Source: an optimization exercise on an open RTL-to-GDS flow (aim: small area). Production flows keep margins and buffers that such runs may drop.
RTL that was checked went through simulation tests only; none was proved equivalent to the original.
Not every run is shown, and edits may drop behaviour that the tests do not exercise.
Only the layout flow was run in runs 4 and 5; the RTL was not checked for function there.

**config.mk**
```make
export PLATFORM = sky130hd
export DESIGN_NAME = lookahead_router
export DESIGN_NICKNAME = lookahead_router
export VERILOG_FILES = /design/flow/design.v
export SDC_FILE = /design/flow/constraint.sdc
export NUM_CORES = 4
export LEC_CHECK = 0
export CAP_MARGIN = 20
export CORE_MARGIN = 2
export CORE_UTILIZATION = 40
export PLACE_DENSITY = 0.6
export SETUP_SLACK_MARGIN = 0.25
export SLEW_MARGIN = 20
```
**run.sh**
```bash
#!/bin/bash
# synth_recipe.tcl (not shown) runs the flow's synth.tcl, then flattens the netlist and writes it again
# the make line also repeats each setting of config.mk as NAME=value (left out here)
make -C /OpenROAD-flow-scripts/flow DESIGN_CONFIG=/design/flow/config.mk WORK_HOME=/design/flow/orfs CLKGATE_MAP_FILE= SYNTH_SCRIPT=/design/flow/synth_recipe.tcl finish
```
**design.v**
```verilog
package noc;
  parameter int unsigned PortQueueDepth = 4;
  parameter int unsigned xMax = 16;
  parameter int unsigned yMax = 16;
  parameter int unsigned messageTypeWidth = 5;
  parameter bit [4:0] AllPorts               = 5'b11111;
  parameter bit [4:0] TopLeftRouterPorts     = 5'b11010;
  parameter bit [4:0] TopRightRouterPorts    = 5'b10110;
  parameter bit [4:0] BottomLeftRouterPorts  = 5'b11001;
  parameter bit [4:0] BottomRightRouterPorts = 5'b10101;
  typedef enum logic [2:0] {
    kNorthPort = 3'd0,
    kSouthPort = 3'd1,
    kWestPort  = 3'd2,
    kEastPort  = 3'd3,
    kLocalPort = 3'd4
  } noc_port_t;
  typedef struct packed {
    logic        go_local;
    logic        go_east;
    logic        go_west;
    logic        go_south;
    logic        go_north;
  } direction_t;
  parameter direction_t goNorth = 5'b00001;
  parameter direction_t goSouth = 5'b00010;
  parameter direction_t goWest = 5'b00100;
  parameter direction_t goEast = 5'b01000;
  parameter direction_t goLocal = 5'b10000;
  parameter int unsigned xWidth = $clog2(xMax);
  parameter int unsigned yWidth = $clog2(xMax);
  typedef struct packed {
    logic [yWidth-1:0] y;
    logic [xWidth-1:0] x;
  } xy_t;
  typedef enum logic {
    kFlowControlAckNack = 1'b0,
    kFlowControlCreditBased = 1'b1
  } noc_flow_control_t;
  parameter int unsigned CreditsWidth = $clog2(PortQueueDepth + 1);
  typedef logic [4:0][CreditsWidth-1:0] credits_t;
  typedef logic [messageTypeWidth-1:0] message_t;
  typedef struct packed {
    logic head;
    logic tail;
  } preamble_t;
endpackage
module router_fifo
  #(
    parameter bit BypassEnable = 1'b1,
    parameter int unsigned Depth = 4,
    parameter int unsigned Width = 66
    )
  (
   input logic clk,
   input logic rst,
   input logic rdreq,
   input logic wrreq,
   input logic [Width-1:0] data_in,
   output logic empty,
   output logic full,
   output logic [Width-1:0] data_out
   );
  logic [Depth-1:0][Width-1:0] mem;
  logic [$clog2(Depth+1)-1:0] head;  
  logic [$clog2(Depth+1)-1:0] head_next;  
  logic [Depth-1:0] tail;
  logic [Depth:0] used;
  logic valid_read;
  logic valid_write;
  logic [Width-1:0] data_out_nobypass;
  genvar g_i;
  assign valid_read = rdreq & ~empty;
  assign valid_write = BypassEnable & empty ? wrreq & ~rdreq : wrreq & ~full;
  assign data_out = BypassEnable & empty ? data_in : data_out_nobypass;
  assign head_next = head == (Depth - 1'b1) ? '0 : head + 1'b1;
  always_ff @(posedge clk) begin
    if (rst) begin
      head <= '0;
    end else if (valid_read) begin
      head <= head_next;
    end
  end
  always_ff @(posedge clk) begin
    if (rst) begin
      tail[Depth-1:1] <= '0;
      tail[0] <= 1'b1;
    end else if (valid_write) begin
      tail[Depth-1:1] <= tail[Depth-2:0];
      tail[0] <= tail[Depth-1];
    end
  end
  always_ff @(posedge clk) begin
    if (rst) begin
      used[Depth:1] <= '0;
      used[0] <= 1'b1;
    end else begin
      if (valid_write & ~valid_read) begin
        used[Depth:1] <= used[Depth-1:0];
        used[0] <= 1'b0;
      end else if (~valid_write & valid_read) begin
        used[Depth-1:0] <= used[Depth:1];
        used[Depth] <= 1'b0;
      end
    end
  end
  assign empty = used[0];
  assign full = used[Depth];
  for (g_i = 0; g_i < Depth; g_i++) begin : gen_fifo_write
    always_ff @(posedge clk) begin
      if (rst) begin
        mem[g_i] <= '0;
      end else if (valid_write & tail[g_i]) begin
        mem[g_i] <= data_in;
      end
    end
  end
  assign data_out_nobypass = mem[head];   
endmodule
module lookahead_routing
  (
   input logic clk,
   input logic [7:0] position,         
   input logic [7:0] destination,      
   input logic [4:0] current_routing,  
   output logic [4:0] next_routing
   );
  function automatic logic [4:0] routing(
    input logic [7:0] next_position,
    input logic [7:0] destination);
    logic [4:0] west, east, north, south;
    west = next_position[3:0] > destination[3:0] ?
           noc::goWest : ~noc::goWest;
    east = next_position[3:0] < destination[3:0] ?
           noc::goEast : ~noc::goEast;
    north = next_position[7:4] > destination[7:4] ?
            noc::goNorth | noc::goWest | noc::goEast : ~noc::goNorth;
    south = next_position[7:4] < destination[7:4] ?
            noc::goSouth | noc::goWest | noc::goEast : ~noc::goSouth;
    routing = west & east & north & south;
  endfunction
  logic [7:0] next_position_d_n, next_position_d_s, next_position_d_w, next_position_d_e;
  logic [7:0] next_position_q_n, next_position_q_s, next_position_q_w, next_position_q_e;
  assign next_position_d_n = {position[7:4] - 4'd1, position[3:0]};
  assign next_position_d_s = {position[7:4] + 4'd1, position[3:0]};
  assign next_position_d_w = {position[7:4], position[3:0] - 4'd1};
  assign next_position_d_e = {position[7:4], position[3:0] + 4'd1};
  always_ff @(posedge clk) begin
    next_position_q_n <= next_position_d_n;
    next_position_q_s <= next_position_d_s;
    next_position_q_w <= next_position_d_w;
    next_position_q_e <= next_position_d_e;
  end
  always_comb begin
    case (current_routing)
      noc::goNorth : next_routing = routing(next_position_q_n, destination);
      noc::goSouth : next_routing = routing(next_position_q_s, destination);
      noc::goWest  : next_routing = routing(next_position_q_w, destination);
      noc::goEast  : next_routing = routing(next_position_q_e, destination);
      default : next_routing = current_routing;
    endcase
  end
endmodule
module router_arbiter
  (
   input  logic clk,
   input  logic rst,
   input  logic [3:0] request,
   input  logic forwarding_head,
   input  logic forwarding_tail,
   output logic [3:0] grant,
   output logic grant_valid
   );
  logic grant_locked;
  always_ff @(posedge clk) begin
    if (rst) begin
      grant_locked <= 1'b0;
    end else begin
      if (forwarding_tail) begin
        grant_locked <= 1'b0;
      end else if (forwarding_head) begin
        grant_locked <= 1'b1;
      end
    end
  end
  assign grant_valid = |request & ~grant_locked;
  logic [15:0] priority_mask, priority_mask_next;
  logic [15:0] grant_stage1;
  logic [7:0] grant_stage2;
  localparam logic [15:0] InitialPriority = { 4'b0000,    
                                              4'b1000,    
                                              4'b1100,    
                                              4'b1110 };  
  always_ff @(posedge clk) begin
    if (rst) begin
      priority_mask <= InitialPriority;
    end else if (forwarding_head) begin
      priority_mask <= priority_mask_next;
    end
  end
  always_comb begin
    priority_mask_next = priority_mask;
    case (grant)
      4'b0001 : begin
        priority_mask_next[3:0] = 4'b0000;
        priority_mask_next[4] = 1'b1;
        priority_mask_next[8] = 1'b1;
        priority_mask_next[12] = 1'b1;
      end
      4'b0010 : begin
        priority_mask_next[7:4] = 4'b0000;
        priority_mask_next[1] = 1'b1;
        priority_mask_next[9] = 1'b1;
        priority_mask_next[13] = 1'b1;
      end
      4'b0100 : begin
        priority_mask_next[11:8] = 4'b0000;
        priority_mask_next[2] = 1'b1;
        priority_mask_next[6] = 1'b1;
        priority_mask_next[14] = 1'b1;
      end
      4'b1000 : begin
        priority_mask_next[15:12] = 4'b0000;
        priority_mask_next[3] = 1'b1;
        priority_mask_next[7] = 1'b1;
        priority_mask_next[11] = 1'b1;
      end
      default begin
      end
    endcase
  end
  genvar g_i, g_j;
  for (g_i = 0; g_i < 4; g_i++) begin : gen_grant
    for (g_j = 0; g_j < 4; g_j++) begin : gen_grant_stage1
      assign grant_stage1[4*g_i + g_j] = request[g_j] & priority_mask[4*g_j + g_i];
    end
    for (g_j = 0; g_j < 2; g_j++) begin : gen_grant_stage2
      assign grant_stage2[2*g_i + g_j] = ~(grant_stage1[4*g_i + 2*g_j] | grant_stage1[4*g_i + 2*g_j + 1]);
    end
    assign grant[g_i] = grant_stage2[2*g_i] & grant_stage2[2*g_i + 1] & request[g_i];
  end   
endmodule
module lookahead_router
  #(
    parameter bit FlowControl = 1'b0,   
    parameter int unsigned DataWidth = 32,
    parameter int unsigned PortWidth = DataWidth + 2,
    parameter bit [4:0] Ports = 5'b11111
    )
  (
   input  logic clk,
   input  logic rst,
   input  logic [7:0] position,
   input  logic [PortWidth-1:0] data_n_in,
   input  logic [PortWidth-1:0] data_s_in,
   input  logic [PortWidth-1:0] data_w_in,
   input  logic [PortWidth-1:0] data_e_in,
   input  logic [PortWidth-1:0] data_p_in,
   input  logic [4:0] data_void_in,
   output logic [4:0] stop_out,
   output logic [PortWidth-1:0] data_n_out,
   output logic [PortWidth-1:0] data_s_out,
   output logic [PortWidth-1:0] data_w_out,
   output logic [PortWidth-1:0] data_e_out,
   output logic [PortWidth-1:0] data_p_out,
   output logic [4:0] data_void_out,
   input  logic [4:0] stop_in
   );
  localparam bit FifoBypassEnable = FlowControl == 1'b0;
  localparam int unsigned HeadBit = PortWidth - 1;
  localparam int unsigned TailBit = PortWidth - 2;
  localparam int unsigned DstLsb = 16;
  localparam int unsigned CreditsWidth = $clog2(noc::PortQueueDepth + 1);
  logic [4:0] state;      
  logic [4:0] new_state;
  logic [4:0][PortWidth-1:0] data_in;
  logic [4:0][PortWidth-1:0] fifo_head;
  logic [4:0][PortWidth-1:0] data_out_crossbar;
  logic [4:0][PortWidth-1:0] last_flit;
  logic [4:0][4:0] saved_routing_request;
  logic [4:0][4:0] final_routing_request;
  logic [4:0][4:0] next_hop_routing;
  logic [4:0][3:0] transp_final_routing_request;
  logic [4:0][4:0] enhanc_routing_configuration;
  logic [4:0][3:0] routing_configuration;
  logic [4:0][3:0] saved_routing_configuration;
  logic [4:0][3:0] grant;
  logic [4:0] grant_valid;
  logic [4:0][4:0] rd_fifo;
  logic [4:0] no_backpressure;
  logic [4:0] rd_fifo_or;
  logic [4:0] in_unvalid_flit;
  logic [4:0] out_unvalid_flit;
  logic [4:0] in_valid_head;
  logic [4:0] full;
  logic [4:0] empty;
  logic [4:0] wr_fifo;
  logic [4:0][CreditsWidth-1:0] credits;
  logic [4:0] forwarding_tail;
  logic [4:0] forwarding_head;
  logic [4:0] forwarding_in_progress;
  logic [4:0] insert_lookahead_routing;
  assign data_in[0] = data_n_in;
  assign data_in[1] = data_s_in;
  assign data_in[2] = data_w_in;
  assign data_in[3] = data_e_in;
  assign data_in[4] = data_p_in;
  assign data_n_out = FifoBypassEnable ? last_flit[0] : data_out_crossbar[0];
  assign data_s_out = FifoBypassEnable ? last_flit[1] : data_out_crossbar[1];
  assign data_w_out = FifoBypassEnable ? last_flit[2] : data_out_crossbar[2];
  assign data_e_out = FifoBypassEnable ? last_flit[3] : data_out_crossbar[3];
  assign data_p_out = FifoBypassEnable ? last_flit[4] : data_out_crossbar[4];
  genvar g_i;
  for (g_i = 0; g_i < 5; g_i++) begin : gen_input_fifo
    if (Ports[g_i]) begin : gen_input_port_enabled
      assign rd_fifo_or[g_i] = rd_fifo[0][g_i] | rd_fifo[1][g_i] | rd_fifo[2][g_i] |
                               rd_fifo[3][g_i] | rd_fifo[4][g_i];
      assign wr_fifo[g_i] = ~data_void_in[g_i];
      router_fifo
        #(
          .BypassEnable(FifoBypassEnable),
          .Depth(noc::PortQueueDepth),
          .Width(PortWidth)
          )
      input_queue (
            .clk(clk),
            .rst(rst),
            .rdreq(rd_fifo_or[g_i]),
            .wrreq(wr_fifo[g_i]),
            .data_in(data_in[g_i]),
            .empty(empty[g_i]),
            .full(full[g_i]),
            .data_out(fifo_head[g_i])
            );
      assign in_unvalid_flit[g_i] = FifoBypassEnable ? empty[g_i] & data_void_in[g_i] : empty[g_i];
      assign in_valid_head[g_i] = fifo_head[g_i][HeadBit] & ~in_unvalid_flit[g_i];
      always_ff @(posedge clk) begin
        if (rst) begin
          saved_routing_request[g_i] <= '0;
        end else begin
          if (fifo_head[g_i][TailBit]) begin
            saved_routing_request[g_i] <= '0;
          end else if (in_valid_head[g_i]) begin
            saved_routing_request[g_i] <= fifo_head[g_i][4:0];
          end
        end
      end
      assign final_routing_request[g_i] = in_valid_head[g_i] ? fifo_head[g_i][4:0] :
                                            saved_routing_request[g_i];
      assign stop_out[g_i] =  FifoBypassEnable ? full[g_i] :
                                ~(rd_fifo_or[g_i] & ~in_unvalid_flit[g_i]);
      lookahead_routing lookahead_routing_i
        (
         .clk(clk),
         .position(position),
         .destination(fifo_head[g_i][DstLsb+7:DstLsb]),
         .current_routing(fifo_head[g_i][4:0]),
         .next_routing(next_hop_routing[g_i])
         );
    end else begin : gen_input_port_disabled
      assign stop_out[g_i] = 1'b1;
      assign final_routing_request[g_i] = '0;
      assign saved_routing_request[g_i] = '0;
      assign in_unvalid_flit[g_i] = '1;
      assign fifo_head[g_i] = '0;
      assign empty[g_i] = 1'b1;
      assign full[g_i] = '0;
      assign next_hop_routing[g_i] = '0;
      assign rd_fifo_or[g_i] = '0;
      assign wr_fifo[g_i] = '0;
      assign in_valid_head[g_i] = 1'b0;
    end  
  end   
  for (g_i = 0; g_i < 5; g_i++) begin : gen_output_control
    if (Ports[g_i]) begin : gen_output_port_enabled
      genvar g_j;
      for (g_j = 0; g_j < 5; g_j++) begin : gen_transpose_routing
        if (g_j < g_i) begin : gen_transpose_routin_j_lt_i
          assign transp_final_routing_request[g_i][g_j] = final_routing_request[g_j][g_i];
          assign enhanc_routing_configuration[g_i][g_j] = routing_configuration[g_i][g_j];
        end else if (g_j > g_i) begin : gen_transpose_routin_j_gt_i
          assign transp_final_routing_request[g_i][g_j-1] = final_routing_request[g_j][g_i];
          assign enhanc_routing_configuration[g_i][g_j] = routing_configuration[g_i][g_j-1];
        end else begin : gen_transpose_routin_j_eq_i
          assign enhanc_routing_configuration[g_i][g_j] = 1'b0;
        end
      end  
      router_arbiter arbiter_i (
        .clk(clk),
        .rst(rst),
        .request(transp_final_routing_request[g_i]),
        .forwarding_head(forwarding_head[g_i]),
        .forwarding_tail(forwarding_tail[g_i]),
        .grant(grant[g_i]),
        .grant_valid(grant_valid[g_i])
      );
      always_ff @(posedge clk) begin
        if (forwarding_in_progress[g_i]) begin
          saved_routing_configuration[g_i] <= routing_configuration[g_i];
        end
      end
      always_ff @(posedge clk) begin
        if (rst) begin
          insert_lookahead_routing[g_i] <= 1'b1;
        end else begin
          if (forwarding_tail[g_i]) begin
            insert_lookahead_routing[g_i] <= 1'b1;
          end else if (forwarding_head[g_i]) begin
            insert_lookahead_routing[g_i] <= 1'b0;
          end
        end
      end
      always_comb begin
        data_out_crossbar[g_i] = '0;
        rd_fifo[g_i] = '0;
        out_unvalid_flit[g_i] = 1'b1;
        case (enhanc_routing_configuration[g_i])
          5'b00001 : begin
            data_out_crossbar[g_i] = ~insert_lookahead_routing[g_i] ? fifo_head[0] :
              {fifo_head[0][PortWidth-1:5], next_hop_routing[0]};
            rd_fifo[g_i][0] = no_backpressure[g_i];
            out_unvalid_flit[g_i] = in_unvalid_flit[0];
          end
          5'b00010 : begin
            data_out_crossbar[g_i] = ~insert_lookahead_routing[g_i] ? fifo_head[1] :
              {fifo_head[1][PortWidth-1:5], next_hop_routing[1]};
            rd_fifo[g_i][1] = no_backpressure[g_i];
            out_unvalid_flit[g_i] = in_unvalid_flit[1];
          end
          5'b00100 : begin
            data_out_crossbar[g_i] = ~insert_lookahead_routing[g_i] ? fifo_head[2] :
              {fifo_head[2][PortWidth-1:5], next_hop_routing[2]};
            rd_fifo[g_i][2] = no_backpressure[g_i];
            out_unvalid_flit[g_i] = in_unvalid_flit[2];
          end
          5'b01000 : begin
            data_out_crossbar[g_i] = ~insert_lookahead_routing[g_i] ? fifo_head[3] :
              {fifo_head[3][PortWidth-1:5], next_hop_routing[3]};
            rd_fifo[g_i][3] = no_backpressure[g_i];
            out_unvalid_flit[g_i] = in_unvalid_flit[3];
          end
          5'b10000 : begin
            data_out_crossbar[g_i] = ~insert_lookahead_routing[g_i] ? fifo_head[4] :
              {fifo_head[4][PortWidth-1:5], next_hop_routing[4]};
            rd_fifo[g_i][4] = no_backpressure[g_i];
            out_unvalid_flit[g_i] = in_unvalid_flit[4];
          end
          default : begin
          end
        endcase
      end
      always_ff @(posedge clk) begin
        if (rst) begin
          last_flit[g_i] <= '0;
        end else begin
          if (FifoBypassEnable) begin
            if (no_backpressure[g_i] & forwarding_in_progress[g_i] & ~out_unvalid_flit[g_i]) begin
              last_flit[g_i] <= data_out_crossbar[g_i];
            end
          end else begin
            if (~data_void_out[g_i]) begin
              last_flit[g_i] <= data_out_crossbar[g_i];
            end
          end
        end
      end
      assign no_backpressure[g_i] = FifoBypassEnable ? ~stop_in[g_i] : credits[g_i] != '0;
      assign forwarding_tail[g_i] = data_out_crossbar[g_i][TailBit] &
                                    ~out_unvalid_flit[g_i] & no_backpressure[g_i];
      assign forwarding_head[g_i] = data_out_crossbar[g_i][HeadBit] &
                                    ~out_unvalid_flit[g_i] & no_backpressure[g_i];
      always_comb begin : flow_control_fsm
        new_state[g_i] = state[g_i];
        routing_configuration[g_i] = '0;
        forwarding_in_progress[g_i] = 1'b0;
        case (state[g_i])
          1'b0 : begin
            if (grant_valid[g_i] & no_backpressure[g_i]) begin
              routing_configuration[g_i] = grant[g_i];
              forwarding_in_progress[g_i] = 1'b1;
              if (~data_out_crossbar[g_i][TailBit]) begin
                new_state[g_i] = 1'b1;
              end
            end
          end
          default : begin
            routing_configuration[g_i] = saved_routing_configuration[g_i];
            forwarding_in_progress[g_i] = 1'b1;
            if (forwarding_tail[g_i]) begin
                new_state[g_i] = 1'b0;
            end
          end
        endcase
      end
      always_ff @(posedge clk) begin
        if (rst) begin
          state[g_i] <= 1'b0;
        end else begin
          state[g_i] <= new_state[g_i];
        end
      end
      if (FifoBypassEnable) begin : gen_data_void_out_acknack
        always_ff @(posedge clk) begin
          if (rst) begin
            data_void_out[g_i] <= 1'b1;
          end else begin
            if (~forwarding_in_progress[g_i] && no_backpressure[g_i]) begin
              data_void_out[g_i] <= 1'b1;
            end else if (no_backpressure[g_i]) begin
              data_void_out[g_i] <= out_unvalid_flit[g_i];
            end
          end
        end
        assign credits[g_i] = '0;
      end else begin : gen_data_void_out_creditbased
        assign data_void_out[g_i] = forwarding_in_progress[g_i] & no_backpressure[g_i] ?
                                    out_unvalid_flit[g_i] : 1'b1;
        always_ff @(posedge clk) begin
          if (rst) begin
            credits[g_i] <= noc::PortQueueDepth;
          end else begin
            if (~data_void_out[g_i]) begin
              credits[g_i] <= credits[g_i] - stop_in[g_i];
            end else begin
              credits[g_i] <= credits[g_i] + ~stop_in[g_i];
            end
          end
        end
      end
    end  else begin : gen_input_port_disabled
      assign grant_valid[g_i] = '0;
      assign grant[g_i] = '0;
      assign data_void_out[g_i] = '1;
      assign out_unvalid_flit[g_i] = '1;
      assign data_out_crossbar[g_i] = '0;
      assign last_flit[g_i] = '0;
      assign routing_configuration[g_i] = '0;
      assign saved_routing_configuration[g_i] = '0;
      assign rd_fifo[g_i] = '0;
      assign no_backpressure[g_i] = '1;
      assign forwarding_tail[g_i] = '0;
      assign forwarding_head[g_i] = '0;
      assign forwarding_in_progress[g_i] = '0;
      assign insert_lookahead_routing[g_i] = '0;
      assign credits[g_i] = '0;
    end  
  end  
endmodule
```
**constraint.sdc**
```tcl
create_clock -name core_clock -period 5.5 [get_ports {clk}]
set_input_delay 1.1000 -clock core_clock [delete_from_list [all_inputs] [get_ports {clk}]]
set_output_delay 1.1000 -clock core_clock [all_outputs]
set_load 0.01 [all_outputs]
```
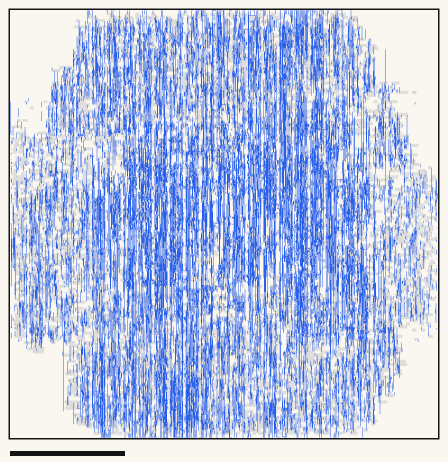
Run 1: M2 wires
Scale bar: 100 um.
main direction = vertical
longest straight run = 143 um
wire length on this layer = 102 mm
nets with wire on the layer = 5642
share of all routed wire = 43%

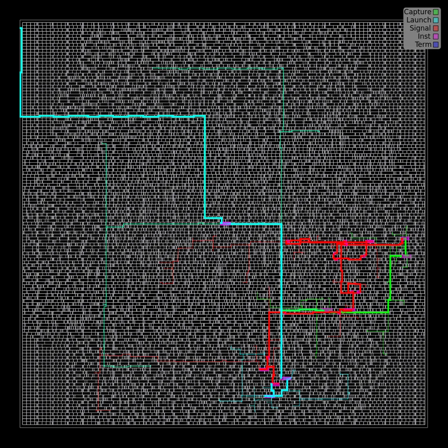
Run 1: critical path on the layout
final worst slack: 0.1775 ns
final critical delay including setup and external delays: 5.322 ns
Cell Count, Final, Fillers Out: 8344
post-route setup TNS: 0 ns

==> impl_metrics.yaml, run 1 <==
setup_path:
  crit_slowest_cell: "sky130_fd_sc_hd__a2111oi_0"
  crit_top_cell: "sky130_fd_sc_hd__buf_4"
  critPathLaunchType: "flop"
  critPathArrivalTime_ns: 5.96
drt:
  dr_wl_met2_um: 101600
  drt_wl_total_um: 234800
  dr.pass1.iters: 8
  via_count: 50840
  drt-initial-drc-count: 5564
global_routing:
  grt_most_used_layer: "met2"
  grt_met1_usage_pct: 44.36
  grt.overflow.total: 0
  initial_antenna_violation_count: 22
final_layout:
  layout_top_registers: "gen_input_fifo.gen_input_port_enabled.input_queue.mem (680), last_flit (170), gen_input_fifo.gen_input_port_enabled.input_queue.used (25)"
  relative_area_change_from_synthesis_to_final_layout_pct: 23.40
  layout.area.top_class: "multi-input gates"
  buffers: 914
  top_register: "gen_input_fifo.gen_input_port_enabled.input_queue.mem"
  regArea_um2: 21280
  num-nonclk-inverters: 97
  n_multi_input_combinational_cell: 4285
  layout.cells.most_common_list: "sky130_fd_sc_hd__dfxtp_1, sky130_fd_sc_hd__nor2_1, sky130_fd_sc_hd__mux2i_1, sky130_fd_sc_hd__buf_4, sky130_fd_sc_hd__nand2_1"
status:
  run_status: "no timing/DRC/antenna violations"
floorplanning:
  core_area_um2: 135000
  die_area_um2: 138500
cts:
  cts_resized: 1
  post_cts_setup_buffers: 0
  cts_root_buffer: "sky130_fd_sc_hd__clkbuf_16"
  clkSlewWorstSetupHoldPaths_ns: 0.06
  tritoncts: "done"
synth:
  synthDominantAreaCellType: "sky130_fd_sc_hd__dfxtp_1"
  synth-edff-count: 20
  synth_top_family_by_area: "compound AO/OA/AOI/OAI gates"
  synthArstFlopShare_pct: 0
  syn-cell-area_um2: 54230
  yosysSeqAreaShare_pct: 39.20
  yosys-mux-area-fraction_pct: 17.99
worst_hold_path:
  hold_path_class: "reg -> reg"
timing:
  timing_limited_maximum_frequency_mhz: 187.9
placement:
  place_inst: 8127
  gpl.final_weighted_congestion: 1.059
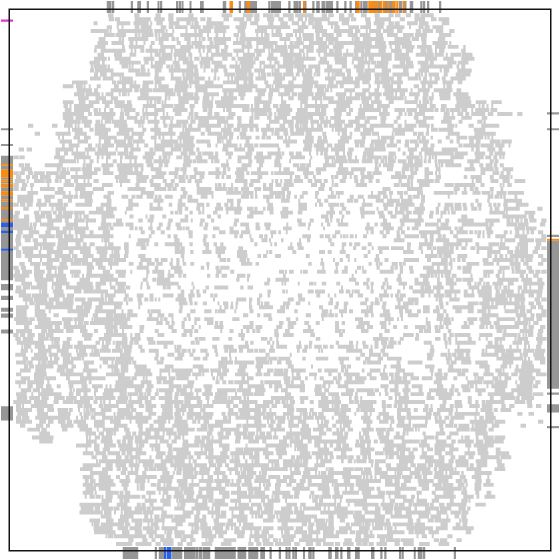
Run 1: pin placement
Pins as bars across the die edge, other pins in grey.
position -> blue  # pins 8, direction input, edge 4 south, 4 west
clk -> magenta  # pins 1, direction input, edge west
data_p_out -> orange  # pins 34, direction output, edge 20 north, 13 west, 1 east
all pins by edge = 106 south, 95 north, 85 east, 84 west

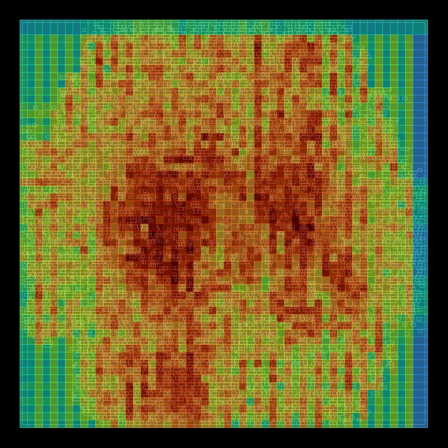
Run 1: track usage over the die
Wirelength per Cell: 28.14 um
met3 Track Usage GR: 6.708%

Run 1, layout detail:
Scale bar: 5 um. Region (176, 102) to (196, 122) um. Cells in grey, sequential cells in the stronger grey; small squares are vias.
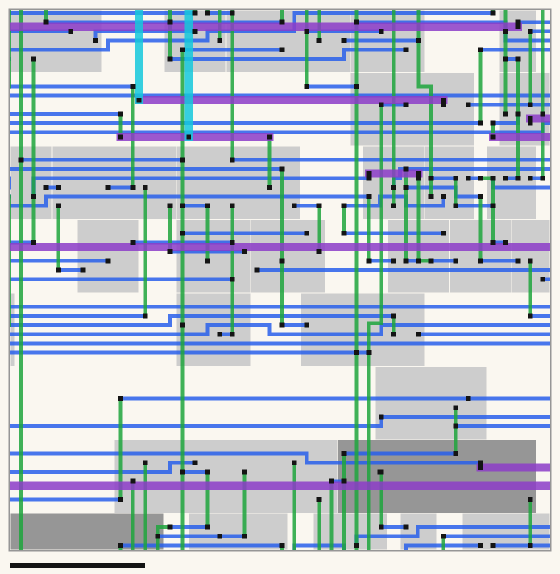

## Run 2: files that changed since run 1, shown whole
removed: run.sh
==> design.v <==
package noc;
  parameter int unsigned PortQueueDepth = 4;
  parameter int unsigned xMax = 16;
  parameter int unsigned yMax = 16;
  parameter int unsigned messageTypeWidth = 5;
  parameter bit [4:0] AllPorts               = 5'b11111;
  parameter bit [4:0] TopLeftRouterPorts     = 5'b11010;
  parameter bit [4:0] TopRightRouterPorts    = 5'b10110;
  parameter bit [4:0] BottomLeftRouterPorts  = 5'b11001;
  parameter bit [4:0] BottomRightRouterPorts = 5'b10101;
  typedef enum logic [2:0] {
    kNorthPort = 3'd0,
    kSouthPort = 3'd1,
    kWestPort  = 3'd2,
    kEastPort  = 3'd3,
    kLocalPort = 3'd4
  } noc_port_t;
  typedef struct packed {
    logic        go_local;
    logic        go_east;
    logic        go_west;
    logic        go_south;
    logic        go_north;
  } direction_t;
  parameter direction_t goNorth = 5'b00001;
  parameter direction_t goSouth = 5'b00010;
  parameter direction_t goWest = 5'b00100;
  parameter direction_t goEast = 5'b01000;
  parameter direction_t goLocal = 5'b10000;
  parameter int unsigned xWidth = $clog2(xMax);
  parameter int unsigned yWidth = $clog2(xMax);
  typedef struct packed {
    logic [yWidth-1:0] y;
    logic [xWidth-1:0] x;
  } xy_t;
  typedef enum logic {
    kFlowControlAckNack = 1'b0,
    kFlowControlCreditBased = 1'b1
  } noc_flow_control_t;
  parameter int unsigned CreditsWidth = $clog2(PortQueueDepth + 1);
  typedef logic [4:0][CreditsWidth-1:0] credits_t;
  typedef logic [messageTypeWidth-1:0] message_t;
  typedef struct packed {
    logic head;
    logic tail;
  } preamble_t;
endpackage
module router_fifo
  #(
    parameter int unsigned Width = 34
    )
  (
   input  logic clk,
   input  logic rst,
   input  logic rdreq,
   input  logic wrreq,
   input  logic [Width-1:0] data_in,
   output logic empty,
   output logic full,
   output logic [Width-1:0] data_out
   );
  logic [3:0][Width-1:0] mem;
  logic [1:0] rd_ptr, wr_ptr;
  logic [2:0] count;
  logic valid_read, valid_write;
  assign empty = count == 3'd0;
  assign full = count[2];
  assign valid_read = rdreq & ~empty;
  assign valid_write = empty ? wrreq & ~rdreq : wrreq & ~full;
  always_ff @(posedge clk) begin
    if (rst) begin
      rd_ptr <= '0;
      wr_ptr <= '0;
      count <= '0;
    end else begin
      if (valid_read) rd_ptr <= rd_ptr + 2'd1;
      if (valid_write) wr_ptr <= wr_ptr + 2'd1;
      if (valid_write & ~valid_read) count <= count + 3'd1;
      else if (~valid_write & valid_read) count <= count - 3'd1;
    end
  end
  for (genvar g_i = 0; g_i < 4; g_i++) begin : gen_mem
    always_ff @(posedge clk) begin
      if (valid_write && wr_ptr == g_i) mem[g_i] <= data_in;
    end
  end
  logic [3:0] rd_sel;
  always_comb begin
    data_out = {Width{empty}} & data_in;
    for (int k = 0; k < 4; k++) begin
      rd_sel[k] = ~empty & (rd_ptr == k);
      data_out = data_out | ({Width{rd_sel[k]}} & mem[k]);
    end
  end
endmodule
module lookahead_routing
  #(
    parameter int unsigned Dir = 0   
    )
  (
   input  logic [7:0] position,      
   input  logic [7:0] destination,   
   output logic [4:0] next_routing   
   );
  logic [3:0] px, py, dx, dy;
  assign {py, px} = position;
  assign {dy, dx} = destination;
  logic [4:0] y_route;
  assign y_route = dy > py ? noc::goSouth : dy < py ? noc::goNorth : noc::goLocal;
  if (Dir == 0) begin : gen_north
    assign next_routing = dy == py - 4'd1 ? noc::goLocal : noc::goNorth;
  end else if (Dir == 1) begin : gen_south
    assign next_routing = dy == py + 4'd1 ? noc::goLocal : noc::goSouth;
  end else if (Dir == 2) begin : gen_west
    assign next_routing = dx == px - 4'd1 ? y_route : noc::goWest;
  end else begin : gen_east
    assign next_routing = dx == px + 4'd1 ? y_route : noc::goEast;
  end
endmodule
module router_arbiter
  #(
    parameter bit [4:0] Allowed = 5'b11110
    )
  (
   input  logic clk,
   input  logic rst,
   input  logic [4:0] request,
   input  logic update,
   output logic [4:0] grant
   );
  logic [4:0][4:0] beats;   
  logic [24:0] pri_w;       
  for (genvar a = 0; a < 5; a++) begin : gen_a
    for (genvar b = 0; b < 5; b++) begin : gen_b
      if (a < b && Allowed[a] && Allowed[b]) begin : gen_pair
        logic pri;
        always_ff @(posedge clk) begin
          if (rst) begin
            pri <= 1'b1;
          end else if (update & grant[a]) begin
            pri <= 1'b0;
          end else if (update & grant[b]) begin
            pri <= 1'b1;
          end
        end
        assign pri_w[5*a+b] = pri;
        assign beats[a][b] = pri;
      end else if (a > b && Allowed[a] && Allowed[b]) begin : gen_pair_t
        assign pri_w[5*a+b] = 1'b0;
        assign beats[a][b] = ~pri_w[5*b+a];
      end else begin : gen_none
        assign pri_w[5*a+b] = 1'b0;
        assign beats[a][b] = 1'b0;
      end
    end
  end
  for (genvar b = 0; b < 5; b++) begin : gen_grant
    logic [4:0] blocked;
    for (genvar a = 0; a < 5; a++) begin : gen_block
      assign blocked[a] = request[a] & beats[a][b];
    end
    assign grant[b] = Allowed[b] & request[b] & ~|blocked;
  end
endmodule
module lookahead_router
  #(
    parameter bit FlowControl = 1'b0,   
    parameter int unsigned DataWidth = 32,
    parameter int unsigned PortWidth = DataWidth + 2,
    parameter bit [4:0] Ports = 5'b11111
    )
  (
   input  logic clk,
   input  logic rst,
   input  logic [7:0] position,
   input  logic [PortWidth-1:0] data_n_in,
   input  logic [PortWidth-1:0] data_s_in,
   input  logic [PortWidth-1:0] data_w_in,
   input  logic [PortWidth-1:0] data_e_in,
   input  logic [PortWidth-1:0] data_p_in,
   input  logic [4:0] data_void_in,
   output logic [4:0] stop_out,
   output logic [PortWidth-1:0] data_n_out,
   output logic [PortWidth-1:0] data_s_out,
   output logic [PortWidth-1:0] data_w_out,
   output logic [PortWidth-1:0] data_e_out,
   output logic [PortWidth-1:0] data_p_out,
   output logic [4:0] data_void_out,
   input  logic [4:0] stop_in
   );
  localparam int unsigned HeadBit = PortWidth - 1;
  localparam int unsigned TailBit = PortWidth - 2;
  localparam int unsigned DstLsb = 16;
  localparam bit [24:0] Allowed = {5'b01111,    
                                       5'b10100,    
                                       5'b11000,    
                                       5'b11101,    
                                       5'b11110};   
  logic [4:0][PortWidth-1:0] data_in;
  logic [4:0][PortWidth-1:0] fifo_head;
  logic [4:0][PortWidth-1:0] last_flit;
  logic [4:0] empty, full, in_valid, in_valid_head, rd_fifo;
  logic [4:0][4:0] request;    
  logic [4:0][4:0] grant;      
  logic [4:0][4:0] select;     
  logic [4:0][4:0] saved_select;
  logic [4:0] state;           
  assign data_in[0] = data_n_in;
  assign data_in[1] = data_s_in;
  assign data_in[2] = data_w_in;
  assign data_in[3] = data_e_in;
  assign data_in[4] = data_p_in;
  assign data_n_out = last_flit[0];
  assign data_s_out = last_flit[1];
  assign data_w_out = last_flit[2];
  assign data_e_out = last_flit[3];
  assign data_p_out = last_flit[4];
  for (genvar g_i = 0; g_i < 5; g_i++) begin : gen_input
    always_comb begin
      rd_fifo[g_i] = 1'b0;
      for (int o = 0; o < 5; o++) rd_fifo[g_i] = rd_fifo[g_i] | (select[o][g_i] & ~stop_in[o]);
    end
    router_fifo #(.Width(PortWidth)) input_queue (
      .clk(clk),
      .rst(rst),
      .rdreq(rd_fifo[g_i]),
      .wrreq(~data_void_in[g_i]),
      .data_in(data_in[g_i]),
      .empty(empty[g_i]),
      .full(full[g_i]),
      .data_out(fifo_head[g_i])
    );
    assign in_valid[g_i] = ~(empty[g_i] & data_void_in[g_i]);
    assign in_valid_head[g_i] = in_valid[g_i] & fifo_head[g_i][HeadBit];
    assign stop_out[g_i] = full[g_i];
  end
  for (genvar g_o = 0; g_o < 5; g_o++) begin : gen_output
    logic [PortWidth-1:0] crossbar;
    logic [PortWidth-1:0] next_flit;
    logic out_valid, forwarding;
    for (genvar g_i = 0; g_i < 5; g_i++) begin : gen_request
      assign request[g_o][g_i] = Allowed[5*g_o+g_i] & in_valid_head[g_i] & fifo_head[g_i][g_o];
    end
    router_arbiter #(.Allowed(Allowed[5*g_o +: 5])) arbiter_i (
      .clk(clk),
      .rst(rst),
      .request(request[g_o]),
      .update(forwarding & crossbar[HeadBit]),
      .grant(grant[g_o])
    );
    always_ff @(posedge clk) begin
      if (~state[g_o]) saved_select[g_o] <= grant[g_o];
    end
    assign select[g_o] = (state[g_o] ? saved_select[g_o] : grant[g_o]) & Allowed[5*g_o +: 5];
    always_comb begin
      crossbar = '0;
      out_valid = 1'b0;
      for (int i = 0; i < 5; i++) begin
        if (Allowed[5*g_o+i]) begin
          crossbar = crossbar | ({PortWidth{select[g_o][i]}} & fifo_head[i]);
          out_valid = out_valid | (select[g_o][i] & in_valid[i]);
        end
      end
    end
    assign forwarding = ~stop_in[g_o] & out_valid;
    always_ff @(posedge clk) begin
      if (rst) begin
        state[g_o] <= 1'b0;
      end else if (forwarding & crossbar[TailBit]) begin
        state[g_o] <= 1'b0;
      end else if (forwarding & crossbar[HeadBit]) begin
        state[g_o] <= 1'b1;
      end
    end
    if (g_o < 4) begin : gen_lookahead
      logic [4:0] next_routing;
      lookahead_routing #(.Dir(g_o)) lookahead_routing_i (
        .position(position),
        .destination(crossbar[DstLsb+7:DstLsb]),
        .next_routing(next_routing)
      );
      assign next_flit = {crossbar[PortWidth-1:5], state[g_o] ? crossbar[4:0] : next_routing};
    end else begin : gen_local
      assign next_flit = crossbar;
    end
    always_ff @(posedge clk) begin
      if (~stop_in[g_o]) last_flit[g_o] <= next_flit;
    end
    always_ff @(posedge clk) begin
      if (rst) begin
        data_void_out[g_o] <= 1'b1;
      end else if (~stop_in[g_o]) begin
        data_void_out[g_o] <= ~out_valid;
      end
    end
  end
endmodule
==> flow/run.sh <==
#!/bin/bash
# Standard ORFS layout, with the smallest buffer on the ports.
set -euo pipefail
export BUFFER_PORTS_ARGS="-buffer_cell sky130_fd_sc_hd__buf_1"
bash standard.sh finish > standard_flow.log 2>&1
==> standard.sh <==
#!/bin/bash
# synth_recipe.tcl (not shown) runs the flow's synth.tcl, then flattens the netlist and writes it again
# the make line also repeats each setting of config.mk as NAME=value (left out here)
make -C /OpenROAD-flow-scripts/flow DESIGN_CONFIG=/design/flow/config.mk WORK_HOME=/design/flow/orfs CLKGATE_MAP_FILE= SYNTH_SCRIPT=/design/flow/synth_recipe.tcl "${@:-finish}"
==> config.mk <==
export PLATFORM = sky130hd
export DESIGN_NAME = lookahead_router
export DESIGN_NICKNAME = lookahead_router
export VERILOG_FILES = /design/flow/design.v
export SDC_FILE = /design/flow/constraint.sdc
export NUM_CORES = 4
export LEC_CHECK = 0
export CAP_MARGIN = 20
export CORE_MARGIN = 2
export CORE_UTILIZATION = 40
export CTS_BUF_LIST = sky130_fd_sc_hd__clkbuf_4 sky130_fd_sc_hd__clkbuf_8
export PLACE_DENSITY = 0.6
export SETUP_SLACK_MARGIN = 0.0
export SLEW_MARGIN = 20
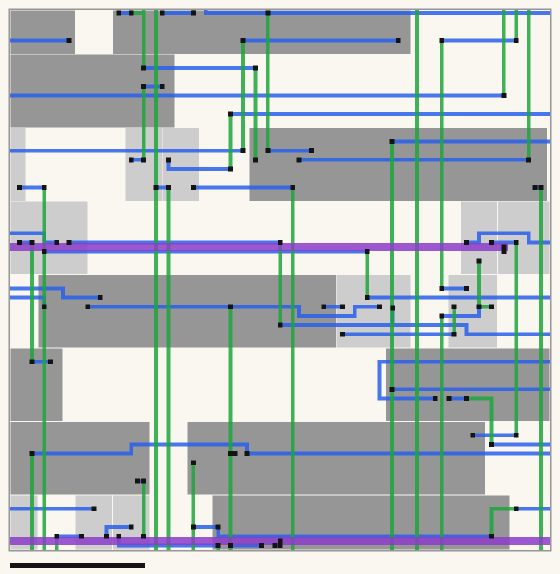
Run 2: layout detail
Scale bar: 5 um. Region (148, 85) to (168, 105) um. Cells in grey, sequential cells in the stronger grey; small squares are vias.
met3 -> purple
met2 -> green
met1 -> blue
cells with their middle in the window = 15
netlist names of flops here include = gen_input.input_queue.mem (4), last_flit (3)
sequential cells in the window = 7
most frequent = edfxtp_1 (7), nand2_1 (3), buf_1 (2)

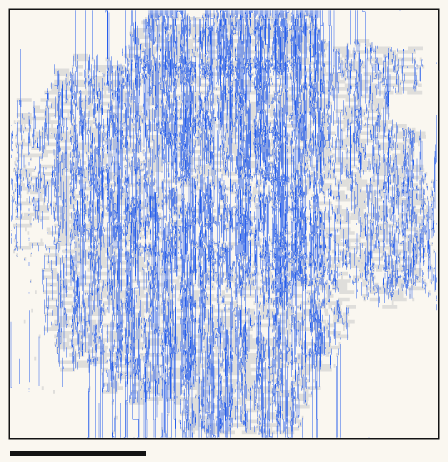
Run 2: M2 wires
Scale bar: 100 um.
longest straight run = 131 um
share of all routed wire = 45%
main direction = vertical

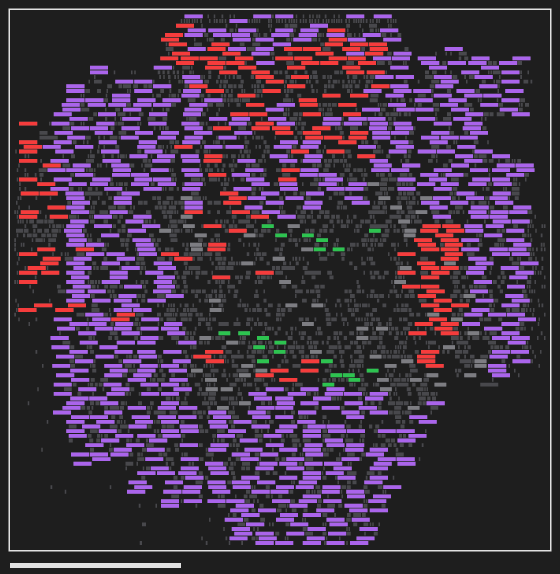
Run 2: where the registers sit
Scale bar: 100 um. Other sequential cells in the stronger grey, the rest of the logic in the fainter grey.
gen_output.arbiter_i.gen_a.gen_b.gen_pair.pri -> green  # sequential cells 20
last_flit -> red  # sequential cells 170
gen_input.input_queue.mem -> purple  # sequential cells 680, where all over the die
not coloured = 61

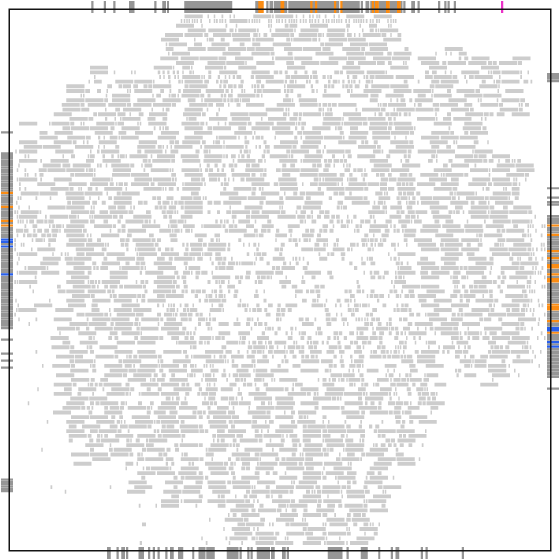
Run 2: pin placement
Pins as bars across the die edge, other pins in grey.
data_p_out -> orange  # pins 34, direction output, edge 16 north, 14 east, 4 west
clk -> magenta  # pins 1, direction input, edge north
position -> blue  # pins 8, direction input, edge 4 west, 4 east
all pins by edge = 132 north, 87 west, 79 east, 72 south

==> run 2 against run 1 <==
Sequential cell count shrank 121. Critical path depth fell by 3. Still clean on timing, DRC and antenna. Worst setup slack better by 0.45 ns. Via count shrank 45%. Non-clock buffer count down 410. Clock skew increased by 0.021 ns. Die area decreased by 28%.
==> impl_metrics.yaml, run 2 <==
status:
  run_status: "no timing/DRC/antenna violations"
drt:
  dr.pass1.iters: 9
  drt-initial-drc-count: 3786
  via_count: 27950
  drt_wl_total_um: 138000
synth:
  synth_top_family_by_area: "compound AO/OA/AOI/OAI gates"
  synth-edff-count: 850
  synthDominantAreaCellType: "sky130_fd_sc_hd__edfxtp_1"
  syn-cell-area_um2: 38730
  yosys-mux-area-fraction_pct: 0.4717
timing:
  post_route_setup_tns_ns: 0
  min_period_ns: 4.873
  setup_ws_ns: 0.6270
  timing_limited_maximum_frequency_mhz: 205.2
cts:
  cts_resized: 0
  tritoncts: "done"
  post_cts_setup_buffers: 0
global_routing:
  initial_antenna_violation_count: 20
  grt.met3_usage_pct: 8.098
final_layout:
  layout.area.top_class: "flip-flops and latches"
  layout.cells.most_common_list: "sky130_fd_sc_hd__edfxtp_1, sky130_fd_sc_hd__buf_1, sky130_fd_sc_hd__nand2_1, sky130_fd_sc_hd__a22oi_1, sky130_fd_sc_hd__nor2_1"
  relative_area_change_from_synthesis_to_final_layout_pct: 16.45
  num-nonclk-inverters: 80
  regArea_um2: 27150
  layout_top_registers: "gen_input.input_queue.mem (680), last_flit (170), gen_output.arbiter_i.gen_a.gen_b.gen_pair.pri (20)"
  buffers: 504
floorplanning:
  die_area_um2: 99330
worst_hold_path:
  hold_path_class: "reg -> reg"
Run 2, critical path on the layout:
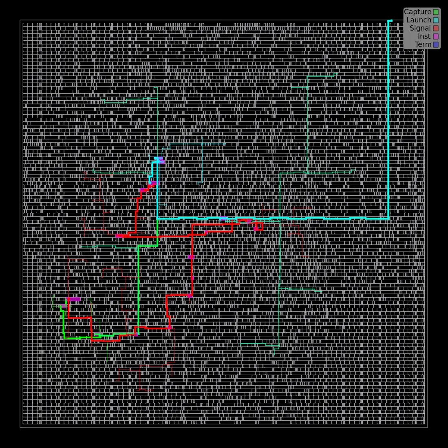

## Run 3: what changed since run 2
==> run.sh (new file) <==
#!/bin/bash
# synth_recipe.tcl (not shown) runs the flow's synth.tcl, then flattens the netlist and writes it again
# the make line also repeats each setting of config.mk as NAME=value (left out here)
make -C /OpenROAD-flow-scripts/flow DESIGN_CONFIG=/design/flow/config.mk WORK_HOME=/design/flow/orfs CLKGATE_MAP_FILE= SYNTH_SCRIPT=/design/flow/synth_recipe.tcl finish
--- a/config.mk
+++ b/config.mk
@@ -8,7 +8,6 @@
 export CAP_MARGIN = 20
 export CORE_MARGIN = 2
 export CORE_UTILIZATION = 40
-export CTS_BUF_LIST = sky130_fd_sc_hd__clkbuf_4 sky130_fd_sc_hd__clkbuf_8
 export PLACE_DENSITY = 0.6
-export SETUP_SLACK_MARGIN = 0.0
+export SETUP_SLACK_MARGIN = 0.25
 export SLEW_MARGIN = 20
removed: flow/run.sh
removed: standard.sh
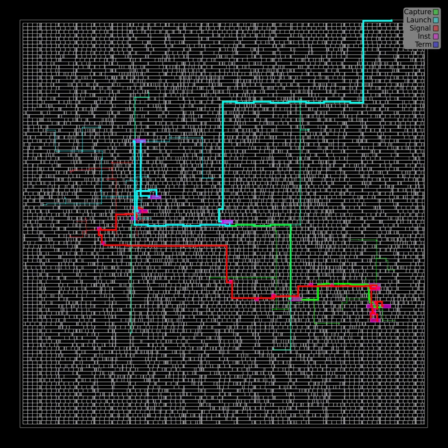
Run 3: critical path on the layout
Cell Count, Final, Fillers Out: 4612
final worst slack: 0.7058 ns
final critical delay including setup and external delays: 4.794 ns

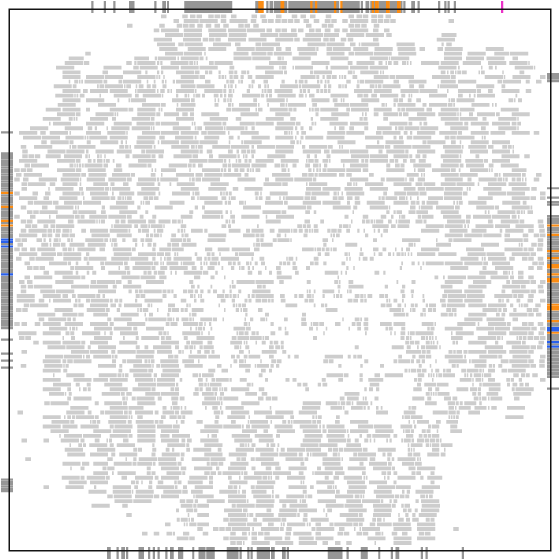
Run 3: pin placement
Pins as bars across the die edge, other pins in grey.
position -> blue  # pins 8, direction input, edge 4 west, 4 east
data_p_out -> orange  # pins 34, direction output, edge 16 north, 14 east, 4 west
clk -> magenta  # pins 1, direction input, edge north
all pins by edge = 132 north, 87 west, 79 east, 72 south

==> run 3 against run 2 <==
Still clean. Sequential share of layout area decreased by 3.7 points. Worst setup slack improved by 0.079 ns. Maximum frequency increased by 1.6%. Via count increased by 0.34%. First-iteration DRC count decreased by 4.5%. Global-route usage increased by 0.78 points. Synthesized cell count unchanged.
==> impl_metrics.yaml, run 3 <==
timing:
  rsz_0062_raised_after_global_routing: "false"
  timing_limited_maximum_frequency_mhz: 208.6
  timing_worst_slew_pin_value_ns: 1.285
  post_route_setup_tns_ns: 0
synth:
  syn_inst: 2789
  most_common_cell_in_the_synthesized_netlist: "sky130_fd_sc_hd__edfxtp_1"
  synthDominantAreaCellType: "sky130_fd_sc_hd__edfxtp_1"
  yosysWarningCount: 7
  yosys-mux-area-fraction_pct: 0.4717
  synth_top_family_by_area: "compound AO/OA/AOI/OAI gates"
  synth-edff-count: 850
  syn-cell-area_um2: 38730
  simple_gate_share_of_the_synthesized_area_pct: 7.876
  post_synth.cell_area_avg_um2: 13.89
worst_hold_path:
  hold_path_class: "reg -> reg"
final_layout:
  top_register: "gen_input.input_queue.mem"
  layout.cells.most_common_list: "sky130_fd_sc_hd__edfxtp_1, sky130_fd_sc_hd__clkdlybuf4s50_1, sky130_fd_sc_hd__nand2_1, sky130_fd_sc_hd__a22oi_1, sky130_fd_sc_hd__nor2_1"
  relative_area_change_from_synthesis_to_final_layout_pct: 24.14
  layout_top_registers: "gen_input.input_queue.mem (680), last_flit (170), gen_output.arbiter_i.gen_a.gen_b.gen_pair.pri (20)"
  antenna_cells: 9
  layout.area.top_class: "flip-flops and latches"
  multiInputGateArea_um2: 10570
  num-nonclk-inverters: 80
  mostFrequentLayoutCell: "sky130_fd_sc_hd__edfxtp_1"
  buffers: 535
  regArea_um2: 27150
cts:
  tritoncts.num_buffers: 98
  tritoncts: "done"
  post_cts_setup_buffers: 0
  cts_resized: 0
drt:
  drt_wl_total_um: 142100
  dr.pass1.iters: 6
  drt-initial-drc-count: 3616
  maxUsedRoutingLayer: "met5"
  via_count: 28040
floorplanning:
  die_area_um2: 99330
  floorplan.die.width_um: 315.2
global_routing:
  initial_antenna_violation_count: 16
  grt_first_pass_wirelength_um: 198000
setup_path:
  worstSetupEndpointType: "flop"
  critPathLaunchType: "flop"
  timing.critical_path.required_ns: 6.10
  critical_path_cell_count: 16
status:
  run_status: "no timing/DRC/antenna violations"
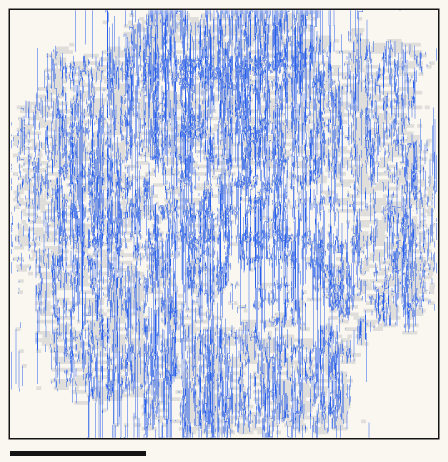
Run 3: M2 wires
Scale bar: 100 um.
main direction = vertical
longest straight run = 154 um
nets with wire on the layer = 3003
wire length on this layer = 61.7 mm

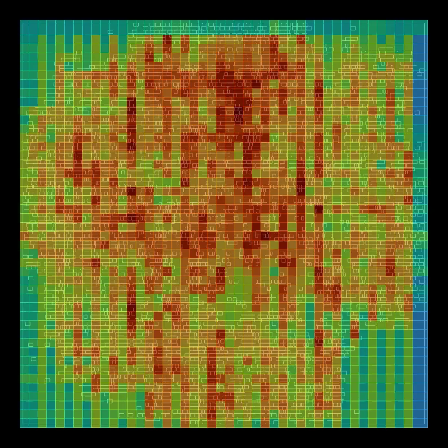
Run 3: track usage over the die
met3 Track Usage GR: 7.644%
Most Used Layer, Global Route: met2
GRT met1 Usage: 37.58%
met2 Track Usage GR: 40.83%
Wirelength per Cell: 30.82 um

Run 3, layout detail:
Scale bar: 5 um. Region (148, 85) to (168, 105) um. Cells in grey, sequential cells in the stronger grey; small squares are vias.
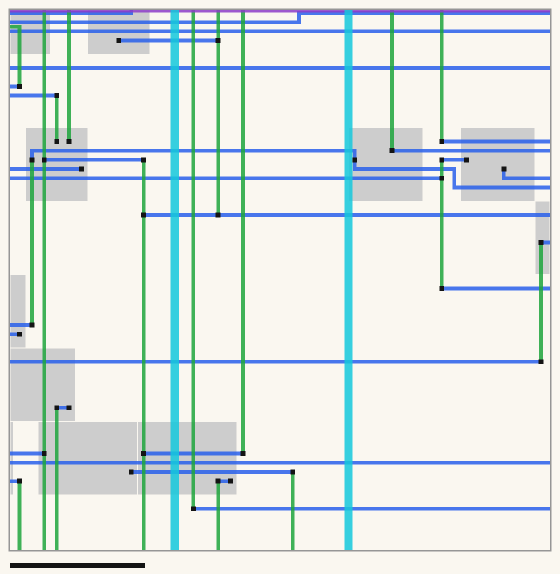

## Run 4: what changed since run 3
--- a/design.v
+++ b/design.v
@@ -61,22 +61,24 @@
    );
   logic [3:0][Width-1:0] mem;
   logic [1:0] rd_ptr, wr_ptr;
-  logic [2:0] count;
+  logic last_write;
+  logic ptr_equal;
   logic valid_read, valid_write;
-  assign empty = count == 3'd0;
-  assign full = count[2];
+  assign ptr_equal = rd_ptr == wr_ptr;
+  assign empty = ptr_equal & ~last_write;
+  assign full = ptr_equal & last_write;
   assign valid_read = rdreq & ~empty;
   assign valid_write = empty ? wrreq & ~rdreq : wrreq & ~full;
   always_ff @(posedge clk) begin
     if (rst) begin
       rd_ptr <= '0;
       wr_ptr <= '0;
-      count <= '0;
+      last_write <= 1'b0;
     end else begin
-      if (valid_read) rd_ptr <= rd_ptr + 2'd1;
-      if (valid_write) wr_ptr <= wr_ptr + 2'd1;
-      if (valid_write & ~valid_read) count <= count + 3'd1;
-      else if (~valid_write & valid_read) count <= count - 3'd1;
+      if (valid_read) rd_ptr <= {rd_ptr[0], ~rd_ptr[1]};
+      if (valid_write) wr_ptr <= {wr_ptr[0], ~wr_ptr[1]};
+      if (valid_write & ~valid_read) last_write <= 1'b1;
+      else if (~valid_write & valid_read) last_write <= 1'b0;
     end
   end
   for (genvar g_i = 0; g_i < 4; g_i++) begin : gen_mem
@@ -126,7 +128,8 @@
    input  logic rst,
    input  logic [4:0] request,
    input  logic update,
-   output logic [4:0] grant
+   output logic [4:0] grant,
+   output logic [4:0] last
    );
   logic [4:0][4:0] beats;   
   logic [24:0] pri_w;       
@@ -161,6 +164,13 @@
     end
     assign grant[b] = Allowed[b] & request[b] & ~|blocked;
   end
+  for (genvar b = 0; b < 5; b++) begin : gen_last
+    logic [4:0] above;
+    for (genvar a = 0; a < 5; a++) begin : gen_above
+      assign above[a] = ~Allowed[a] | (a == b) | beats[a][b];
+    end
+    assign last[b] = Allowed[b] & &above;
+  end
 endmodule
 module lookahead_router
   #(
@@ -199,6 +209,7 @@
   logic [4:0][PortWidth-1:0] data_in;
   logic [4:0][PortWidth-1:0] fifo_head;
   logic [4:0][PortWidth-1:0] last_flit;
+  logic [4:0][PortWidth-1:0] data_out;
   logic [4:0] empty, full, in_valid, in_valid_head, rd_fifo;
   logic [4:0][4:0] request;    
   logic [4:0][4:0] grant;      
@@ -210,11 +221,11 @@
   assign data_in[2] = data_w_in;
   assign data_in[3] = data_e_in;
   assign data_in[4] = data_p_in;
-  assign data_n_out = last_flit[0];
-  assign data_s_out = last_flit[1];
-  assign data_w_out = last_flit[2];
-  assign data_e_out = last_flit[3];
-  assign data_p_out = last_flit[4];
+  assign data_n_out = data_out[0];
+  assign data_s_out = data_out[1];
+  assign data_w_out = data_out[2];
+  assign data_e_out = data_out[3];
+  assign data_p_out = data_out[4];
   for (genvar g_i = 0; g_i < 5; g_i++) begin : gen_input
     always_comb begin
       rd_fifo[g_i] = 1'b0;
@@ -236,7 +247,6 @@
   end
   for (genvar g_o = 0; g_o < 5; g_o++) begin : gen_output
     logic [PortWidth-1:0] crossbar;
-    logic [PortWidth-1:0] next_flit;
     logic out_valid, forwarding;
     for (genvar g_i = 0; g_i < 5; g_i++) begin : gen_request
       assign request[g_o][g_i] = Allowed[5*g_o+g_i] & in_valid_head[g_i] & fifo_head[g_i][g_o];
@@ -246,11 +256,9 @@
       .rst(rst),
       .request(request[g_o]),
       .update(forwarding & crossbar[HeadBit]),
-      .grant(grant[g_o])
+      .grant(grant[g_o]),
+      .last(saved_select[g_o])
     );
-    always_ff @(posedge clk) begin
-      if (~state[g_o]) saved_select[g_o] <= grant[g_o];
-    end
     assign select[g_o] = (state[g_o] ? saved_select[g_o] : grant[g_o]) & Allowed[5*g_o +: 5];
     always_comb begin
       crossbar = '0;
@@ -272,19 +280,20 @@
         state[g_o] <= 1'b1;
       end
     end
+    always_ff @(posedge clk) begin
+      if (~stop_in[g_o]) last_flit[g_o] <= crossbar;
+    end
     if (g_o < 4) begin : gen_lookahead
       logic [4:0] next_routing;
       lookahead_routing #(.Dir(g_o)) lookahead_routing_i (
         .position(position),
-        .destination(crossbar[DstLsb+7:DstLsb]),
+        .destination(last_flit[g_o][DstLsb+7:DstLsb]),
         .next_routing(next_routing)
       );
-      assign next_flit = {crossbar[PortWidth-1:5], state[g_o] ? crossbar[4:0] : next_routing};
+      assign data_out[g_o] = {last_flit[g_o][PortWidth-1:5],
+                              last_flit[g_o][HeadBit] ? next_routing : last_flit[g_o][4:0]};
     end else begin : gen_local
-      assign next_flit = crossbar;
-    end
-    always_ff @(posedge clk) begin
-      if (~stop_in[g_o]) last_flit[g_o] <= next_flit;
+      assign data_out[g_o] = last_flit[g_o];
     end
     always_ff @(posedge clk) begin
       if (rst) begin
==> flow/run.sh (new file) <==
#!/bin/bash
# Layout flow: the standard ORFS flow (standard.sh) with two changes:
#  - synthesis is the standard one (synth_recipe.tcl, same passes, same registers), except that the
#    final ABC technology mapping uses an area-oriented script (flow/area.abc);
#  - ports are buffered with the smallest buffer (sky130_fd_sc_hd__buf_1).
# Each tool's full output goes to the ORFS logs under orfs/logs/; make's output to flow_make.log.
set -euo pipefail
here=$(pwd)
export MY_ABC_SCRIPT="$here/flow/area.abc"
export BUFFER_PORTS_ARGS="-buffer_cell sky130_fd_sc_hd__buf_1"
# Synthesis script: the standard flow's, with abc's -script argument pointing at flow/area.abc
{
  echo 'proc abc {args} {'
  echo '  set i [lsearch $args -script]'
  echo '  if { $i >= 0 } { lset args [expr {$i + 1}] $::env(MY_ABC_SCRIPT) }'
  echo '  yosys abc {*}$args'
  echo '}'
  cat synth_recipe.tcl
} > "$here/area_synth.tcl"
sed "s#SYNTH_SCRIPT=[^ ]*#SYNTH_SCRIPT=$here/area_synth.tcl#" standard.sh > "$here/area_standard.sh"
grep -q "SYNTH_SCRIPT=$here/area_synth.tcl" "$here/area_standard.sh"
bash "$here/area_standard.sh" finish > flow_make.log 2>&1
==> flow/area.abc (new file) <==
strash
&get -n
&st
&dch
&nf -a -p -F 6 -A 6
&put
topo
==> standard.sh (new file) <==
#!/bin/bash
# synth_recipe.tcl (not shown) runs the flow's synth.tcl, then flattens the netlist and writes it again
# the make line also repeats each setting of config.mk as NAME=value (left out here)
make -C /OpenROAD-flow-scripts/flow DESIGN_CONFIG=/design/flow/config.mk WORK_HOME=/design/flow/orfs CLKGATE_MAP_FILE= SYNTH_SCRIPT=/design/flow/synth_recipe.tcl "${@:-finish}"
==> config.mk (replaced) <==
export PLATFORM = sky130hd
export DESIGN_NAME = lookahead_router
export DESIGN_NICKNAME = lookahead_router
export VERILOG_FILES = /design/flow/design.v
export SDC_FILE = /design/flow/constraint.sdc
export NUM_CORES = 4
export LEC_CHECK = 0
export CAP_MARGIN = 5
export CORE_MARGIN = 2
export CORE_UTILIZATION = 55
export CTS_CLUSTER_DIAMETER = 60
export CTS_CLUSTER_SIZE = 30
export PLACE_DENSITY = 0.7
export SETUP_SLACK_MARGIN = 0.0
export SLEW_MARGIN = 5
removed: run.sh
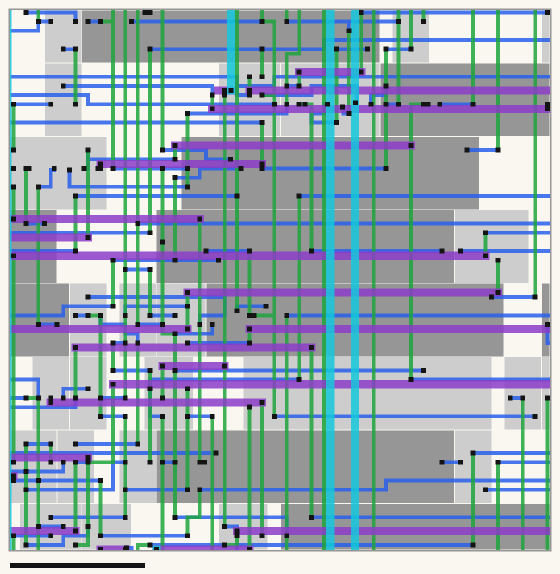
Run 4: layout detail
Scale bar: 5 um. Region (122, 69) to (142, 89) um. Cells in grey, sequential cells in the stronger grey; small squares are vias.
met4 -> cyan
met1 -> blue
met3 -> purple
met2 -> green
most frequent = edfxtp_1 (7), nor2_1 (6)
netlist names of flops here include = gen_input.input_queue.mem (6), last_flit (1)
cells with their middle in the window = 29
sequential cells in the window = 7

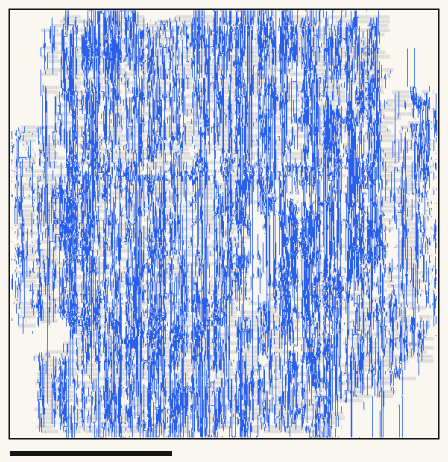
Run 4: M2 wires
Scale bar: 100 um.
wire length on this layer = 56.3 mm
nets with wire on the layer = 2837
main direction = vertical
share of all routed wire = 47%
longest straight run = 148 um

==> run 4 against run 3 <==
Sequential cell count is 26 lower. First-iteration DRC count is 41% higher. Clock skew is 0.046 ns higher. Utilization is 13 points higher. Critical path depth is 1 lower. Register-to-register slack worse by 0.44 ns. Clock-buffer cell count is 59 lower. Via count is 3.5% lower. Final area is 13% lower. Still clean on timing, DRC and antenna. Critical endpoint is now gen_input[4].input_queue.last_write. Largest cell class unchanged. Global-route usage is 6.1 points higher.
==> impl_metrics.yaml, run 4 <==
drt:
  maxUsedRoutingLayer: "met5"
  drt-initial-drc-count: 5083
  via_count: 27070
  drt-wirelength-per-cell_um: 30.25
cts:
  tritoncts.num_buffers: 51
floorplanning:
  floorplan.die.width_um: 264.1
timing:
  timing_worst_slew_pin_value_ns: 1.063
  timing_limited_maximum_frequency_mhz: 190.9
  post_route_setup_tns_ns: 0
  rsz_0062_raised_after_global_routing: "false"
global_routing:
  grt.met3_usage_pct: 6.590
  initial_antenna_violation_count: 31
status:
  run_status: "no timing/DRC/antenna violations"
final_layout:
  multiInputGateArea_um2: 9806
  relative_area_change_from_synthesis_to_final_layout_pct: 12.73
  regArea_um2: 26630
synth:
  most_common_cell_in_the_synthesized_netlist: "sky130_fd_sc_hd__edfxtp_1"
  synth_top_family_by_area: "compound AO/OA/AOI/OAI gates"
  post_synth.cell_area_avg_um2: 13.79
  syn_inst: 2697
setup_path:
  timing.critical_path.required_ns: 6.06
  critPathLaunchType: "flop"
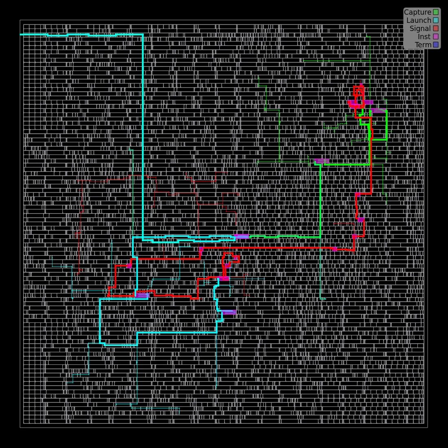
Run 4: critical path on the layout
final critical delay including setup and external delays: 5.238 ns
final worst slack: 0.2624 ns
Cell Count, Final, Fillers Out: 3998
core occupancy in the finished layout: 62.56%

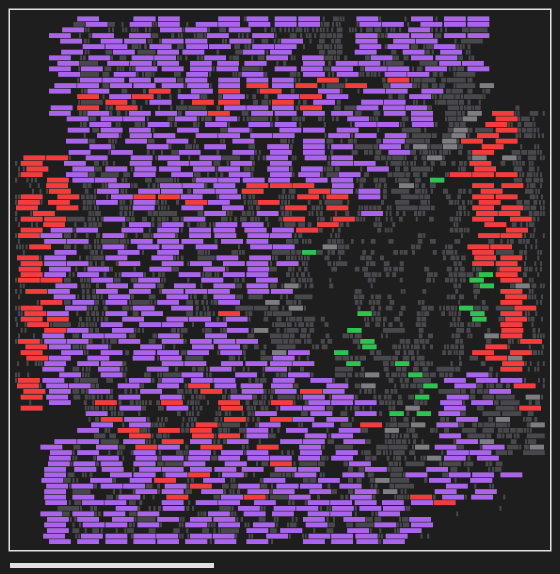
Run 4: where the registers sit
Scale bar: 100 um. Other sequential cells in the stronger grey, the rest of the logic in the fainter grey.
last_flit -> red  # sequential cells 170
gen_input.input_queue.mem -> purple  # sequential cells 680
gen_output.arbiter_i.gen_a.gen_b.gen_pair.pri -> green  # sequential cells 20, where east
not coloured = 35

Run 4, track usage over the die:
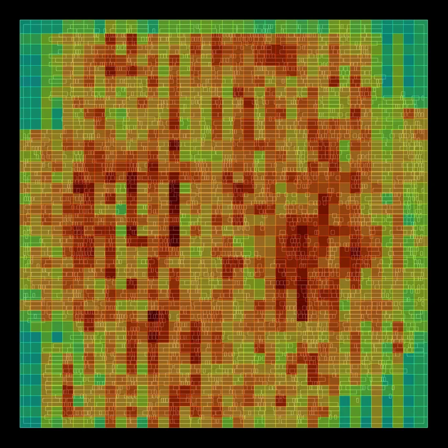

## Run 5: what changed since run 4
==> config.mk (replaced) <==
export PLATFORM = sky130hd
export DESIGN_NAME = lookahead_router
export DESIGN_NICKNAME = lookahead_router
export VERILOG_FILES = /design/flow/design.v
export SDC_FILE = /design/flow/constraint.sdc
export NUM_CORES = 4
export LEC_CHECK = 0
export CAP_MARGIN = 20
export CORE_MARGIN = 2
export CORE_UTILIZATION = 55
export CTS_CLUSTER_DIAMETER = 100
export CTS_CLUSTER_SIZE = 25
export PLACE_DENSITY = 0.7
export SETUP_SLACK_MARGIN = 0.0
export SLEW_MARGIN = 20
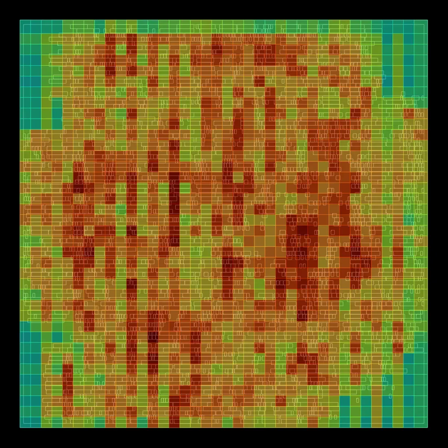
Run 5: track usage over the die
met2 Track Usage GR: 52.41%
GRT met1 Usage: 46.32%

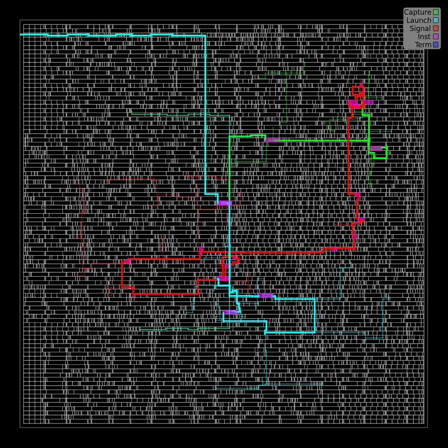
Run 5: critical path on the layout
Cell Count, Final, Fillers Out: 3977
final worst slack: 0.2802 ns
core occupancy in the finished layout: 61.57%
final critical delay including setup and external delays: 5.220 ns

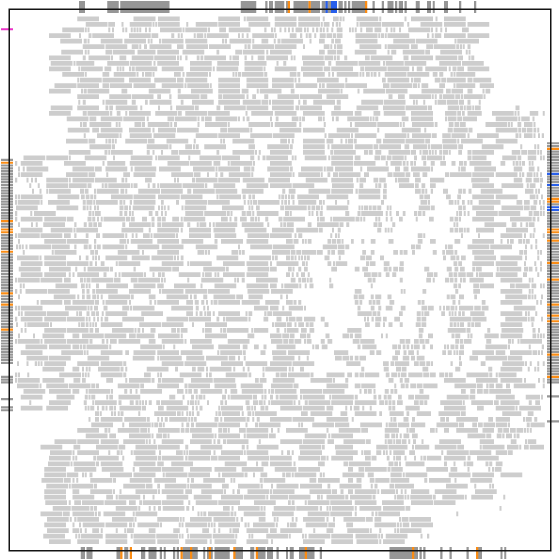
Run 5: pin placement
Pins as bars across the die edge, other pins in grey.
data_p_out -> orange  # pins 34, direction output, edge 13 east, 10 south, 8 west, 3 north
position -> blue  # pins 8, direction input, edge 4 north, 4 east
clk -> magenta  # pins 1, direction input, edge west

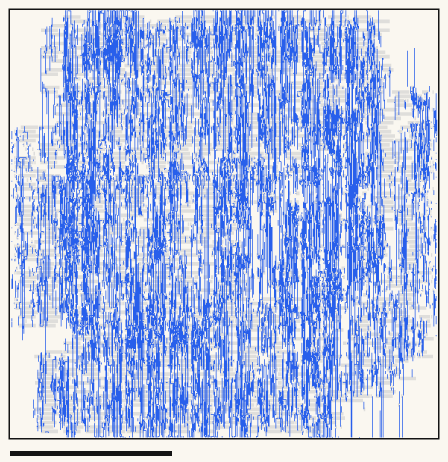
Run 5: M2 wires
Scale bar: 100 um.
share of all routed wire = 46%
nets with wire on the layer = 2821
wire length on this layer = 55.6 mm
longest straight run = 148 um

==> run 5 against run 4 <==
Still clean. Clock-buffer cell count up 13. Sequential cell count unchanged. Utilization down 0.99 points. Sequential share of layout area up 1.0 points. Maximum frequency up 0.34%. Via count down 0.58%. Register-to-register slack better by 0.02 ns. Critical path type unchanged. Largest cell class unchanged. Highest routed layer unchanged.
==> impl_metrics.yaml, run 5 <==
drt:
  drt-initial-drc-count: 4624
  drt-wirelength-per-cell_um: 30.39
  route.layer.met1.wl_um: 44940
  maxUsedRoutingLayer: "met5"
  dr.pass1.iters: 13
  drt_wl_total_um: 120800
  via_count: 26910
placement:
  gpl.final_weighted_congestion: 1.040
  dpl-instance-area_um2: 39980
  dp_worst_setup_slack_ns: 0.3989
synth:
  synth_xor_xnor_area_share_pct: 0.8005
  synth_ff_type: "sky130_fd_sc_hd__edfxtp_1"
  synthTopCellsByCount: "sky130_fd_sc_hd__edfxtp_1, sky130_fd_sc_hd__nand2_1, sky130_fd_sc_hd__nor2_1"
  syn_inst: 2697
  synth_top_family_by_area: "compound AO/OA/AOI/OAI gates"
  most_common_cell_in_the_synthesized_netlist: "sky130_fd_sc_hd__edfxtp_1"
  post_synth.cell_area_avg_um2: 13.79
final_layout:
  multiInputGateArea_um2: 9806
  relative_area_change_from_synthesis_to_final_layout_pct: 10.95
  design.seq.count: 905
  regArea_um2: 26630
  clockBufferCount: 64
  layout.cells.most_common_list: "sky130_fd_sc_hd__edfxtp_1, sky130_fd_sc_hd__buf_1, sky130_fd_sc_hd__nand2_1, sky130_fd_sc_hd__nor2_1, sky130_fd_sc_hd__o22ai_1"
  seq-cell-share_pct: 64.51
timing:
  rsz_0062_raised_after_global_routing: "false"
  post_route_setup_tns_ns: 0
  timing_limited_maximum_frequency_mhz: 191.6
  timing_worst_slew_pin_value_ns: 1.052
global_routing:
  grt.met3_usage_pct: 6.851
  initial_antenna_violation_count: 30
floorplanning:
  die_area_um2: 69740
  floorplan.die.width_um: 264.1
  num_io_pins: 370
  well_tap_cells: 873
setup_path:
  critPathLaunchType: "flop"
  timing.critical_path.required_ns: 6.02
  crit_slowest_cell: "sky130_fd_sc_hd__o311a_1"
  startpoint_of_the_worst_setup_timing_path: "gen_input[2].input_queue.wr_ptr[1]"
worst_hold_path:
  hold_path_class: "reg -> reg"
cts:
  cts_max_path_buffers: 3
  tritoncts.num_buffers: 42
status:
  run_status: "no timing/DRC/antenna violations"
Run 5, layout detail:
Scale bar: 5 um. Region (122, 69) to (142, 89) um. Cells in grey, sequential cells in the stronger grey; small squares are vias.
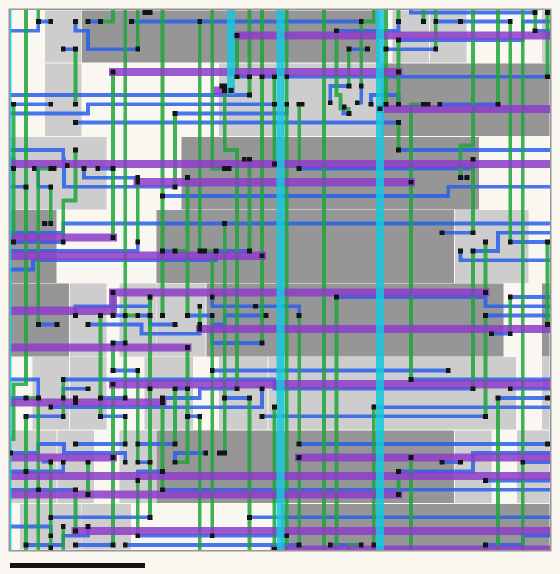

## Run 6: what changed since run 5
--- a/design.v
+++ b/design.v
@@ -60,25 +60,28 @@
    output logic [Width-1:0] data_out
    );
   logic [3:0][Width-1:0] mem;
-  logic [1:0] rd_ptr, wr_ptr;
-  logic last_write;
-  logic ptr_equal;
+  logic [1:0] rd_ptr, wr_ptr, rd_ptr_next, wr_ptr_next;
   logic valid_read, valid_write;
-  assign ptr_equal = rd_ptr == wr_ptr;
-  assign empty = ptr_equal & ~last_write;
-  assign full = ptr_equal & last_write;
   assign valid_read = rdreq & ~empty;
   assign valid_write = empty ? wrreq & ~rdreq : wrreq & ~full;
+  assign rd_ptr_next = {rd_ptr[0], ~rd_ptr[1]};
+  assign wr_ptr_next = {wr_ptr[0], ~wr_ptr[1]};
   always_ff @(posedge clk) begin
     if (rst) begin
       rd_ptr <= '0;
       wr_ptr <= '0;
-      last_write <= 1'b0;
+      empty <= 1'b1;
+      full <= 1'b0;
     end else begin
-      if (valid_read) rd_ptr <= {rd_ptr[0], ~rd_ptr[1]};
-      if (valid_write) wr_ptr <= {wr_ptr[0], ~wr_ptr[1]};
-      if (valid_write & ~valid_read) last_write <= 1'b1;
-      else if (~valid_write & valid_read) last_write <= 1'b0;
+      if (valid_read) rd_ptr <= rd_ptr_next;
+      if (valid_write) wr_ptr <= wr_ptr_next;
+      if (valid_write & ~valid_read) begin
+        empty <= 1'b0;
+        full <= wr_ptr_next == rd_ptr;
+      end else if (~valid_write & valid_read) begin
+        empty <= rd_ptr_next == wr_ptr;
+        full <= 1'b0;
+      end
     end
   end
   for (genvar g_i = 0; g_i < 4; g_i++) begin : gen_mem
--- a/flow/run.sh
+++ b/flow/run.sh
@@ -8,6 +8,7 @@
 here=$(pwd)
 export MY_ABC_SCRIPT="$here/flow/area.abc"
 export BUFFER_PORTS_ARGS="-buffer_cell sky130_fd_sc_hd__buf_1"
+export SYNTH_INSBUF=0
 # Synthesis script: the standard flow's, with abc's -script argument pointing at flow/area.abc
 {
   echo 'proc abc {args} {'
--- a/config.mk
+++ b/config.mk
@@ -10,6 +10,7 @@
 export CORE_UTILIZATION = 55
 export CTS_CLUSTER_DIAMETER = 100
 export CTS_CLUSTER_SIZE = 25
+export GPL_TIMING_DRIVEN = 0
 export PLACE_DENSITY = 0.7
 export SETUP_SLACK_MARGIN = 0.0
 export SLEW_MARGIN = 20
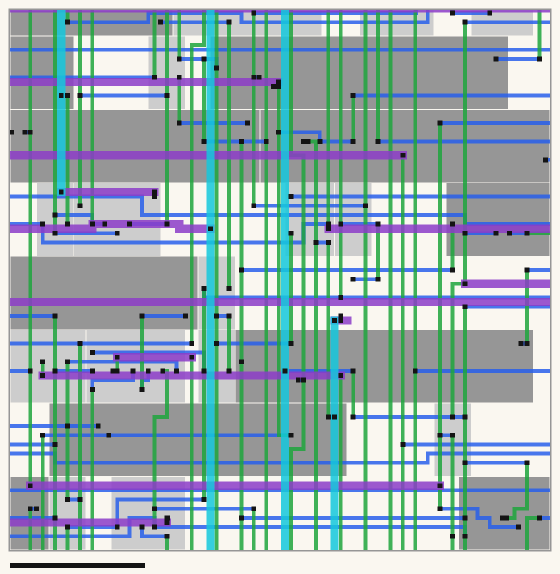
Run 6: layout detail
Scale bar: 5 um. Region (120, 68) to (140, 88) um. Cells in grey, sequential cells in the stronger grey; small squares are vias.
met2 -> green
met3 -> purple
met4 -> cyan
met1 -> blue
netlist names of flops here include = gen_input.input_queue.mem (6)
cells with their middle in the window = 18
sequential cells in the window = 6
most frequent = edfxtp_1 (6), nand2_1 (4), buf_1 (3)

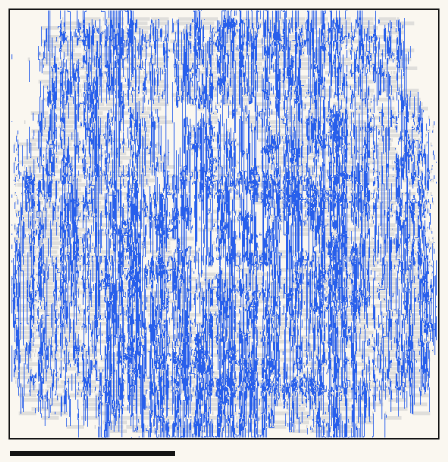
Run 6: M2 wires
Scale bar: 100 um.
longest straight run = 181 um
main direction = vertical
nets with wire on the layer = 2792

==> run 6 against run 5 <==
Still clean. Global-route usage increased by 2.1 points. Worst hold slack got worse by 0.0086 ns. Non-clock buffer count increased by 10. Critical path depth decreased by 2. Register-to-register slack got worse by 0.13 ns. Final cell count decreased by 3.6%. Largest cell class unchanged.
==> impl_metrics.yaml, run 6 <==
timing:
  setup_ws_ns: 0.1501
  timing_limited_maximum_frequency_mhz: 186.9
  rsz_0062_raised_after_global_routing: "false"
  timing_worst_slew_pin_value_ns: 1.230
  min_period_ns: 5.350
placement:
  dpl-instance-area_um2: 40600
  dp_worst_setup_slack_ns: -0.7583
  gpl.final_weighted_congestion: 0.9328
setup_path:
  crit_slowest_cell: "sky130_fd_sc_hd__nor3_4"
  critPathLaunchType: "flop"
  startpoint_of_the_worst_setup_timing_path: "gen_input[3].input_queue.empty"
final_layout:
  design.seq.count: 910
  multiInputGateArea_um2: 9519
  finalNonFillerCells: 3834
  clockBufferCount: 74
  seq-cell-share_pct: 63.50
  final_util_pct: 65.18
  regArea_um2: 26730
  layout.cells.most_common_list: "sky130_fd_sc_hd__edfxtp_1, sky130_fd_sc_hd__buf_1, sky130_fd_sc_hd__nand2_1, sky130_fd_sc_hd__a222oi_1, sky130_fd_sc_hd__a21oi_1"
synth:
  synth_xor_xnor_area_share_pct: 0.8277
  syn_inst: 2399
  post_synth.cell_area_avg_um2: 15.00
  synth_top_family_by_area: "compound AO/OA/AOI/OAI gates"
  synth_ff_type: "sky130_fd_sc_hd__edfxtp_1"
drt:
  dr.pass1.iters: 10
  route.layer.met1.wl_um: 44510
  via_count: 26970
  drt-initial-drc-count: 5374
  drt_wl_total_um: 125000
  drt-wirelength-per-cell_um: 32.59
worst_hold_path:
  hold_path_class: "reg -> reg"
floorplanning:
  well_tap_cells: 855
  die_area_um2: 67480
cts:
  tritoncts.num_buffers: 42
status:
  run_status: "no timing/DRC/antenna violations"
global_routing:
  grt.met3_usage_pct: 8.811
  grt_met1_usage_pct: 48.80
  gr-usage-met2_pct: 55.42
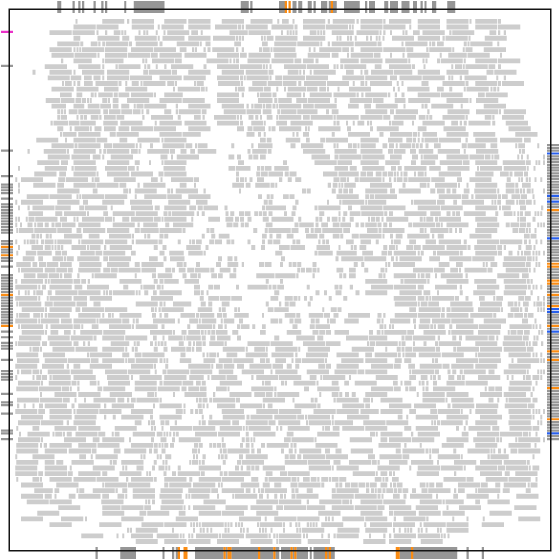
Run 6: pin placement
Pins as bars across the die edge, other pins in grey.
data_p_out -> orange  # pins 34, direction output, edge 15 south, 12 east, 4 west, 3 north
position -> blue  # pins 8, direction input, edge east
clk -> magenta  # pins 1, direction input, edge west
all pins by edge = 119 south, 105 east, 81 north, 65 west

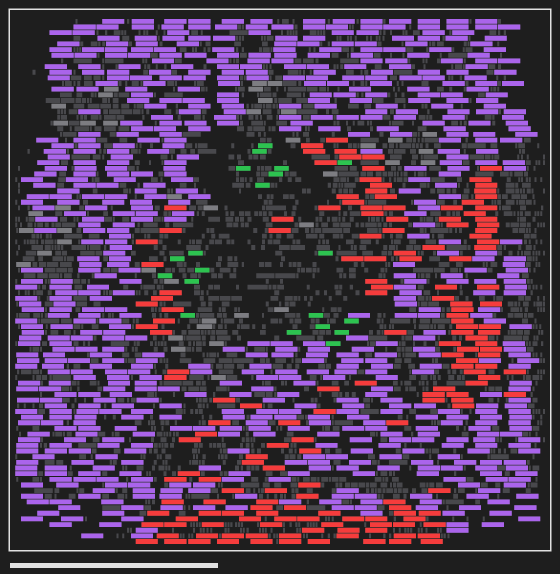
Run 6: where the registers sit
Scale bar: 100 um. Other sequential cells in the stronger grey, the rest of the logic in the fainter grey.
last_flit -> red  # sequential cells 170
gen_input.input_queue.mem -> purple  # sequential cells 680, where all over the die
gen_output.arbiter_i.gen_a.gen_b.gen_pair.pri -> green  # sequential cells 20, where centre

Run 6, critical path on the layout:
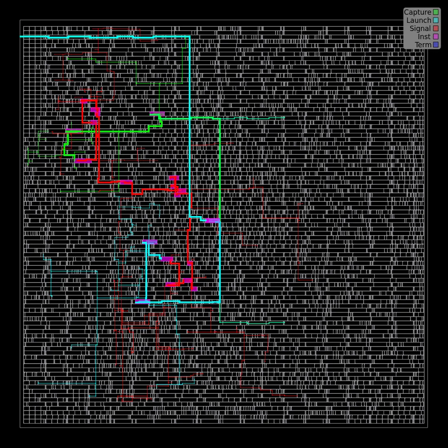

## Run 7: what changed since run 6
--- a/flow/run.sh
+++ b/flow/run.sh
@@ -8,7 +8,6 @@
 here=$(pwd)
 export MY_ABC_SCRIPT="$here/flow/area.abc"
 export BUFFER_PORTS_ARGS="-buffer_cell sky130_fd_sc_hd__buf_1"
-export SYNTH_INSBUF=0
 # Synthesis script: the standard flow's, with abc's -script argument pointing at flow/area.abc
 {
   echo 'proc abc {args} {'
--- a/config.mk
+++ b/config.mk
@@ -10,7 +10,6 @@
 export CORE_UTILIZATION = 55
 export CTS_CLUSTER_DIAMETER = 100
 export CTS_CLUSTER_SIZE = 25
-export GPL_TIMING_DRIVEN = 0
 export PLACE_DENSITY = 0.7
 export SETUP_SLACK_MARGIN = 0.0
 export SLEW_MARGIN = 20
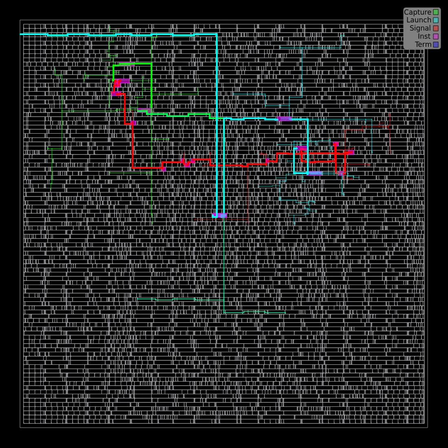
Run 7: critical path on the layout
final critical delay including setup and external delays: 5.098 ns
Cell Count, Final, Fillers Out: 3842

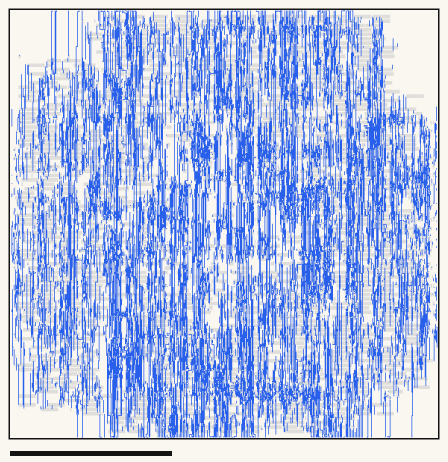
Run 7: M2 wires
Scale bar: 100 um.
longest straight run = 131 um
share of all routed wire = 45%

==> run 7 against run 6 <==
Still clean on timing, DRC and antenna. Non-clock buffer count fell by 5. Die area up 3.2%. Synthesized cell count rose by 6.5%. Utilization shrank 3.9 points. Register-to-register slack improved by 0.25 ns. Wire length decreased by 3.0%. Sequential share of layout area rose by 1.5 points. Clock-buffer cell count stayed put. Area after synthesis rose by 3.2%. Largest cell class unchanged.
==> impl_metrics.yaml, run 7 <==
status:
  run_status: "no timing/DRC/antenna violations"
final_layout:
  multiInputGateArea_um2: 9366
  seq-cell-share_pct: 65.03
  regArea_um2: 26730
  clockBufferCount: 74
  drive_above_1_share_pct: 6.899
  design.seq.count: 910
  layout.cells.most_common_list: "sky130_fd_sc_hd__edfxtp_1, sky130_fd_sc_hd__buf_1, sky130_fd_sc_hd__nand2_1, sky130_fd_sc_hd__a222oi_1, sky130_fd_sc_hd__a21oi_1"
timing:
  rsz_0062_raised_after_global_routing: "false"
  timing_worst_slew_pin_value_ns: 1.261
  timing_limited_maximum_frequency_mhz: 196.2
  setup_ws_ns: 0.4022
cts:
  tritoncts.num_buffers: 43
  cts_root_buffer: "sky130_fd_sc_hd__clkbuf_16"
  cts_resized: 0
synth:
  syn_inst: 2554
  synth_compound_area_share_pct: 15.47
  synth_top_family_by_area: "compound AO/OA/AOI/OAI gates"
  synth_ff_type: "sky130_fd_sc_hd__edfxtp_1"
  post_synth.cell_area_avg_um2: 14.54
  synth_xor_xnor_area_share_pct: 0.8018
setup_path:
  critPathLaunchType: "flop"
  crit_slowest_cell: "sky130_fd_sc_hd__dfxtp_1"
  worstSetupEndpointType: "flop"
  startpoint_of_the_worst_setup_timing_path: "gen_input[2].input_queue.empty"
global_routing:
  grt_met1_usage_pct: 46.83
drt:
  route.layer.met1.wl_um: 44220
  dr.pass1.iters: 13
  via_count: 26520
  drt-initial-drc-count: 5079
  drt_wl_total_um: 121200
  maxUsedRoutingLayer: "met5"
placement:
  gpl.final_weighted_congestion: 0.9711
  dp_worst_setup_slack_ns: 0.4032
  dpl-instance-area_um2: 39750
floorplanning:
  floorplan.initialDensity_pct: 55.40
  die_area_um2: 69620
  well_tap_cells: 873
worst_hold_path:
  hold_path_class: "reg -> reg"
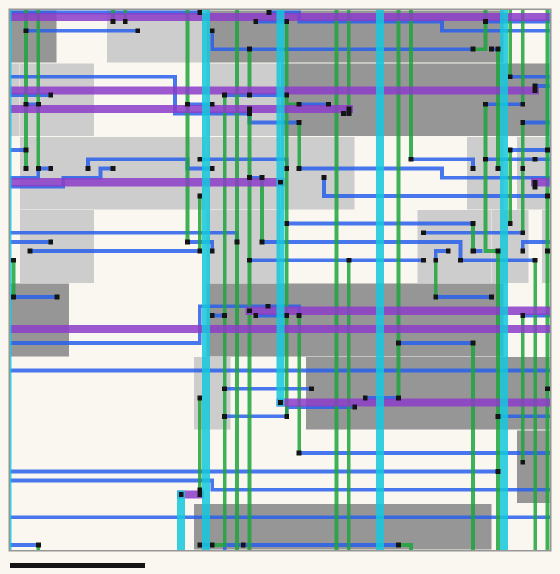
Run 7: layout detail
Scale bar: 5 um. Region (122, 69) to (142, 89) um. Cells in grey, sequential cells in the stronger grey; small squares are vias.
met4 -> cyan
met3 -> purple
met1 -> blue
met2 -> green
most frequent = buf_4 (6), edfxtp_1 (5), nand2_1 (2)
sequential cells in the window = 5
cells with their middle in the window = 18
netlist names of flops here include = gen_input.input_queue.mem (5)

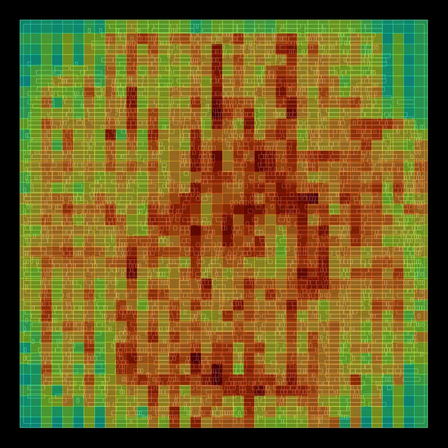
Run 7: track usage over the die
met3 Track Usage GR: 9.004%
core occupancy in the finished layout: 61.30%
met2 Track Usage GR: 50.45%

Run 7, pin placement:
Pins as bars across the die edge, other pins in grey.
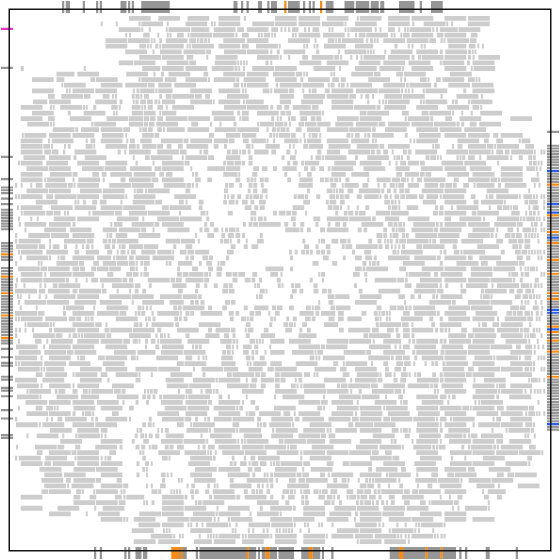

## Run 8: what changed since run 7
--- a/design.v
+++ b/design.v
@@ -86,7 +86,7 @@
   end
   for (genvar g_i = 0; g_i < 4; g_i++) begin : gen_mem
     always_ff @(posedge clk) begin
-      if (valid_write && wr_ptr == g_i) mem[g_i] <= data_in;
+      if (wr_ptr == g_i && !full) mem[g_i] <= data_in;
     end
   end
   logic [3:0] rd_sel;
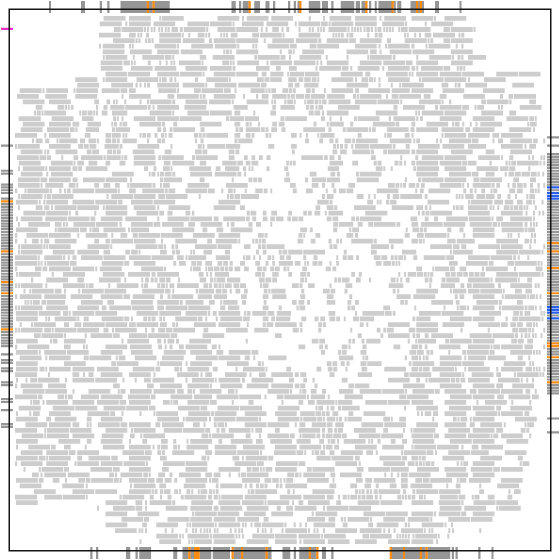
Run 8: pin placement
Pins as bars across the die edge, other pins in grey.
clk -> magenta  # pins 1, direction input, edge west
position -> blue  # pins 8, direction input, edge east
data_p_out -> orange  # pins 34, direction output, edge 13 south, 8 north, 8 east, 5 west

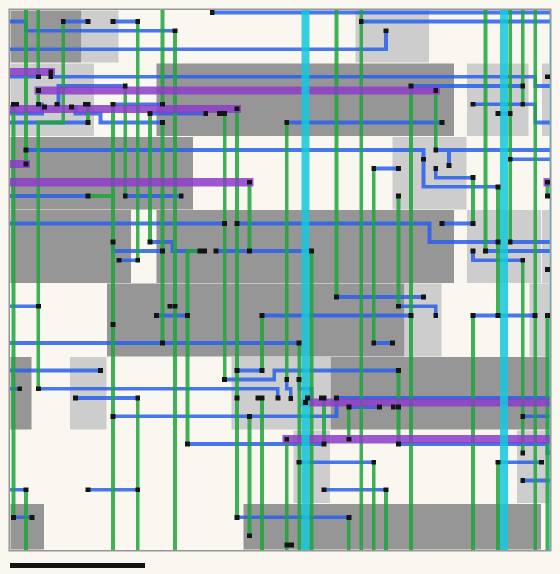
Run 8: layout detail
Scale bar: 5 um. Region (122, 69) to (142, 89) um. Cells in grey, sequential cells in the stronger grey; small squares are vias.
met3 -> purple
met4 -> cyan
met2 -> green
met1 -> blue
most frequent = edfxtp_1 (6), nand2_1 (3)
cells with their middle in the window = 17
netlist names of flops here include = gen_input.input_queue.mem (6)
sequential cells in the window = 6

==> run 8 against run 7 <==
Largest cell class unchanged. Via count down 0.62%. Die area hardly changed. Highest routed layer unchanged. Clock-buffer cell count decreased by 1.
==> impl_metrics.yaml, run 8 <==
floorplanning:
  well_tap_cells: 873
  die_area_um2: 69610
  floorplan.initialDensity_pct: 55.39
timing:
  rsz_0062_raised_after_global_routing: "false"
  setup_ws_ns: 0.6061
  timing_worst_slew_pin_value_ns: 1.230
  timing_limited_maximum_frequency_mhz: 204.3
synth:
  synth_top_family_by_area: "compound AO/OA/AOI/OAI gates"
  synth_ff_type: "sky130_fd_sc_hd__edfxtp_1"
  post_synth.cell_area_avg_um2: 14.77
  synth_xor_xnor_area_share_pct: 0.8019
drt:
  drt_wl_total_um: 123200
  drt-initial-drc-count: 5177
  route.layer.met1.wl_um: 45970
  dr.pass1.iters: 10
  via_count: 26350
  maxUsedRoutingLayer: "met5"
global_routing:
  grt.met3_usage_pct: 7.560
  grt_met1_usage_pct: 47.99
  gr-usage-met2_pct: 53.48
cts:
  cts_resized: 0
  cts_root_buffer: "sky130_fd_sc_hd__clkbuf_16"
final_layout:
  seq-cell-share_pct: 65.53
  regArea_um2: 26730
  drive_above_1_share_pct: 6.496
  layout.cells.most_common_list: "sky130_fd_sc_hd__edfxtp_1, sky130_fd_sc_hd__buf_1, sky130_fd_sc_hd__nand2_1, sky130_fd_sc_hd__a222oi_1, sky130_fd_sc_hd__a22oi_1"
  multiInputGateArea_um2: 9179
  clockBufferCount: 73
setup_path:
  startpoint_of_the_worst_setup_timing_path: "gen_input[1].input_queue.rd_ptr[0]"
  crit_slowest_cell: "sky130_fd_sc_hd__a41oi_1"
placement:
  dp_worst_setup_slack_ns: 0.4010
  gpl.final_weighted_congestion: 0.9608
  dpl-instance-area_um2: 39520
worst_hold_path:
  hold_path_class: "reg -> reg"
status:
  run_status: "no timing/DRC/antenna violations"
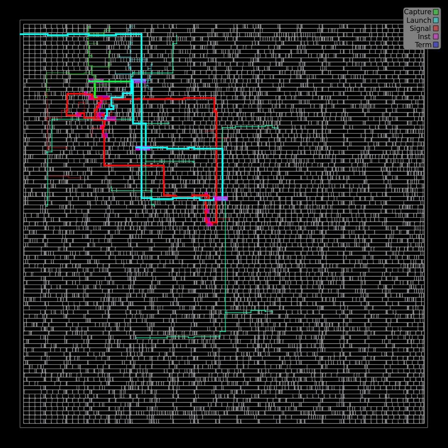
Run 8: critical path on the layout
final critical delay including setup and external delays: 4.894 ns
core occupancy in the finished layout: 60.84%
Cell Count, Final, Fillers Out: 3783

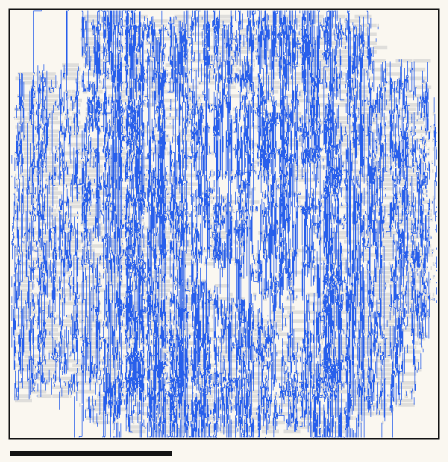
Run 8: M2 wires
Scale bar: 100 um.
share of all routed wire = 46%
nets with wire on the layer = 2715
longest straight run = 178 um
main direction = vertical
wire length on this layer = 56.7 mm

Run 8, where the registers sit:
Scale bar: 100 um. Other sequential cells in the stronger grey, the rest of the logic in the fainter grey.
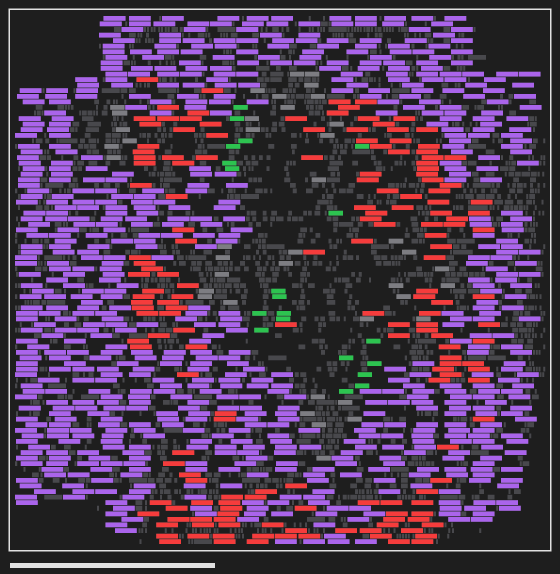

## Run 9: what changed since run 8
==> flow/area.abc (replaced) <==
strash
&get -n
&st
&dch
&nf -a -p -F 6 -A 6
&put
strash
&get -n
&st
&dch -f
&nf -a -p -F 6 -A 6
&put
strash
&get -n
&st
&dch
&nf -a -p -F 10 -A 10 -C 24
&put
topo
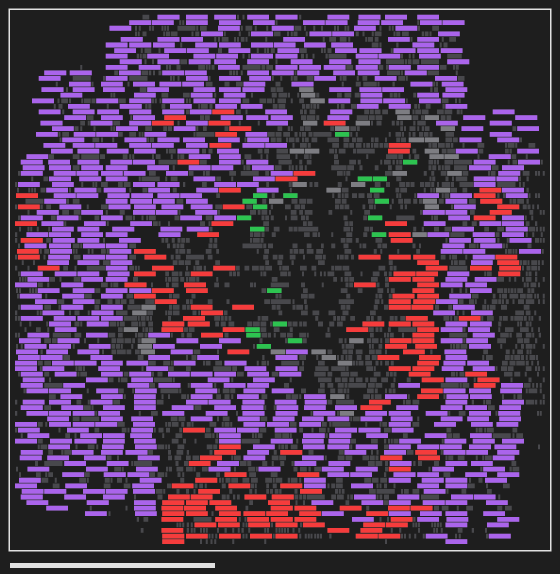
Run 9: where the registers sit
Scale bar: 100 um. Other sequential cells in the stronger grey, the rest of the logic in the fainter grey.
last_flit -> red  # sequential cells 170
gen_output.arbiter_i.gen_a.gen_b.gen_pair.pri -> green  # sequential cells 20
gen_input.input_queue.mem -> purple  # sequential cells 680, where all over the die
not coloured = 40

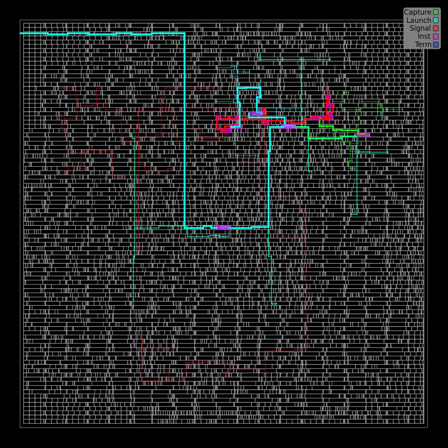
Run 9: critical path on the layout
final critical delay including setup and external delays: 4.838 ns
Cell Count, Final, Fillers Out: 3729
final worst slack: 0.6623 ns
core occupancy in the finished layout: 60.80%

==> run 9 against run 8 <==
Wire length fell by 2.5%. Synthesized cell count fell by 2.1%. Non-clock buffer count did not move. Largest cell class unchanged. Area after synthesis fell by 0.48%. Critical path type unchanged. Still clean on timing, DRC and antenna. Final area fell by 0.42%. Critical path depth fell by 2. Sequential share of layout area rose by 0.28 points.
==> impl_metrics.yaml, run 9 <==
setup_path:
  crit_slowest_cell: "sky130_fd_sc_hd__o31a_2"
synth:
  synth_ff_type: "sky130_fd_sc_hd__edfxtp_1"
  synth_top_family_by_area: "compound AO/OA/AOI/OAI gates"
floorplanning:
  die_area_um2: 69280
  floorplan.initialDensity_pct: 55.32
  well_tap_cells: 873
final_layout:
  clockBufferCount: 72
  layout.cells.most_common_list: "sky130_fd_sc_hd__edfxtp_1, sky130_fd_sc_hd__buf_1, sky130_fd_sc_hd__nand2_1, sky130_fd_sc_hd__a222oi_1, sky130_fd_sc_hd__a22oi_1"
  seq-cell-share_pct: 65.80
  drive_above_1_share_pct: 6.549
  regArea_um2: 26730
  multiInputGateArea_um2: 9056
placement:
  dp_worst_setup_slack_ns: 0.6513
timing:
  rsz_0062_raised_after_global_routing: "false"
  timing_worst_slew_pin_value_ns: 1.134
  timing_limited_maximum_frequency_mhz: 206.7
drt:
  dr.pass1.iters: 13
  drt_wl_total_um: 120200
  maxUsedRoutingLayer: "met5"
  via_count: 25930
  route.layer.met1.wl_um: 43440
  drt-initial-drc-count: 4895
status:
  run_status: "no timing/DRC/antenna violations"
cts:
  cts_resized: 0
  cts_root_buffer: "sky130_fd_sc_hd__clkbuf_16"
global_routing:
  grt.met3_usage_pct: 9.316
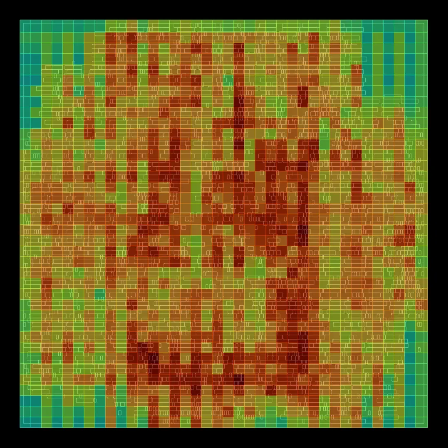
Run 9: track usage over the die
GRT met1 Usage: 45.53%
met2 Track Usage GR: 50.22%
GRT Util Overall: 33.83%
Wirelength per Cell: 32.22 um

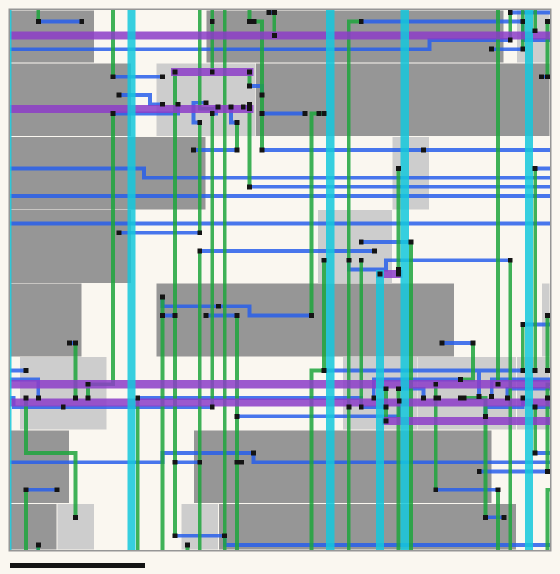
Run 9: layout detail
Scale bar: 5 um. Region (122, 69) to (142, 89) um. Cells in grey, sequential cells in the stronger grey; small squares are vias.
met1 -> blue
met3 -> purple
met4 -> cyan
met2 -> green
netlist names of flops here include = gen_input.input_queue.mem (6)
most frequent = edfxtp_1 (6)
sequential cells in the window = 6
cells with their middle in the window = 15

Run 9, pin placement:
Pins as bars across the die edge, other pins in grey.
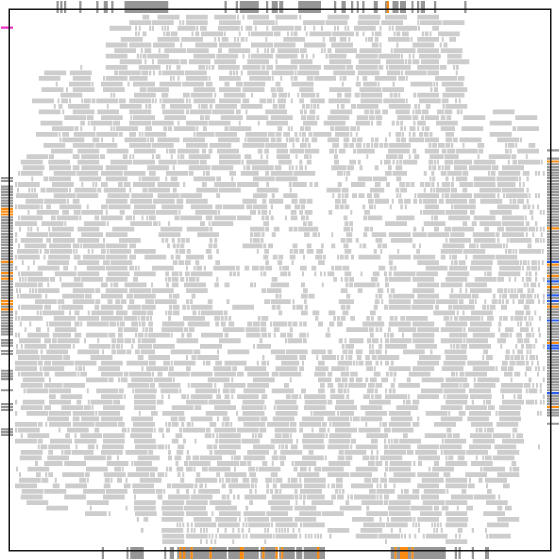

## Run 10: what changed since run 9
==> flow/area.abc (replaced) <==
strash
&get -n
&st
&dch
&nf -a -p -F 6 -A 6
&put
topo
--- a/config.mk
+++ b/config.mk
@@ -7,9 +7,9 @@
 export LEC_CHECK = 0
 export CAP_MARGIN = 20
 export CORE_MARGIN = 2
-export CORE_UTILIZATION = 55
+export CORE_UTILIZATION = 65
 export CTS_CLUSTER_DIAMETER = 100
 export CTS_CLUSTER_SIZE = 25
-export PLACE_DENSITY = 0.7
+export PLACE_DENSITY = 0.8
 export SETUP_SLACK_MARGIN = 0.0
 export SLEW_MARGIN = 20
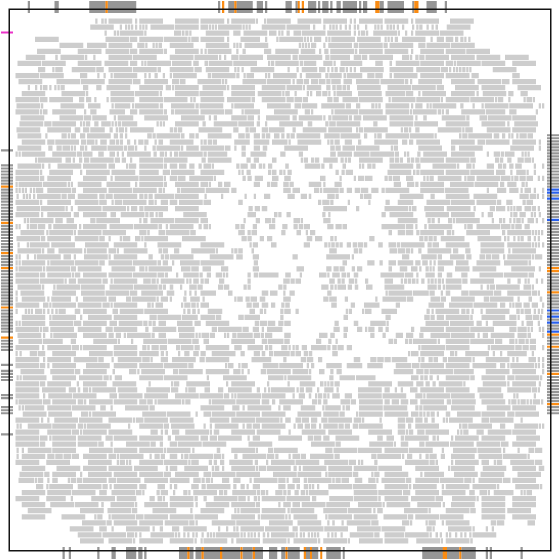
Run 10: pin placement
Pins as bars across the die edge, other pins in grey.
data_p_out -> orange  # pins 34, direction output, edge 12 south, 9 north, 7 east, 6 west
clk -> magenta  # pins 1, direction input, edge west
position -> blue  # pins 8, direction input, edge east
all pins by edge = 111 south, 93 east, 92 north, 74 west

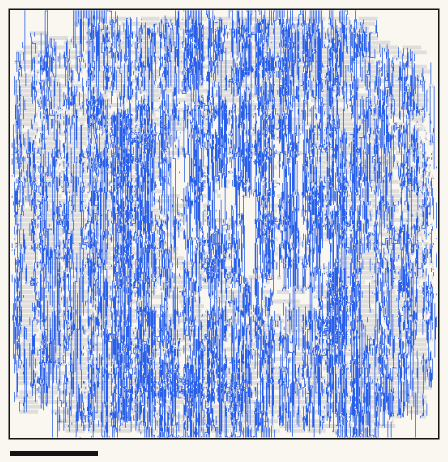
Run 10: M2 wires
Scale bar: 50 um.
share of all routed wire = 45%
main direction = vertical

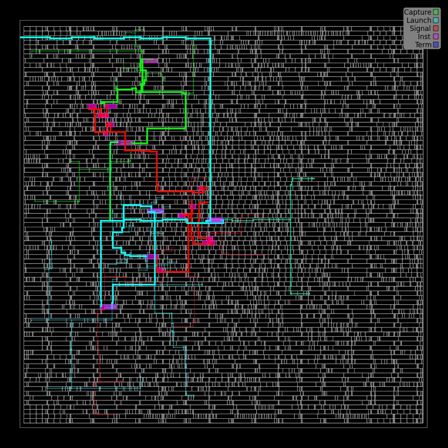
Run 10: critical path on the layout
final critical delay including setup and external delays: 4.889 ns
Cell Count, Final, Fillers Out: 3676

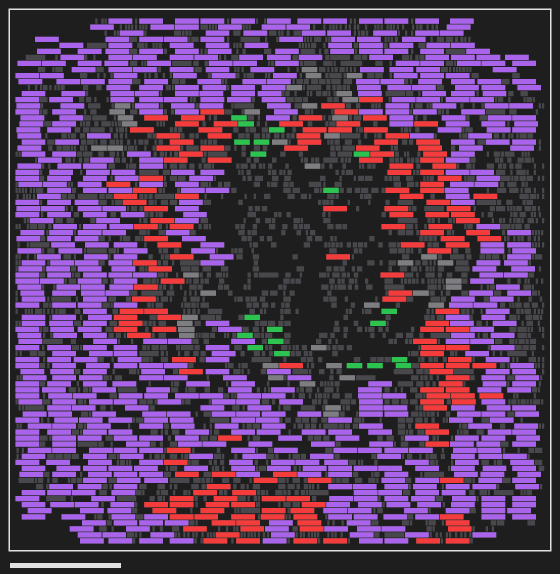
Run 10: where the registers sit
Scale bar: 50 um. Other sequential cells in the stronger grey, the rest of the logic in the fainter grey.
last_flit -> red  # sequential cells 170
gen_output.arbiter_i.gen_a.gen_b.gen_pair.pri -> green  # sequential cells 20
gen_input.input_queue.mem -> purple  # sequential cells 680, where all over the die
not coloured = 40

==> run 10 against run 9 <==
Register-to-register slack worse by 0.05 ns. Worst setup slack worse by 0.051 ns. Synthesized cell count is 2.1% higher. Die area is 15% lower. First-iteration DRC count is 7.5% higher. Maximum frequency is 1.0% lower. Area after synthesis is 0.48% higher. Global-route usage is 5.4 points higher. Largest cell class unchanged.
==> impl_metrics.yaml, run 10 <==
status:
  run_status: "no timing/DRC/antenna violations"
floorplanning:
  floorplan.initialDensity_pct: 65.86
  die_area_um2: 59060
  well_tap_cells: 756
cts:
  cts_resized: 0
  cts_max_path_buffers: 3
placement:
  dp_worst_setup_slack_ns: 0.7806
setup_path:
  reg2reg_to: "gen_input[1].input_queue.empty"
  timing.critical_path.required_ns: 6.08
drt:
  route.layer.met1.wl_um: 39940
  drt_wl_total_um: 118100
  dr.pass1.iters: 14
  maxUsedRoutingLayer: "met5"
  met3RoutedLength_um: 17450
  drt-wirelength-per-cell_um: 32.13
final_layout:
  seq-cell-share_pct: 65.55
  layout.cells.most_common_list: "sky130_fd_sc_hd__edfxtp_1, sky130_fd_sc_hd__buf_1, sky130_fd_sc_hd__nand2_1, sky130_fd_sc_hd__a222oi_1, sky130_fd_sc_hd__a22oi_1"
  drive_above_1_share_pct: 6.907
  clockBufferCount: 74
  multiInputGateArea_um2: 9163
  regArea_um2: 26730
  final_util_pct: 72.31
synth:
  leading_post_synthesis_cells_by_cell_area: "sky130_fd_sc_hd__edfxtp_1, sky130_fd_sc_hd__a222oi_1, sky130_fd_sc_hd__dfxtp_1"
  synth_top_family_by_area: "compound AO/OA/AOI/OAI gates"
  yosysWarningCount: 7
  synthTopCellsByCount: "sky130_fd_sc_hd__edfxtp_1, sky130_fd_sc_hd__nand2_1, sky130_fd_sc_hd__a222oi_1"
  synth_ff_type: "sky130_fd_sc_hd__edfxtp_1"
global_routing:
  grt_met1_usage_pct: 52.76
  grt_use_total_pct: 39.22
  grt.met3_usage_pct: 10.80
  gr-usage-met2_pct: 59.63
timing:
  timing_worst_slew_pin_value_ns: 1.200
  setup_ws_ns: 0.6114
Run 10, layout detail:
Scale bar: 5 um. Region (112, 63) to (132, 83) um. Cells in grey, sequential cells in the stronger grey; small squares are vias.
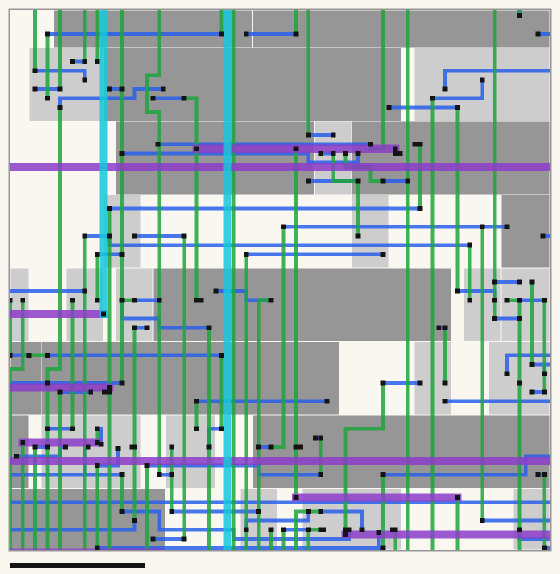

## Run 11: what changed since run 10
==> flow/area.abc (replaced) <==
strash
&get -n
&st
&dch
&nf -a -p -F 6 -A 6
&put
strash
&get -n
&st
&dch -f
&nf -a -p -F 6 -A 6
&put
strash
&get -n
&st
&dch
&nf -a -p -F 10 -A 10 -C 24
&put
topo
--- a/config.mk
+++ b/config.mk
@@ -7,9 +7,9 @@
 export LEC_CHECK = 0
 export CAP_MARGIN = 20
 export CORE_MARGIN = 2
-export CORE_UTILIZATION = 65
-export CTS_CLUSTER_DIAMETER = 100
-export CTS_CLUSTER_SIZE = 25
-export PLACE_DENSITY = 0.8
+export CORE_UTILIZATION = 55
+export CTS_CLUSTER_DIAMETER = 80
+export CTS_CLUSTER_SIZE = 28
+export PLACE_DENSITY = 0.7
 export SETUP_SLACK_MARGIN = 0.0
 export SLEW_MARGIN = 20
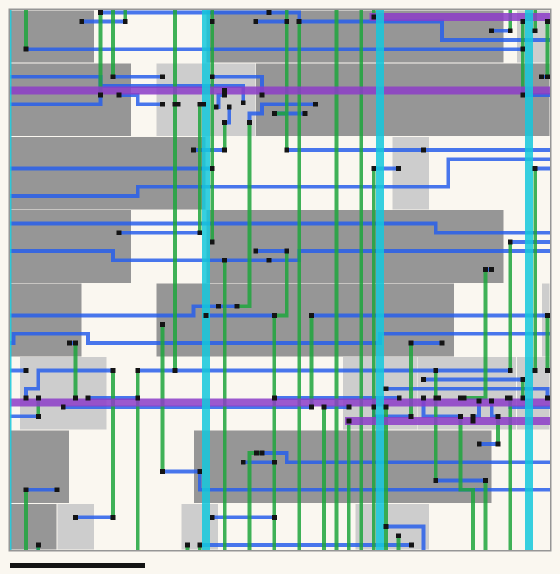
Run 11: layout detail
Scale bar: 5 um. Region (122, 69) to (142, 89) um. Cells in grey, sequential cells in the stronger grey; small squares are vias.
met2 -> green
met4 -> cyan
met1 -> blue
met3 -> purple
sequential cells in the window = 6
most frequent = edfxtp_1 (6)
cells with their middle in the window = 15
netlist names of flops here include = gen_input.input_queue.mem (6)

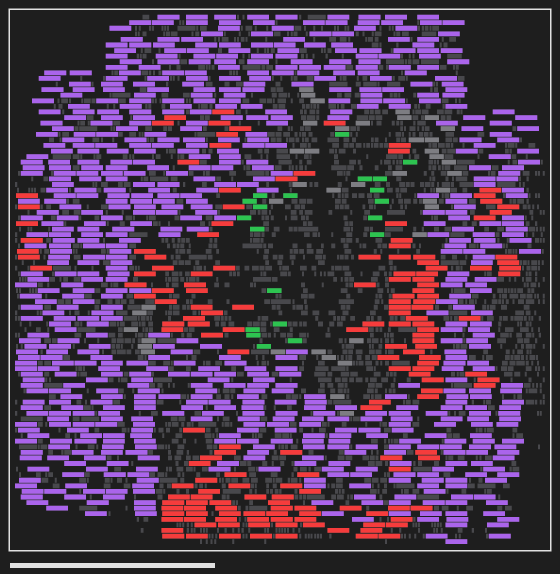
Run 11: where the registers sit
Scale bar: 100 um. Other sequential cells in the stronger grey, the rest of the logic in the fainter grey.
gen_output.arbiter_i.gen_a.gen_b.gen_pair.pri -> green  # sequential cells 20
gen_input.input_queue.mem -> purple  # sequential cells 680, where all over the die
last_flit -> red  # sequential cells 170
not coloured = 40

==> run 11 against run 10 <==
Final cell count increased by 1.4%. Sequential share of layout area up 0.11 points. Non-clock buffer count shrank 13. Maximum frequency grew 0.66%. Highest routed layer unchanged.
==> impl_metrics.yaml, run 11 <==
cts:
  cts_resized: 0
  cts_root_buffer: "sky130_fd_sc_hd__clkbuf_16"
  post_cts_hold_buffer_count: 0
  cts_max_path_buffers: 3
drt:
  drt_wl_total_um: 119900
  route.layer.met1.wl_um: 43070
  dr.pass1.iters: 12
  met3RoutedLength_um: 15880
  maxUsedRoutingLayer: "met5"
final_layout:
  finalNonFillerCells: 3728
  num-nets-final: 3015
  share_of_the_final_layout_cell_area_in_multi_input_gates_pct: 22.25
  mostFrequentLayoutCell: "sky130_fd_sc_hd__edfxtp_1"
  regArea_um2: 26730
  multiInputGateArea_um2: 9056
  non_clock_buffer_area_share_pct: 5.140
  drive_above_1_share_pct: 6.831
  seq-cell-share_pct: 65.67
  clockBufferCount: 63
  layout.cells.most_common_list: "sky130_fd_sc_hd__edfxtp_1, sky130_fd_sc_hd__buf_1, sky130_fd_sc_hd__nand2_1, sky130_fd_sc_hd__a222oi_1, sky130_fd_sc_hd__a22oi_1"
timing:
  min_period_ns: 4.856
  setup_ws_ns: 0.6435
  timing_worst_slew_pin_value_ns: 1.185
  finClkSkew_ns: 0.05516
  hold_violations: 0
synth:
  simple_gate_share_of_the_synthesized_area_pct: 6.297
  synthTopCellsByCount: "sky130_fd_sc_hd__edfxtp_1, sky130_fd_sc_hd__nand2_1, sky130_fd_sc_hd__a222oi_1"
  leading_post_synthesis_cells_by_cell_area: "sky130_fd_sc_hd__edfxtp_1, sky130_fd_sc_hd__a222oi_1, sky130_fd_sc_hd__dfxtp_1"
  synth_compound_area_share_pct: 15.80
  syn_inst: 2462
  synthArstFlopShare_pct: 0
  synth_top_family_by_area: "compound AO/OA/AOI/OAI gates"
  syn-cell-area_um2: 36960
  synth_ff_type: "sky130_fd_sc_hd__edfxtp_1"
  yosysWarningCount: 7
placement:
  dp_worst_setup_slack_ns: 0.6513
  dpl-instance-area_um2: 39360
setup_path:
  worstSetupEndpointType: "flop"
  worst-setup-path-type: "reg -> reg"
  timing.critical_path.required_ns: 5.99
  reg2reg_to: "gen_input[4].input_queue.empty"
global_routing:
  grt_first_pass_wirelength_um: 169700
  grt_met1_usage_pct: 45.87
  grt_start_max_net_pins: 44
  initial_antenna_violation_count: 15
  grt_most_used_layer: "met2"
  grt_use_total_pct: 33.72
  grt.met3_usage_pct: 8.633
floorplanning:
  die_area_um2: 69280
  floorplan.initialDensity_pct: 55.32
  well_tap_cells: 873
status:
  run_status: "no timing/DRC/antenna violations"
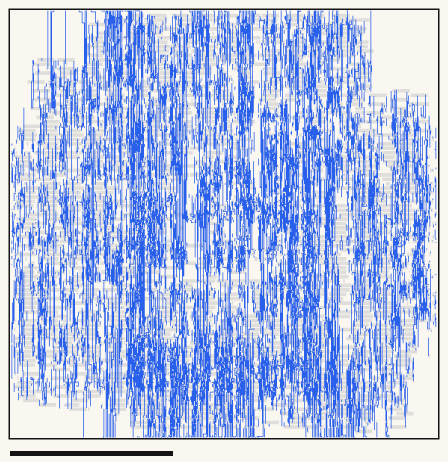
Run 11: M2 wires
Scale bar: 100 um.
share of all routed wire = 45%
longest straight run = 121 um

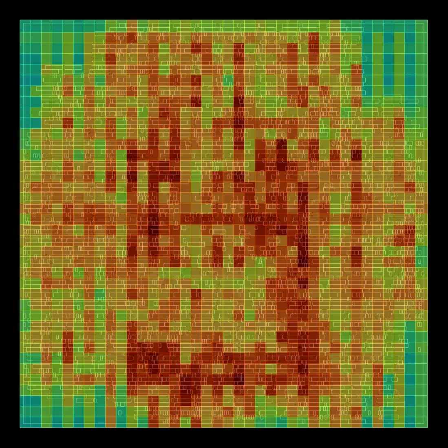
Run 11: track usage over the die
Wirelength per Cell: 32.16 um
met2 Track Usage GR: 50.64%
core occupancy in the finished layout: 60.93%

Run 11, critical path on the layout:
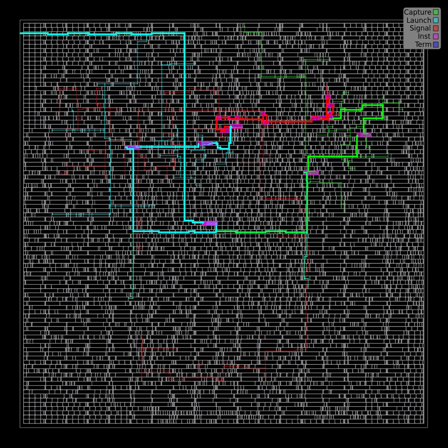

## Run 12: what changed since run 11
--- a/flow/run.sh
+++ b/flow/run.sh
@@ -1,13 +1,16 @@
 #!/bin/bash
-# Layout flow: the standard ORFS flow (standard.sh) with two changes:
+# Layout flow: the standard ORFS flow (standard.sh) with these changes:
 #  - synthesis is the standard one (synth_recipe.tcl, same passes, same registers), except that the
 #    final ABC technology mapping uses an area-oriented script (flow/area.abc);
-#  - ports are buffered with the smallest buffer (sky130_fd_sc_hd__buf_1).
+#  - ports are buffered with the smallest buffer (sky130_fd_sc_hd__buf_1);
+#  - clock tree synthesis adds no dummy loads (CTS_ARGS repeats ORFS's arguments and
+#    config.mk's cluster settings, plus -dont_use_dummy_load).
 # Each tool's full output goes to the ORFS logs under orfs/logs/; make's output to flow_make.log.
 set -euo pipefail
 here=$(pwd)
 export MY_ABC_SCRIPT="$here/flow/area.abc"
 export BUFFER_PORTS_ARGS="-buffer_cell sky130_fd_sc_hd__buf_1"
+export CTS_ARGS="-sink_clustering_enable -repair_clock_nets -sink_clustering_size 25 -sink_clustering_max_diameter 100 -dont_use_dummy_load"
 # Synthesis script: the standard flow's, with abc's -script argument pointing at flow/area.abc
 {
   echo 'proc abc {args} {'
--- a/config.mk
+++ b/config.mk
@@ -8,8 +8,8 @@
 export CAP_MARGIN = 20
 export CORE_MARGIN = 2
 export CORE_UTILIZATION = 55
-export CTS_CLUSTER_DIAMETER = 80
-export CTS_CLUSTER_SIZE = 28
+export CTS_CLUSTER_DIAMETER = 100
+export CTS_CLUSTER_SIZE = 25
 export PLACE_DENSITY = 0.7
 export SETUP_SLACK_MARGIN = 0.0
 export SLEW_MARGIN = 20
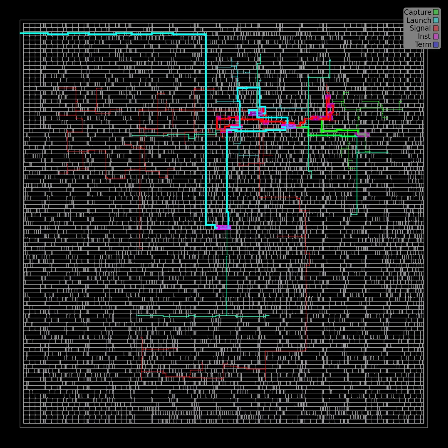
Run 12: critical path on the layout
final worst slack: 0.6587 ns
core occupancy in the finished layout: 60.55%

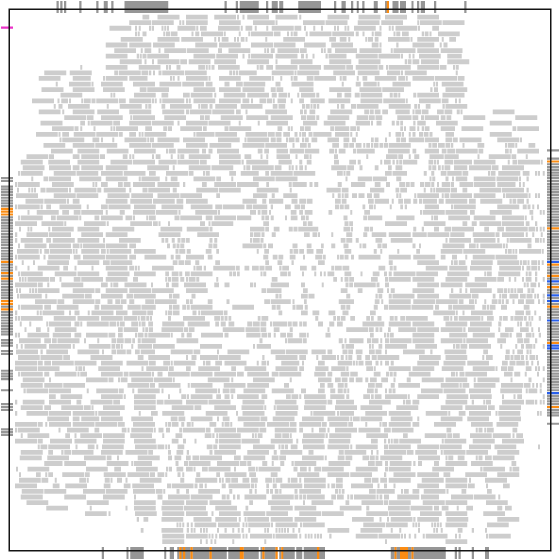
Run 12: pin placement
Pins as bars across the die edge, other pins in grey.
position -> blue  # pins 8, direction input, edge east
data_p_out -> orange  # pins 34, direction output, edge 16 south, 9 west, 8 east, 1 north
clk -> magenta  # pins 1, direction input, edge west
all pins by edge = 119 south, 95 east, 83 north, 73 west

==> run 12 against run 11 <==
First-iteration DRC count fell by 1.9%. Clock skew rose by 0.0061 ns. Final cell count fell by 0.94%. Via count fell by 0.64%. Maximum frequency rose by 0.31%. Register-to-register slack improved by 0.02 ns. Critical path type unchanged. Largest cell class unchanged.
==> impl_metrics.yaml, run 12 <==
synth:
  yosysWarningCount: 7
  syn_inst: 2462
  leading_post_synthesis_cells_by_cell_area: "sky130_fd_sc_hd__edfxtp_1, sky130_fd_sc_hd__a222oi_1, sky130_fd_sc_hd__dfxtp_1"
  simple_gate_share_of_the_synthesized_area_pct: 6.297
  synthArstFlopShare_pct: 0
  synth_top_family_by_area: "compound AO/OA/AOI/OAI gates"
  syn-cell-area_um2: 36960
  synth_ff_type: "sky130_fd_sc_hd__edfxtp_1"
  synth_compound_area_share_pct: 15.80
  synthTopCellsByCount: "sky130_fd_sc_hd__edfxtp_1, sky130_fd_sc_hd__nand2_1, sky130_fd_sc_hd__a222oi_1"
setup_path:
  reg2reg_to: "gen_input[4].input_queue.empty"
  worst-setup-path-type: "reg -> reg"
  worstSetupEndpointType: "flop"
  timing.critical_path.required_ns: 5.97
cts:
  cts_root_buffer: "sky130_fd_sc_hd__clkbuf_16"
  post_cts_hold_buffer_count: 0
  cts_resized: 0
  cts_max_path_buffers: 3
drt:
  drt_wl_total_um: 120200
  maxUsedRoutingLayer: "met5"
  met3RoutedLength_um: 15690
  route.layer.met1.wl_um: 43530
  drt-wirelength-per-cell_um: 32.56
global_routing:
  grt.met3_usage_pct: 9.428
  grt_use_total_pct: 33.80
  grt_first_pass_wirelength_um: 169600
  initial_antenna_violation_count: 14
  grt_met1_usage_pct: 45.30
  gr-usage-met2_pct: 50.23
  grt_most_used_layer: "met2"
final_layout:
  drive_above_1_share_pct: 6.484
  non_clock_buffer_area_share_pct: 5.172
  regArea_um2: 26730
  largest_register_ffs: 680
  clockBufferCount: 42
  seq-cell-share_pct: 66.08
  mostFrequentLayoutCell: "sky130_fd_sc_hd__edfxtp_1"
  share_of_the_final_layout_cell_area_in_multi_input_gates_pct: 22.39
  multiInputGateArea_um2: 9056
  layout.cells.most_common_list: "sky130_fd_sc_hd__edfxtp_1, sky130_fd_sc_hd__buf_1, sky130_fd_sc_hd__nand2_1, sky130_fd_sc_hd__a222oi_1, sky130_fd_sc_hd__a22oi_1"
floorplanning:
  floorplan.initialDensity_pct: 55.32
  floorplan.die.width_um: 263.2
  well_tap_cells: 873
timing:
  hold_violations: 0
  min_period_ns: 4.841
  finClkSkew_ns: 0.06124
placement:
  dpl-instance-area_um2: 39360
  dp_worst_setup_slack_ns: 0.6513
status:
  run_status: "no timing/DRC/antenna violations"
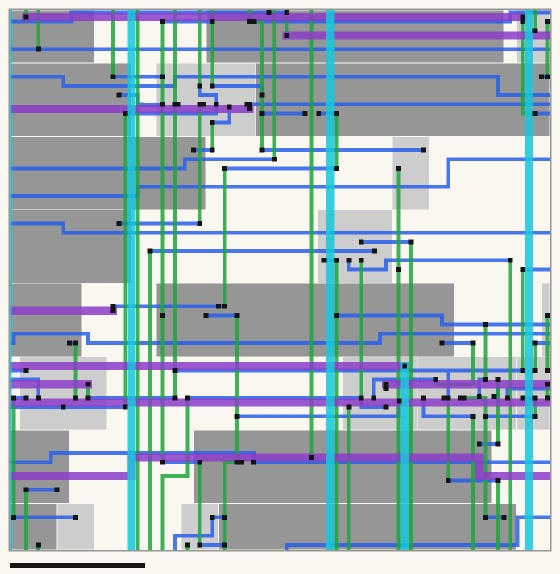
Run 12: layout detail
Scale bar: 5 um. Region (122, 69) to (142, 89) um. Cells in grey, sequential cells in the stronger grey; small squares are vias.
met4 -> cyan
met2 -> green
met1 -> blue
met3 -> purple
cells with their middle in the window = 15
netlist names of flops here include = gen_input.input_queue.mem (6)
most frequent = edfxtp_1 (6)
sequential cells in the window = 6

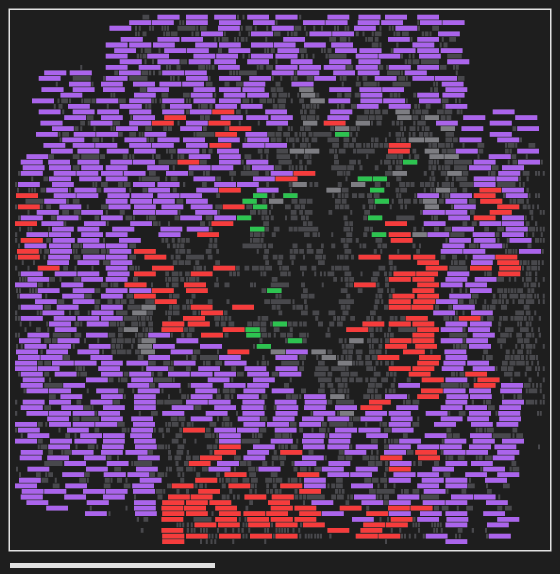
Run 12: where the registers sit
Scale bar: 100 um. Other sequential cells in the stronger grey, the rest of the logic in the fainter grey.
last_flit -> red  # sequential cells 170
gen_input.input_queue.mem -> purple  # sequential cells 680, where all over the die
gen_output.arbiter_i.gen_a.gen_b.gen_pair.pri -> green  # sequential cells 20

## what the ideal ports hide
Ports are ideal in the flow. The routed layouts listed here were re-timed in OpenROAD. Step 1 (the two cells are an assumption about what drives the block):
set clk [get_ports {clk}]
set_driving_cell -lib_cell sky130_fd_sc_hd__clkbuf_16 $clk
set_driving_cell -lib_cell sky130_fd_sc_hd__buf_2 [delete_from_list [all_inputs] $clk]
Step 2 times the ports against the registers' clock, not the clock port: input delays grow and output delays shrink by t, the midpoint of the rising clock arrivals with the driver on. a / b / c = ideal / step 1 / step 2; a / b = the first two.
run	t (ns)	slack for setup (ns)	worst setup path after step 2	slew at the worst register clock pin (ns)	worst data-port slew with drivers (ns)
run 1	0.840	0.178 / 0.178 / -0.469	input to register	0.07 / 0.07	0.22
run 2	0.895	0.627 / 0.627 / 0.417	input to register	0.07 / 0.07	0.13
run 3	0.744	0.706 / 0.706 / 0.280	input to register	0.07 / 0.07	0.12
run 4	0.719	0.262 / 0.262 / 0.262	register to register	0.11 / 0.11	0.18
run 5	0.685	0.280 / 0.280 / 0.280	register to register	0.11 / 0.11	0.17
run 6	0.673	0.150 / 0.150 / 0.124	input to register	0.11 / 0.11	0.12
run 7	0.671	0.402 / 0.402 / 0.309	input to register	0.11 / 0.11	0.12
run 8	0.672	0.606 / 0.606 / 0.391	input to register	0.10 / 0.10	0.12
run 9	0.674	0.662 / 0.662 / 0.526	input to register	0.11 / 0.11	0.12
run 10	0.702	0.611 / 0.611 / 0.611	register to register	0.11 / 0.11	0.12
run 11	0.677	0.644 / 0.644 / 0.534	input to register	0.12 / 0.12	0.11
run 12	0.653	0.659 / 0.659 / 0.534	input to register	0.10 / 0.10	0.12
Met with ideal ports but missed after step 2: setup timing in run 1. For run 1, which loses most, drivers alone change the setup slack by 0.000 ns; drivers and shift together by -0.647 ns.
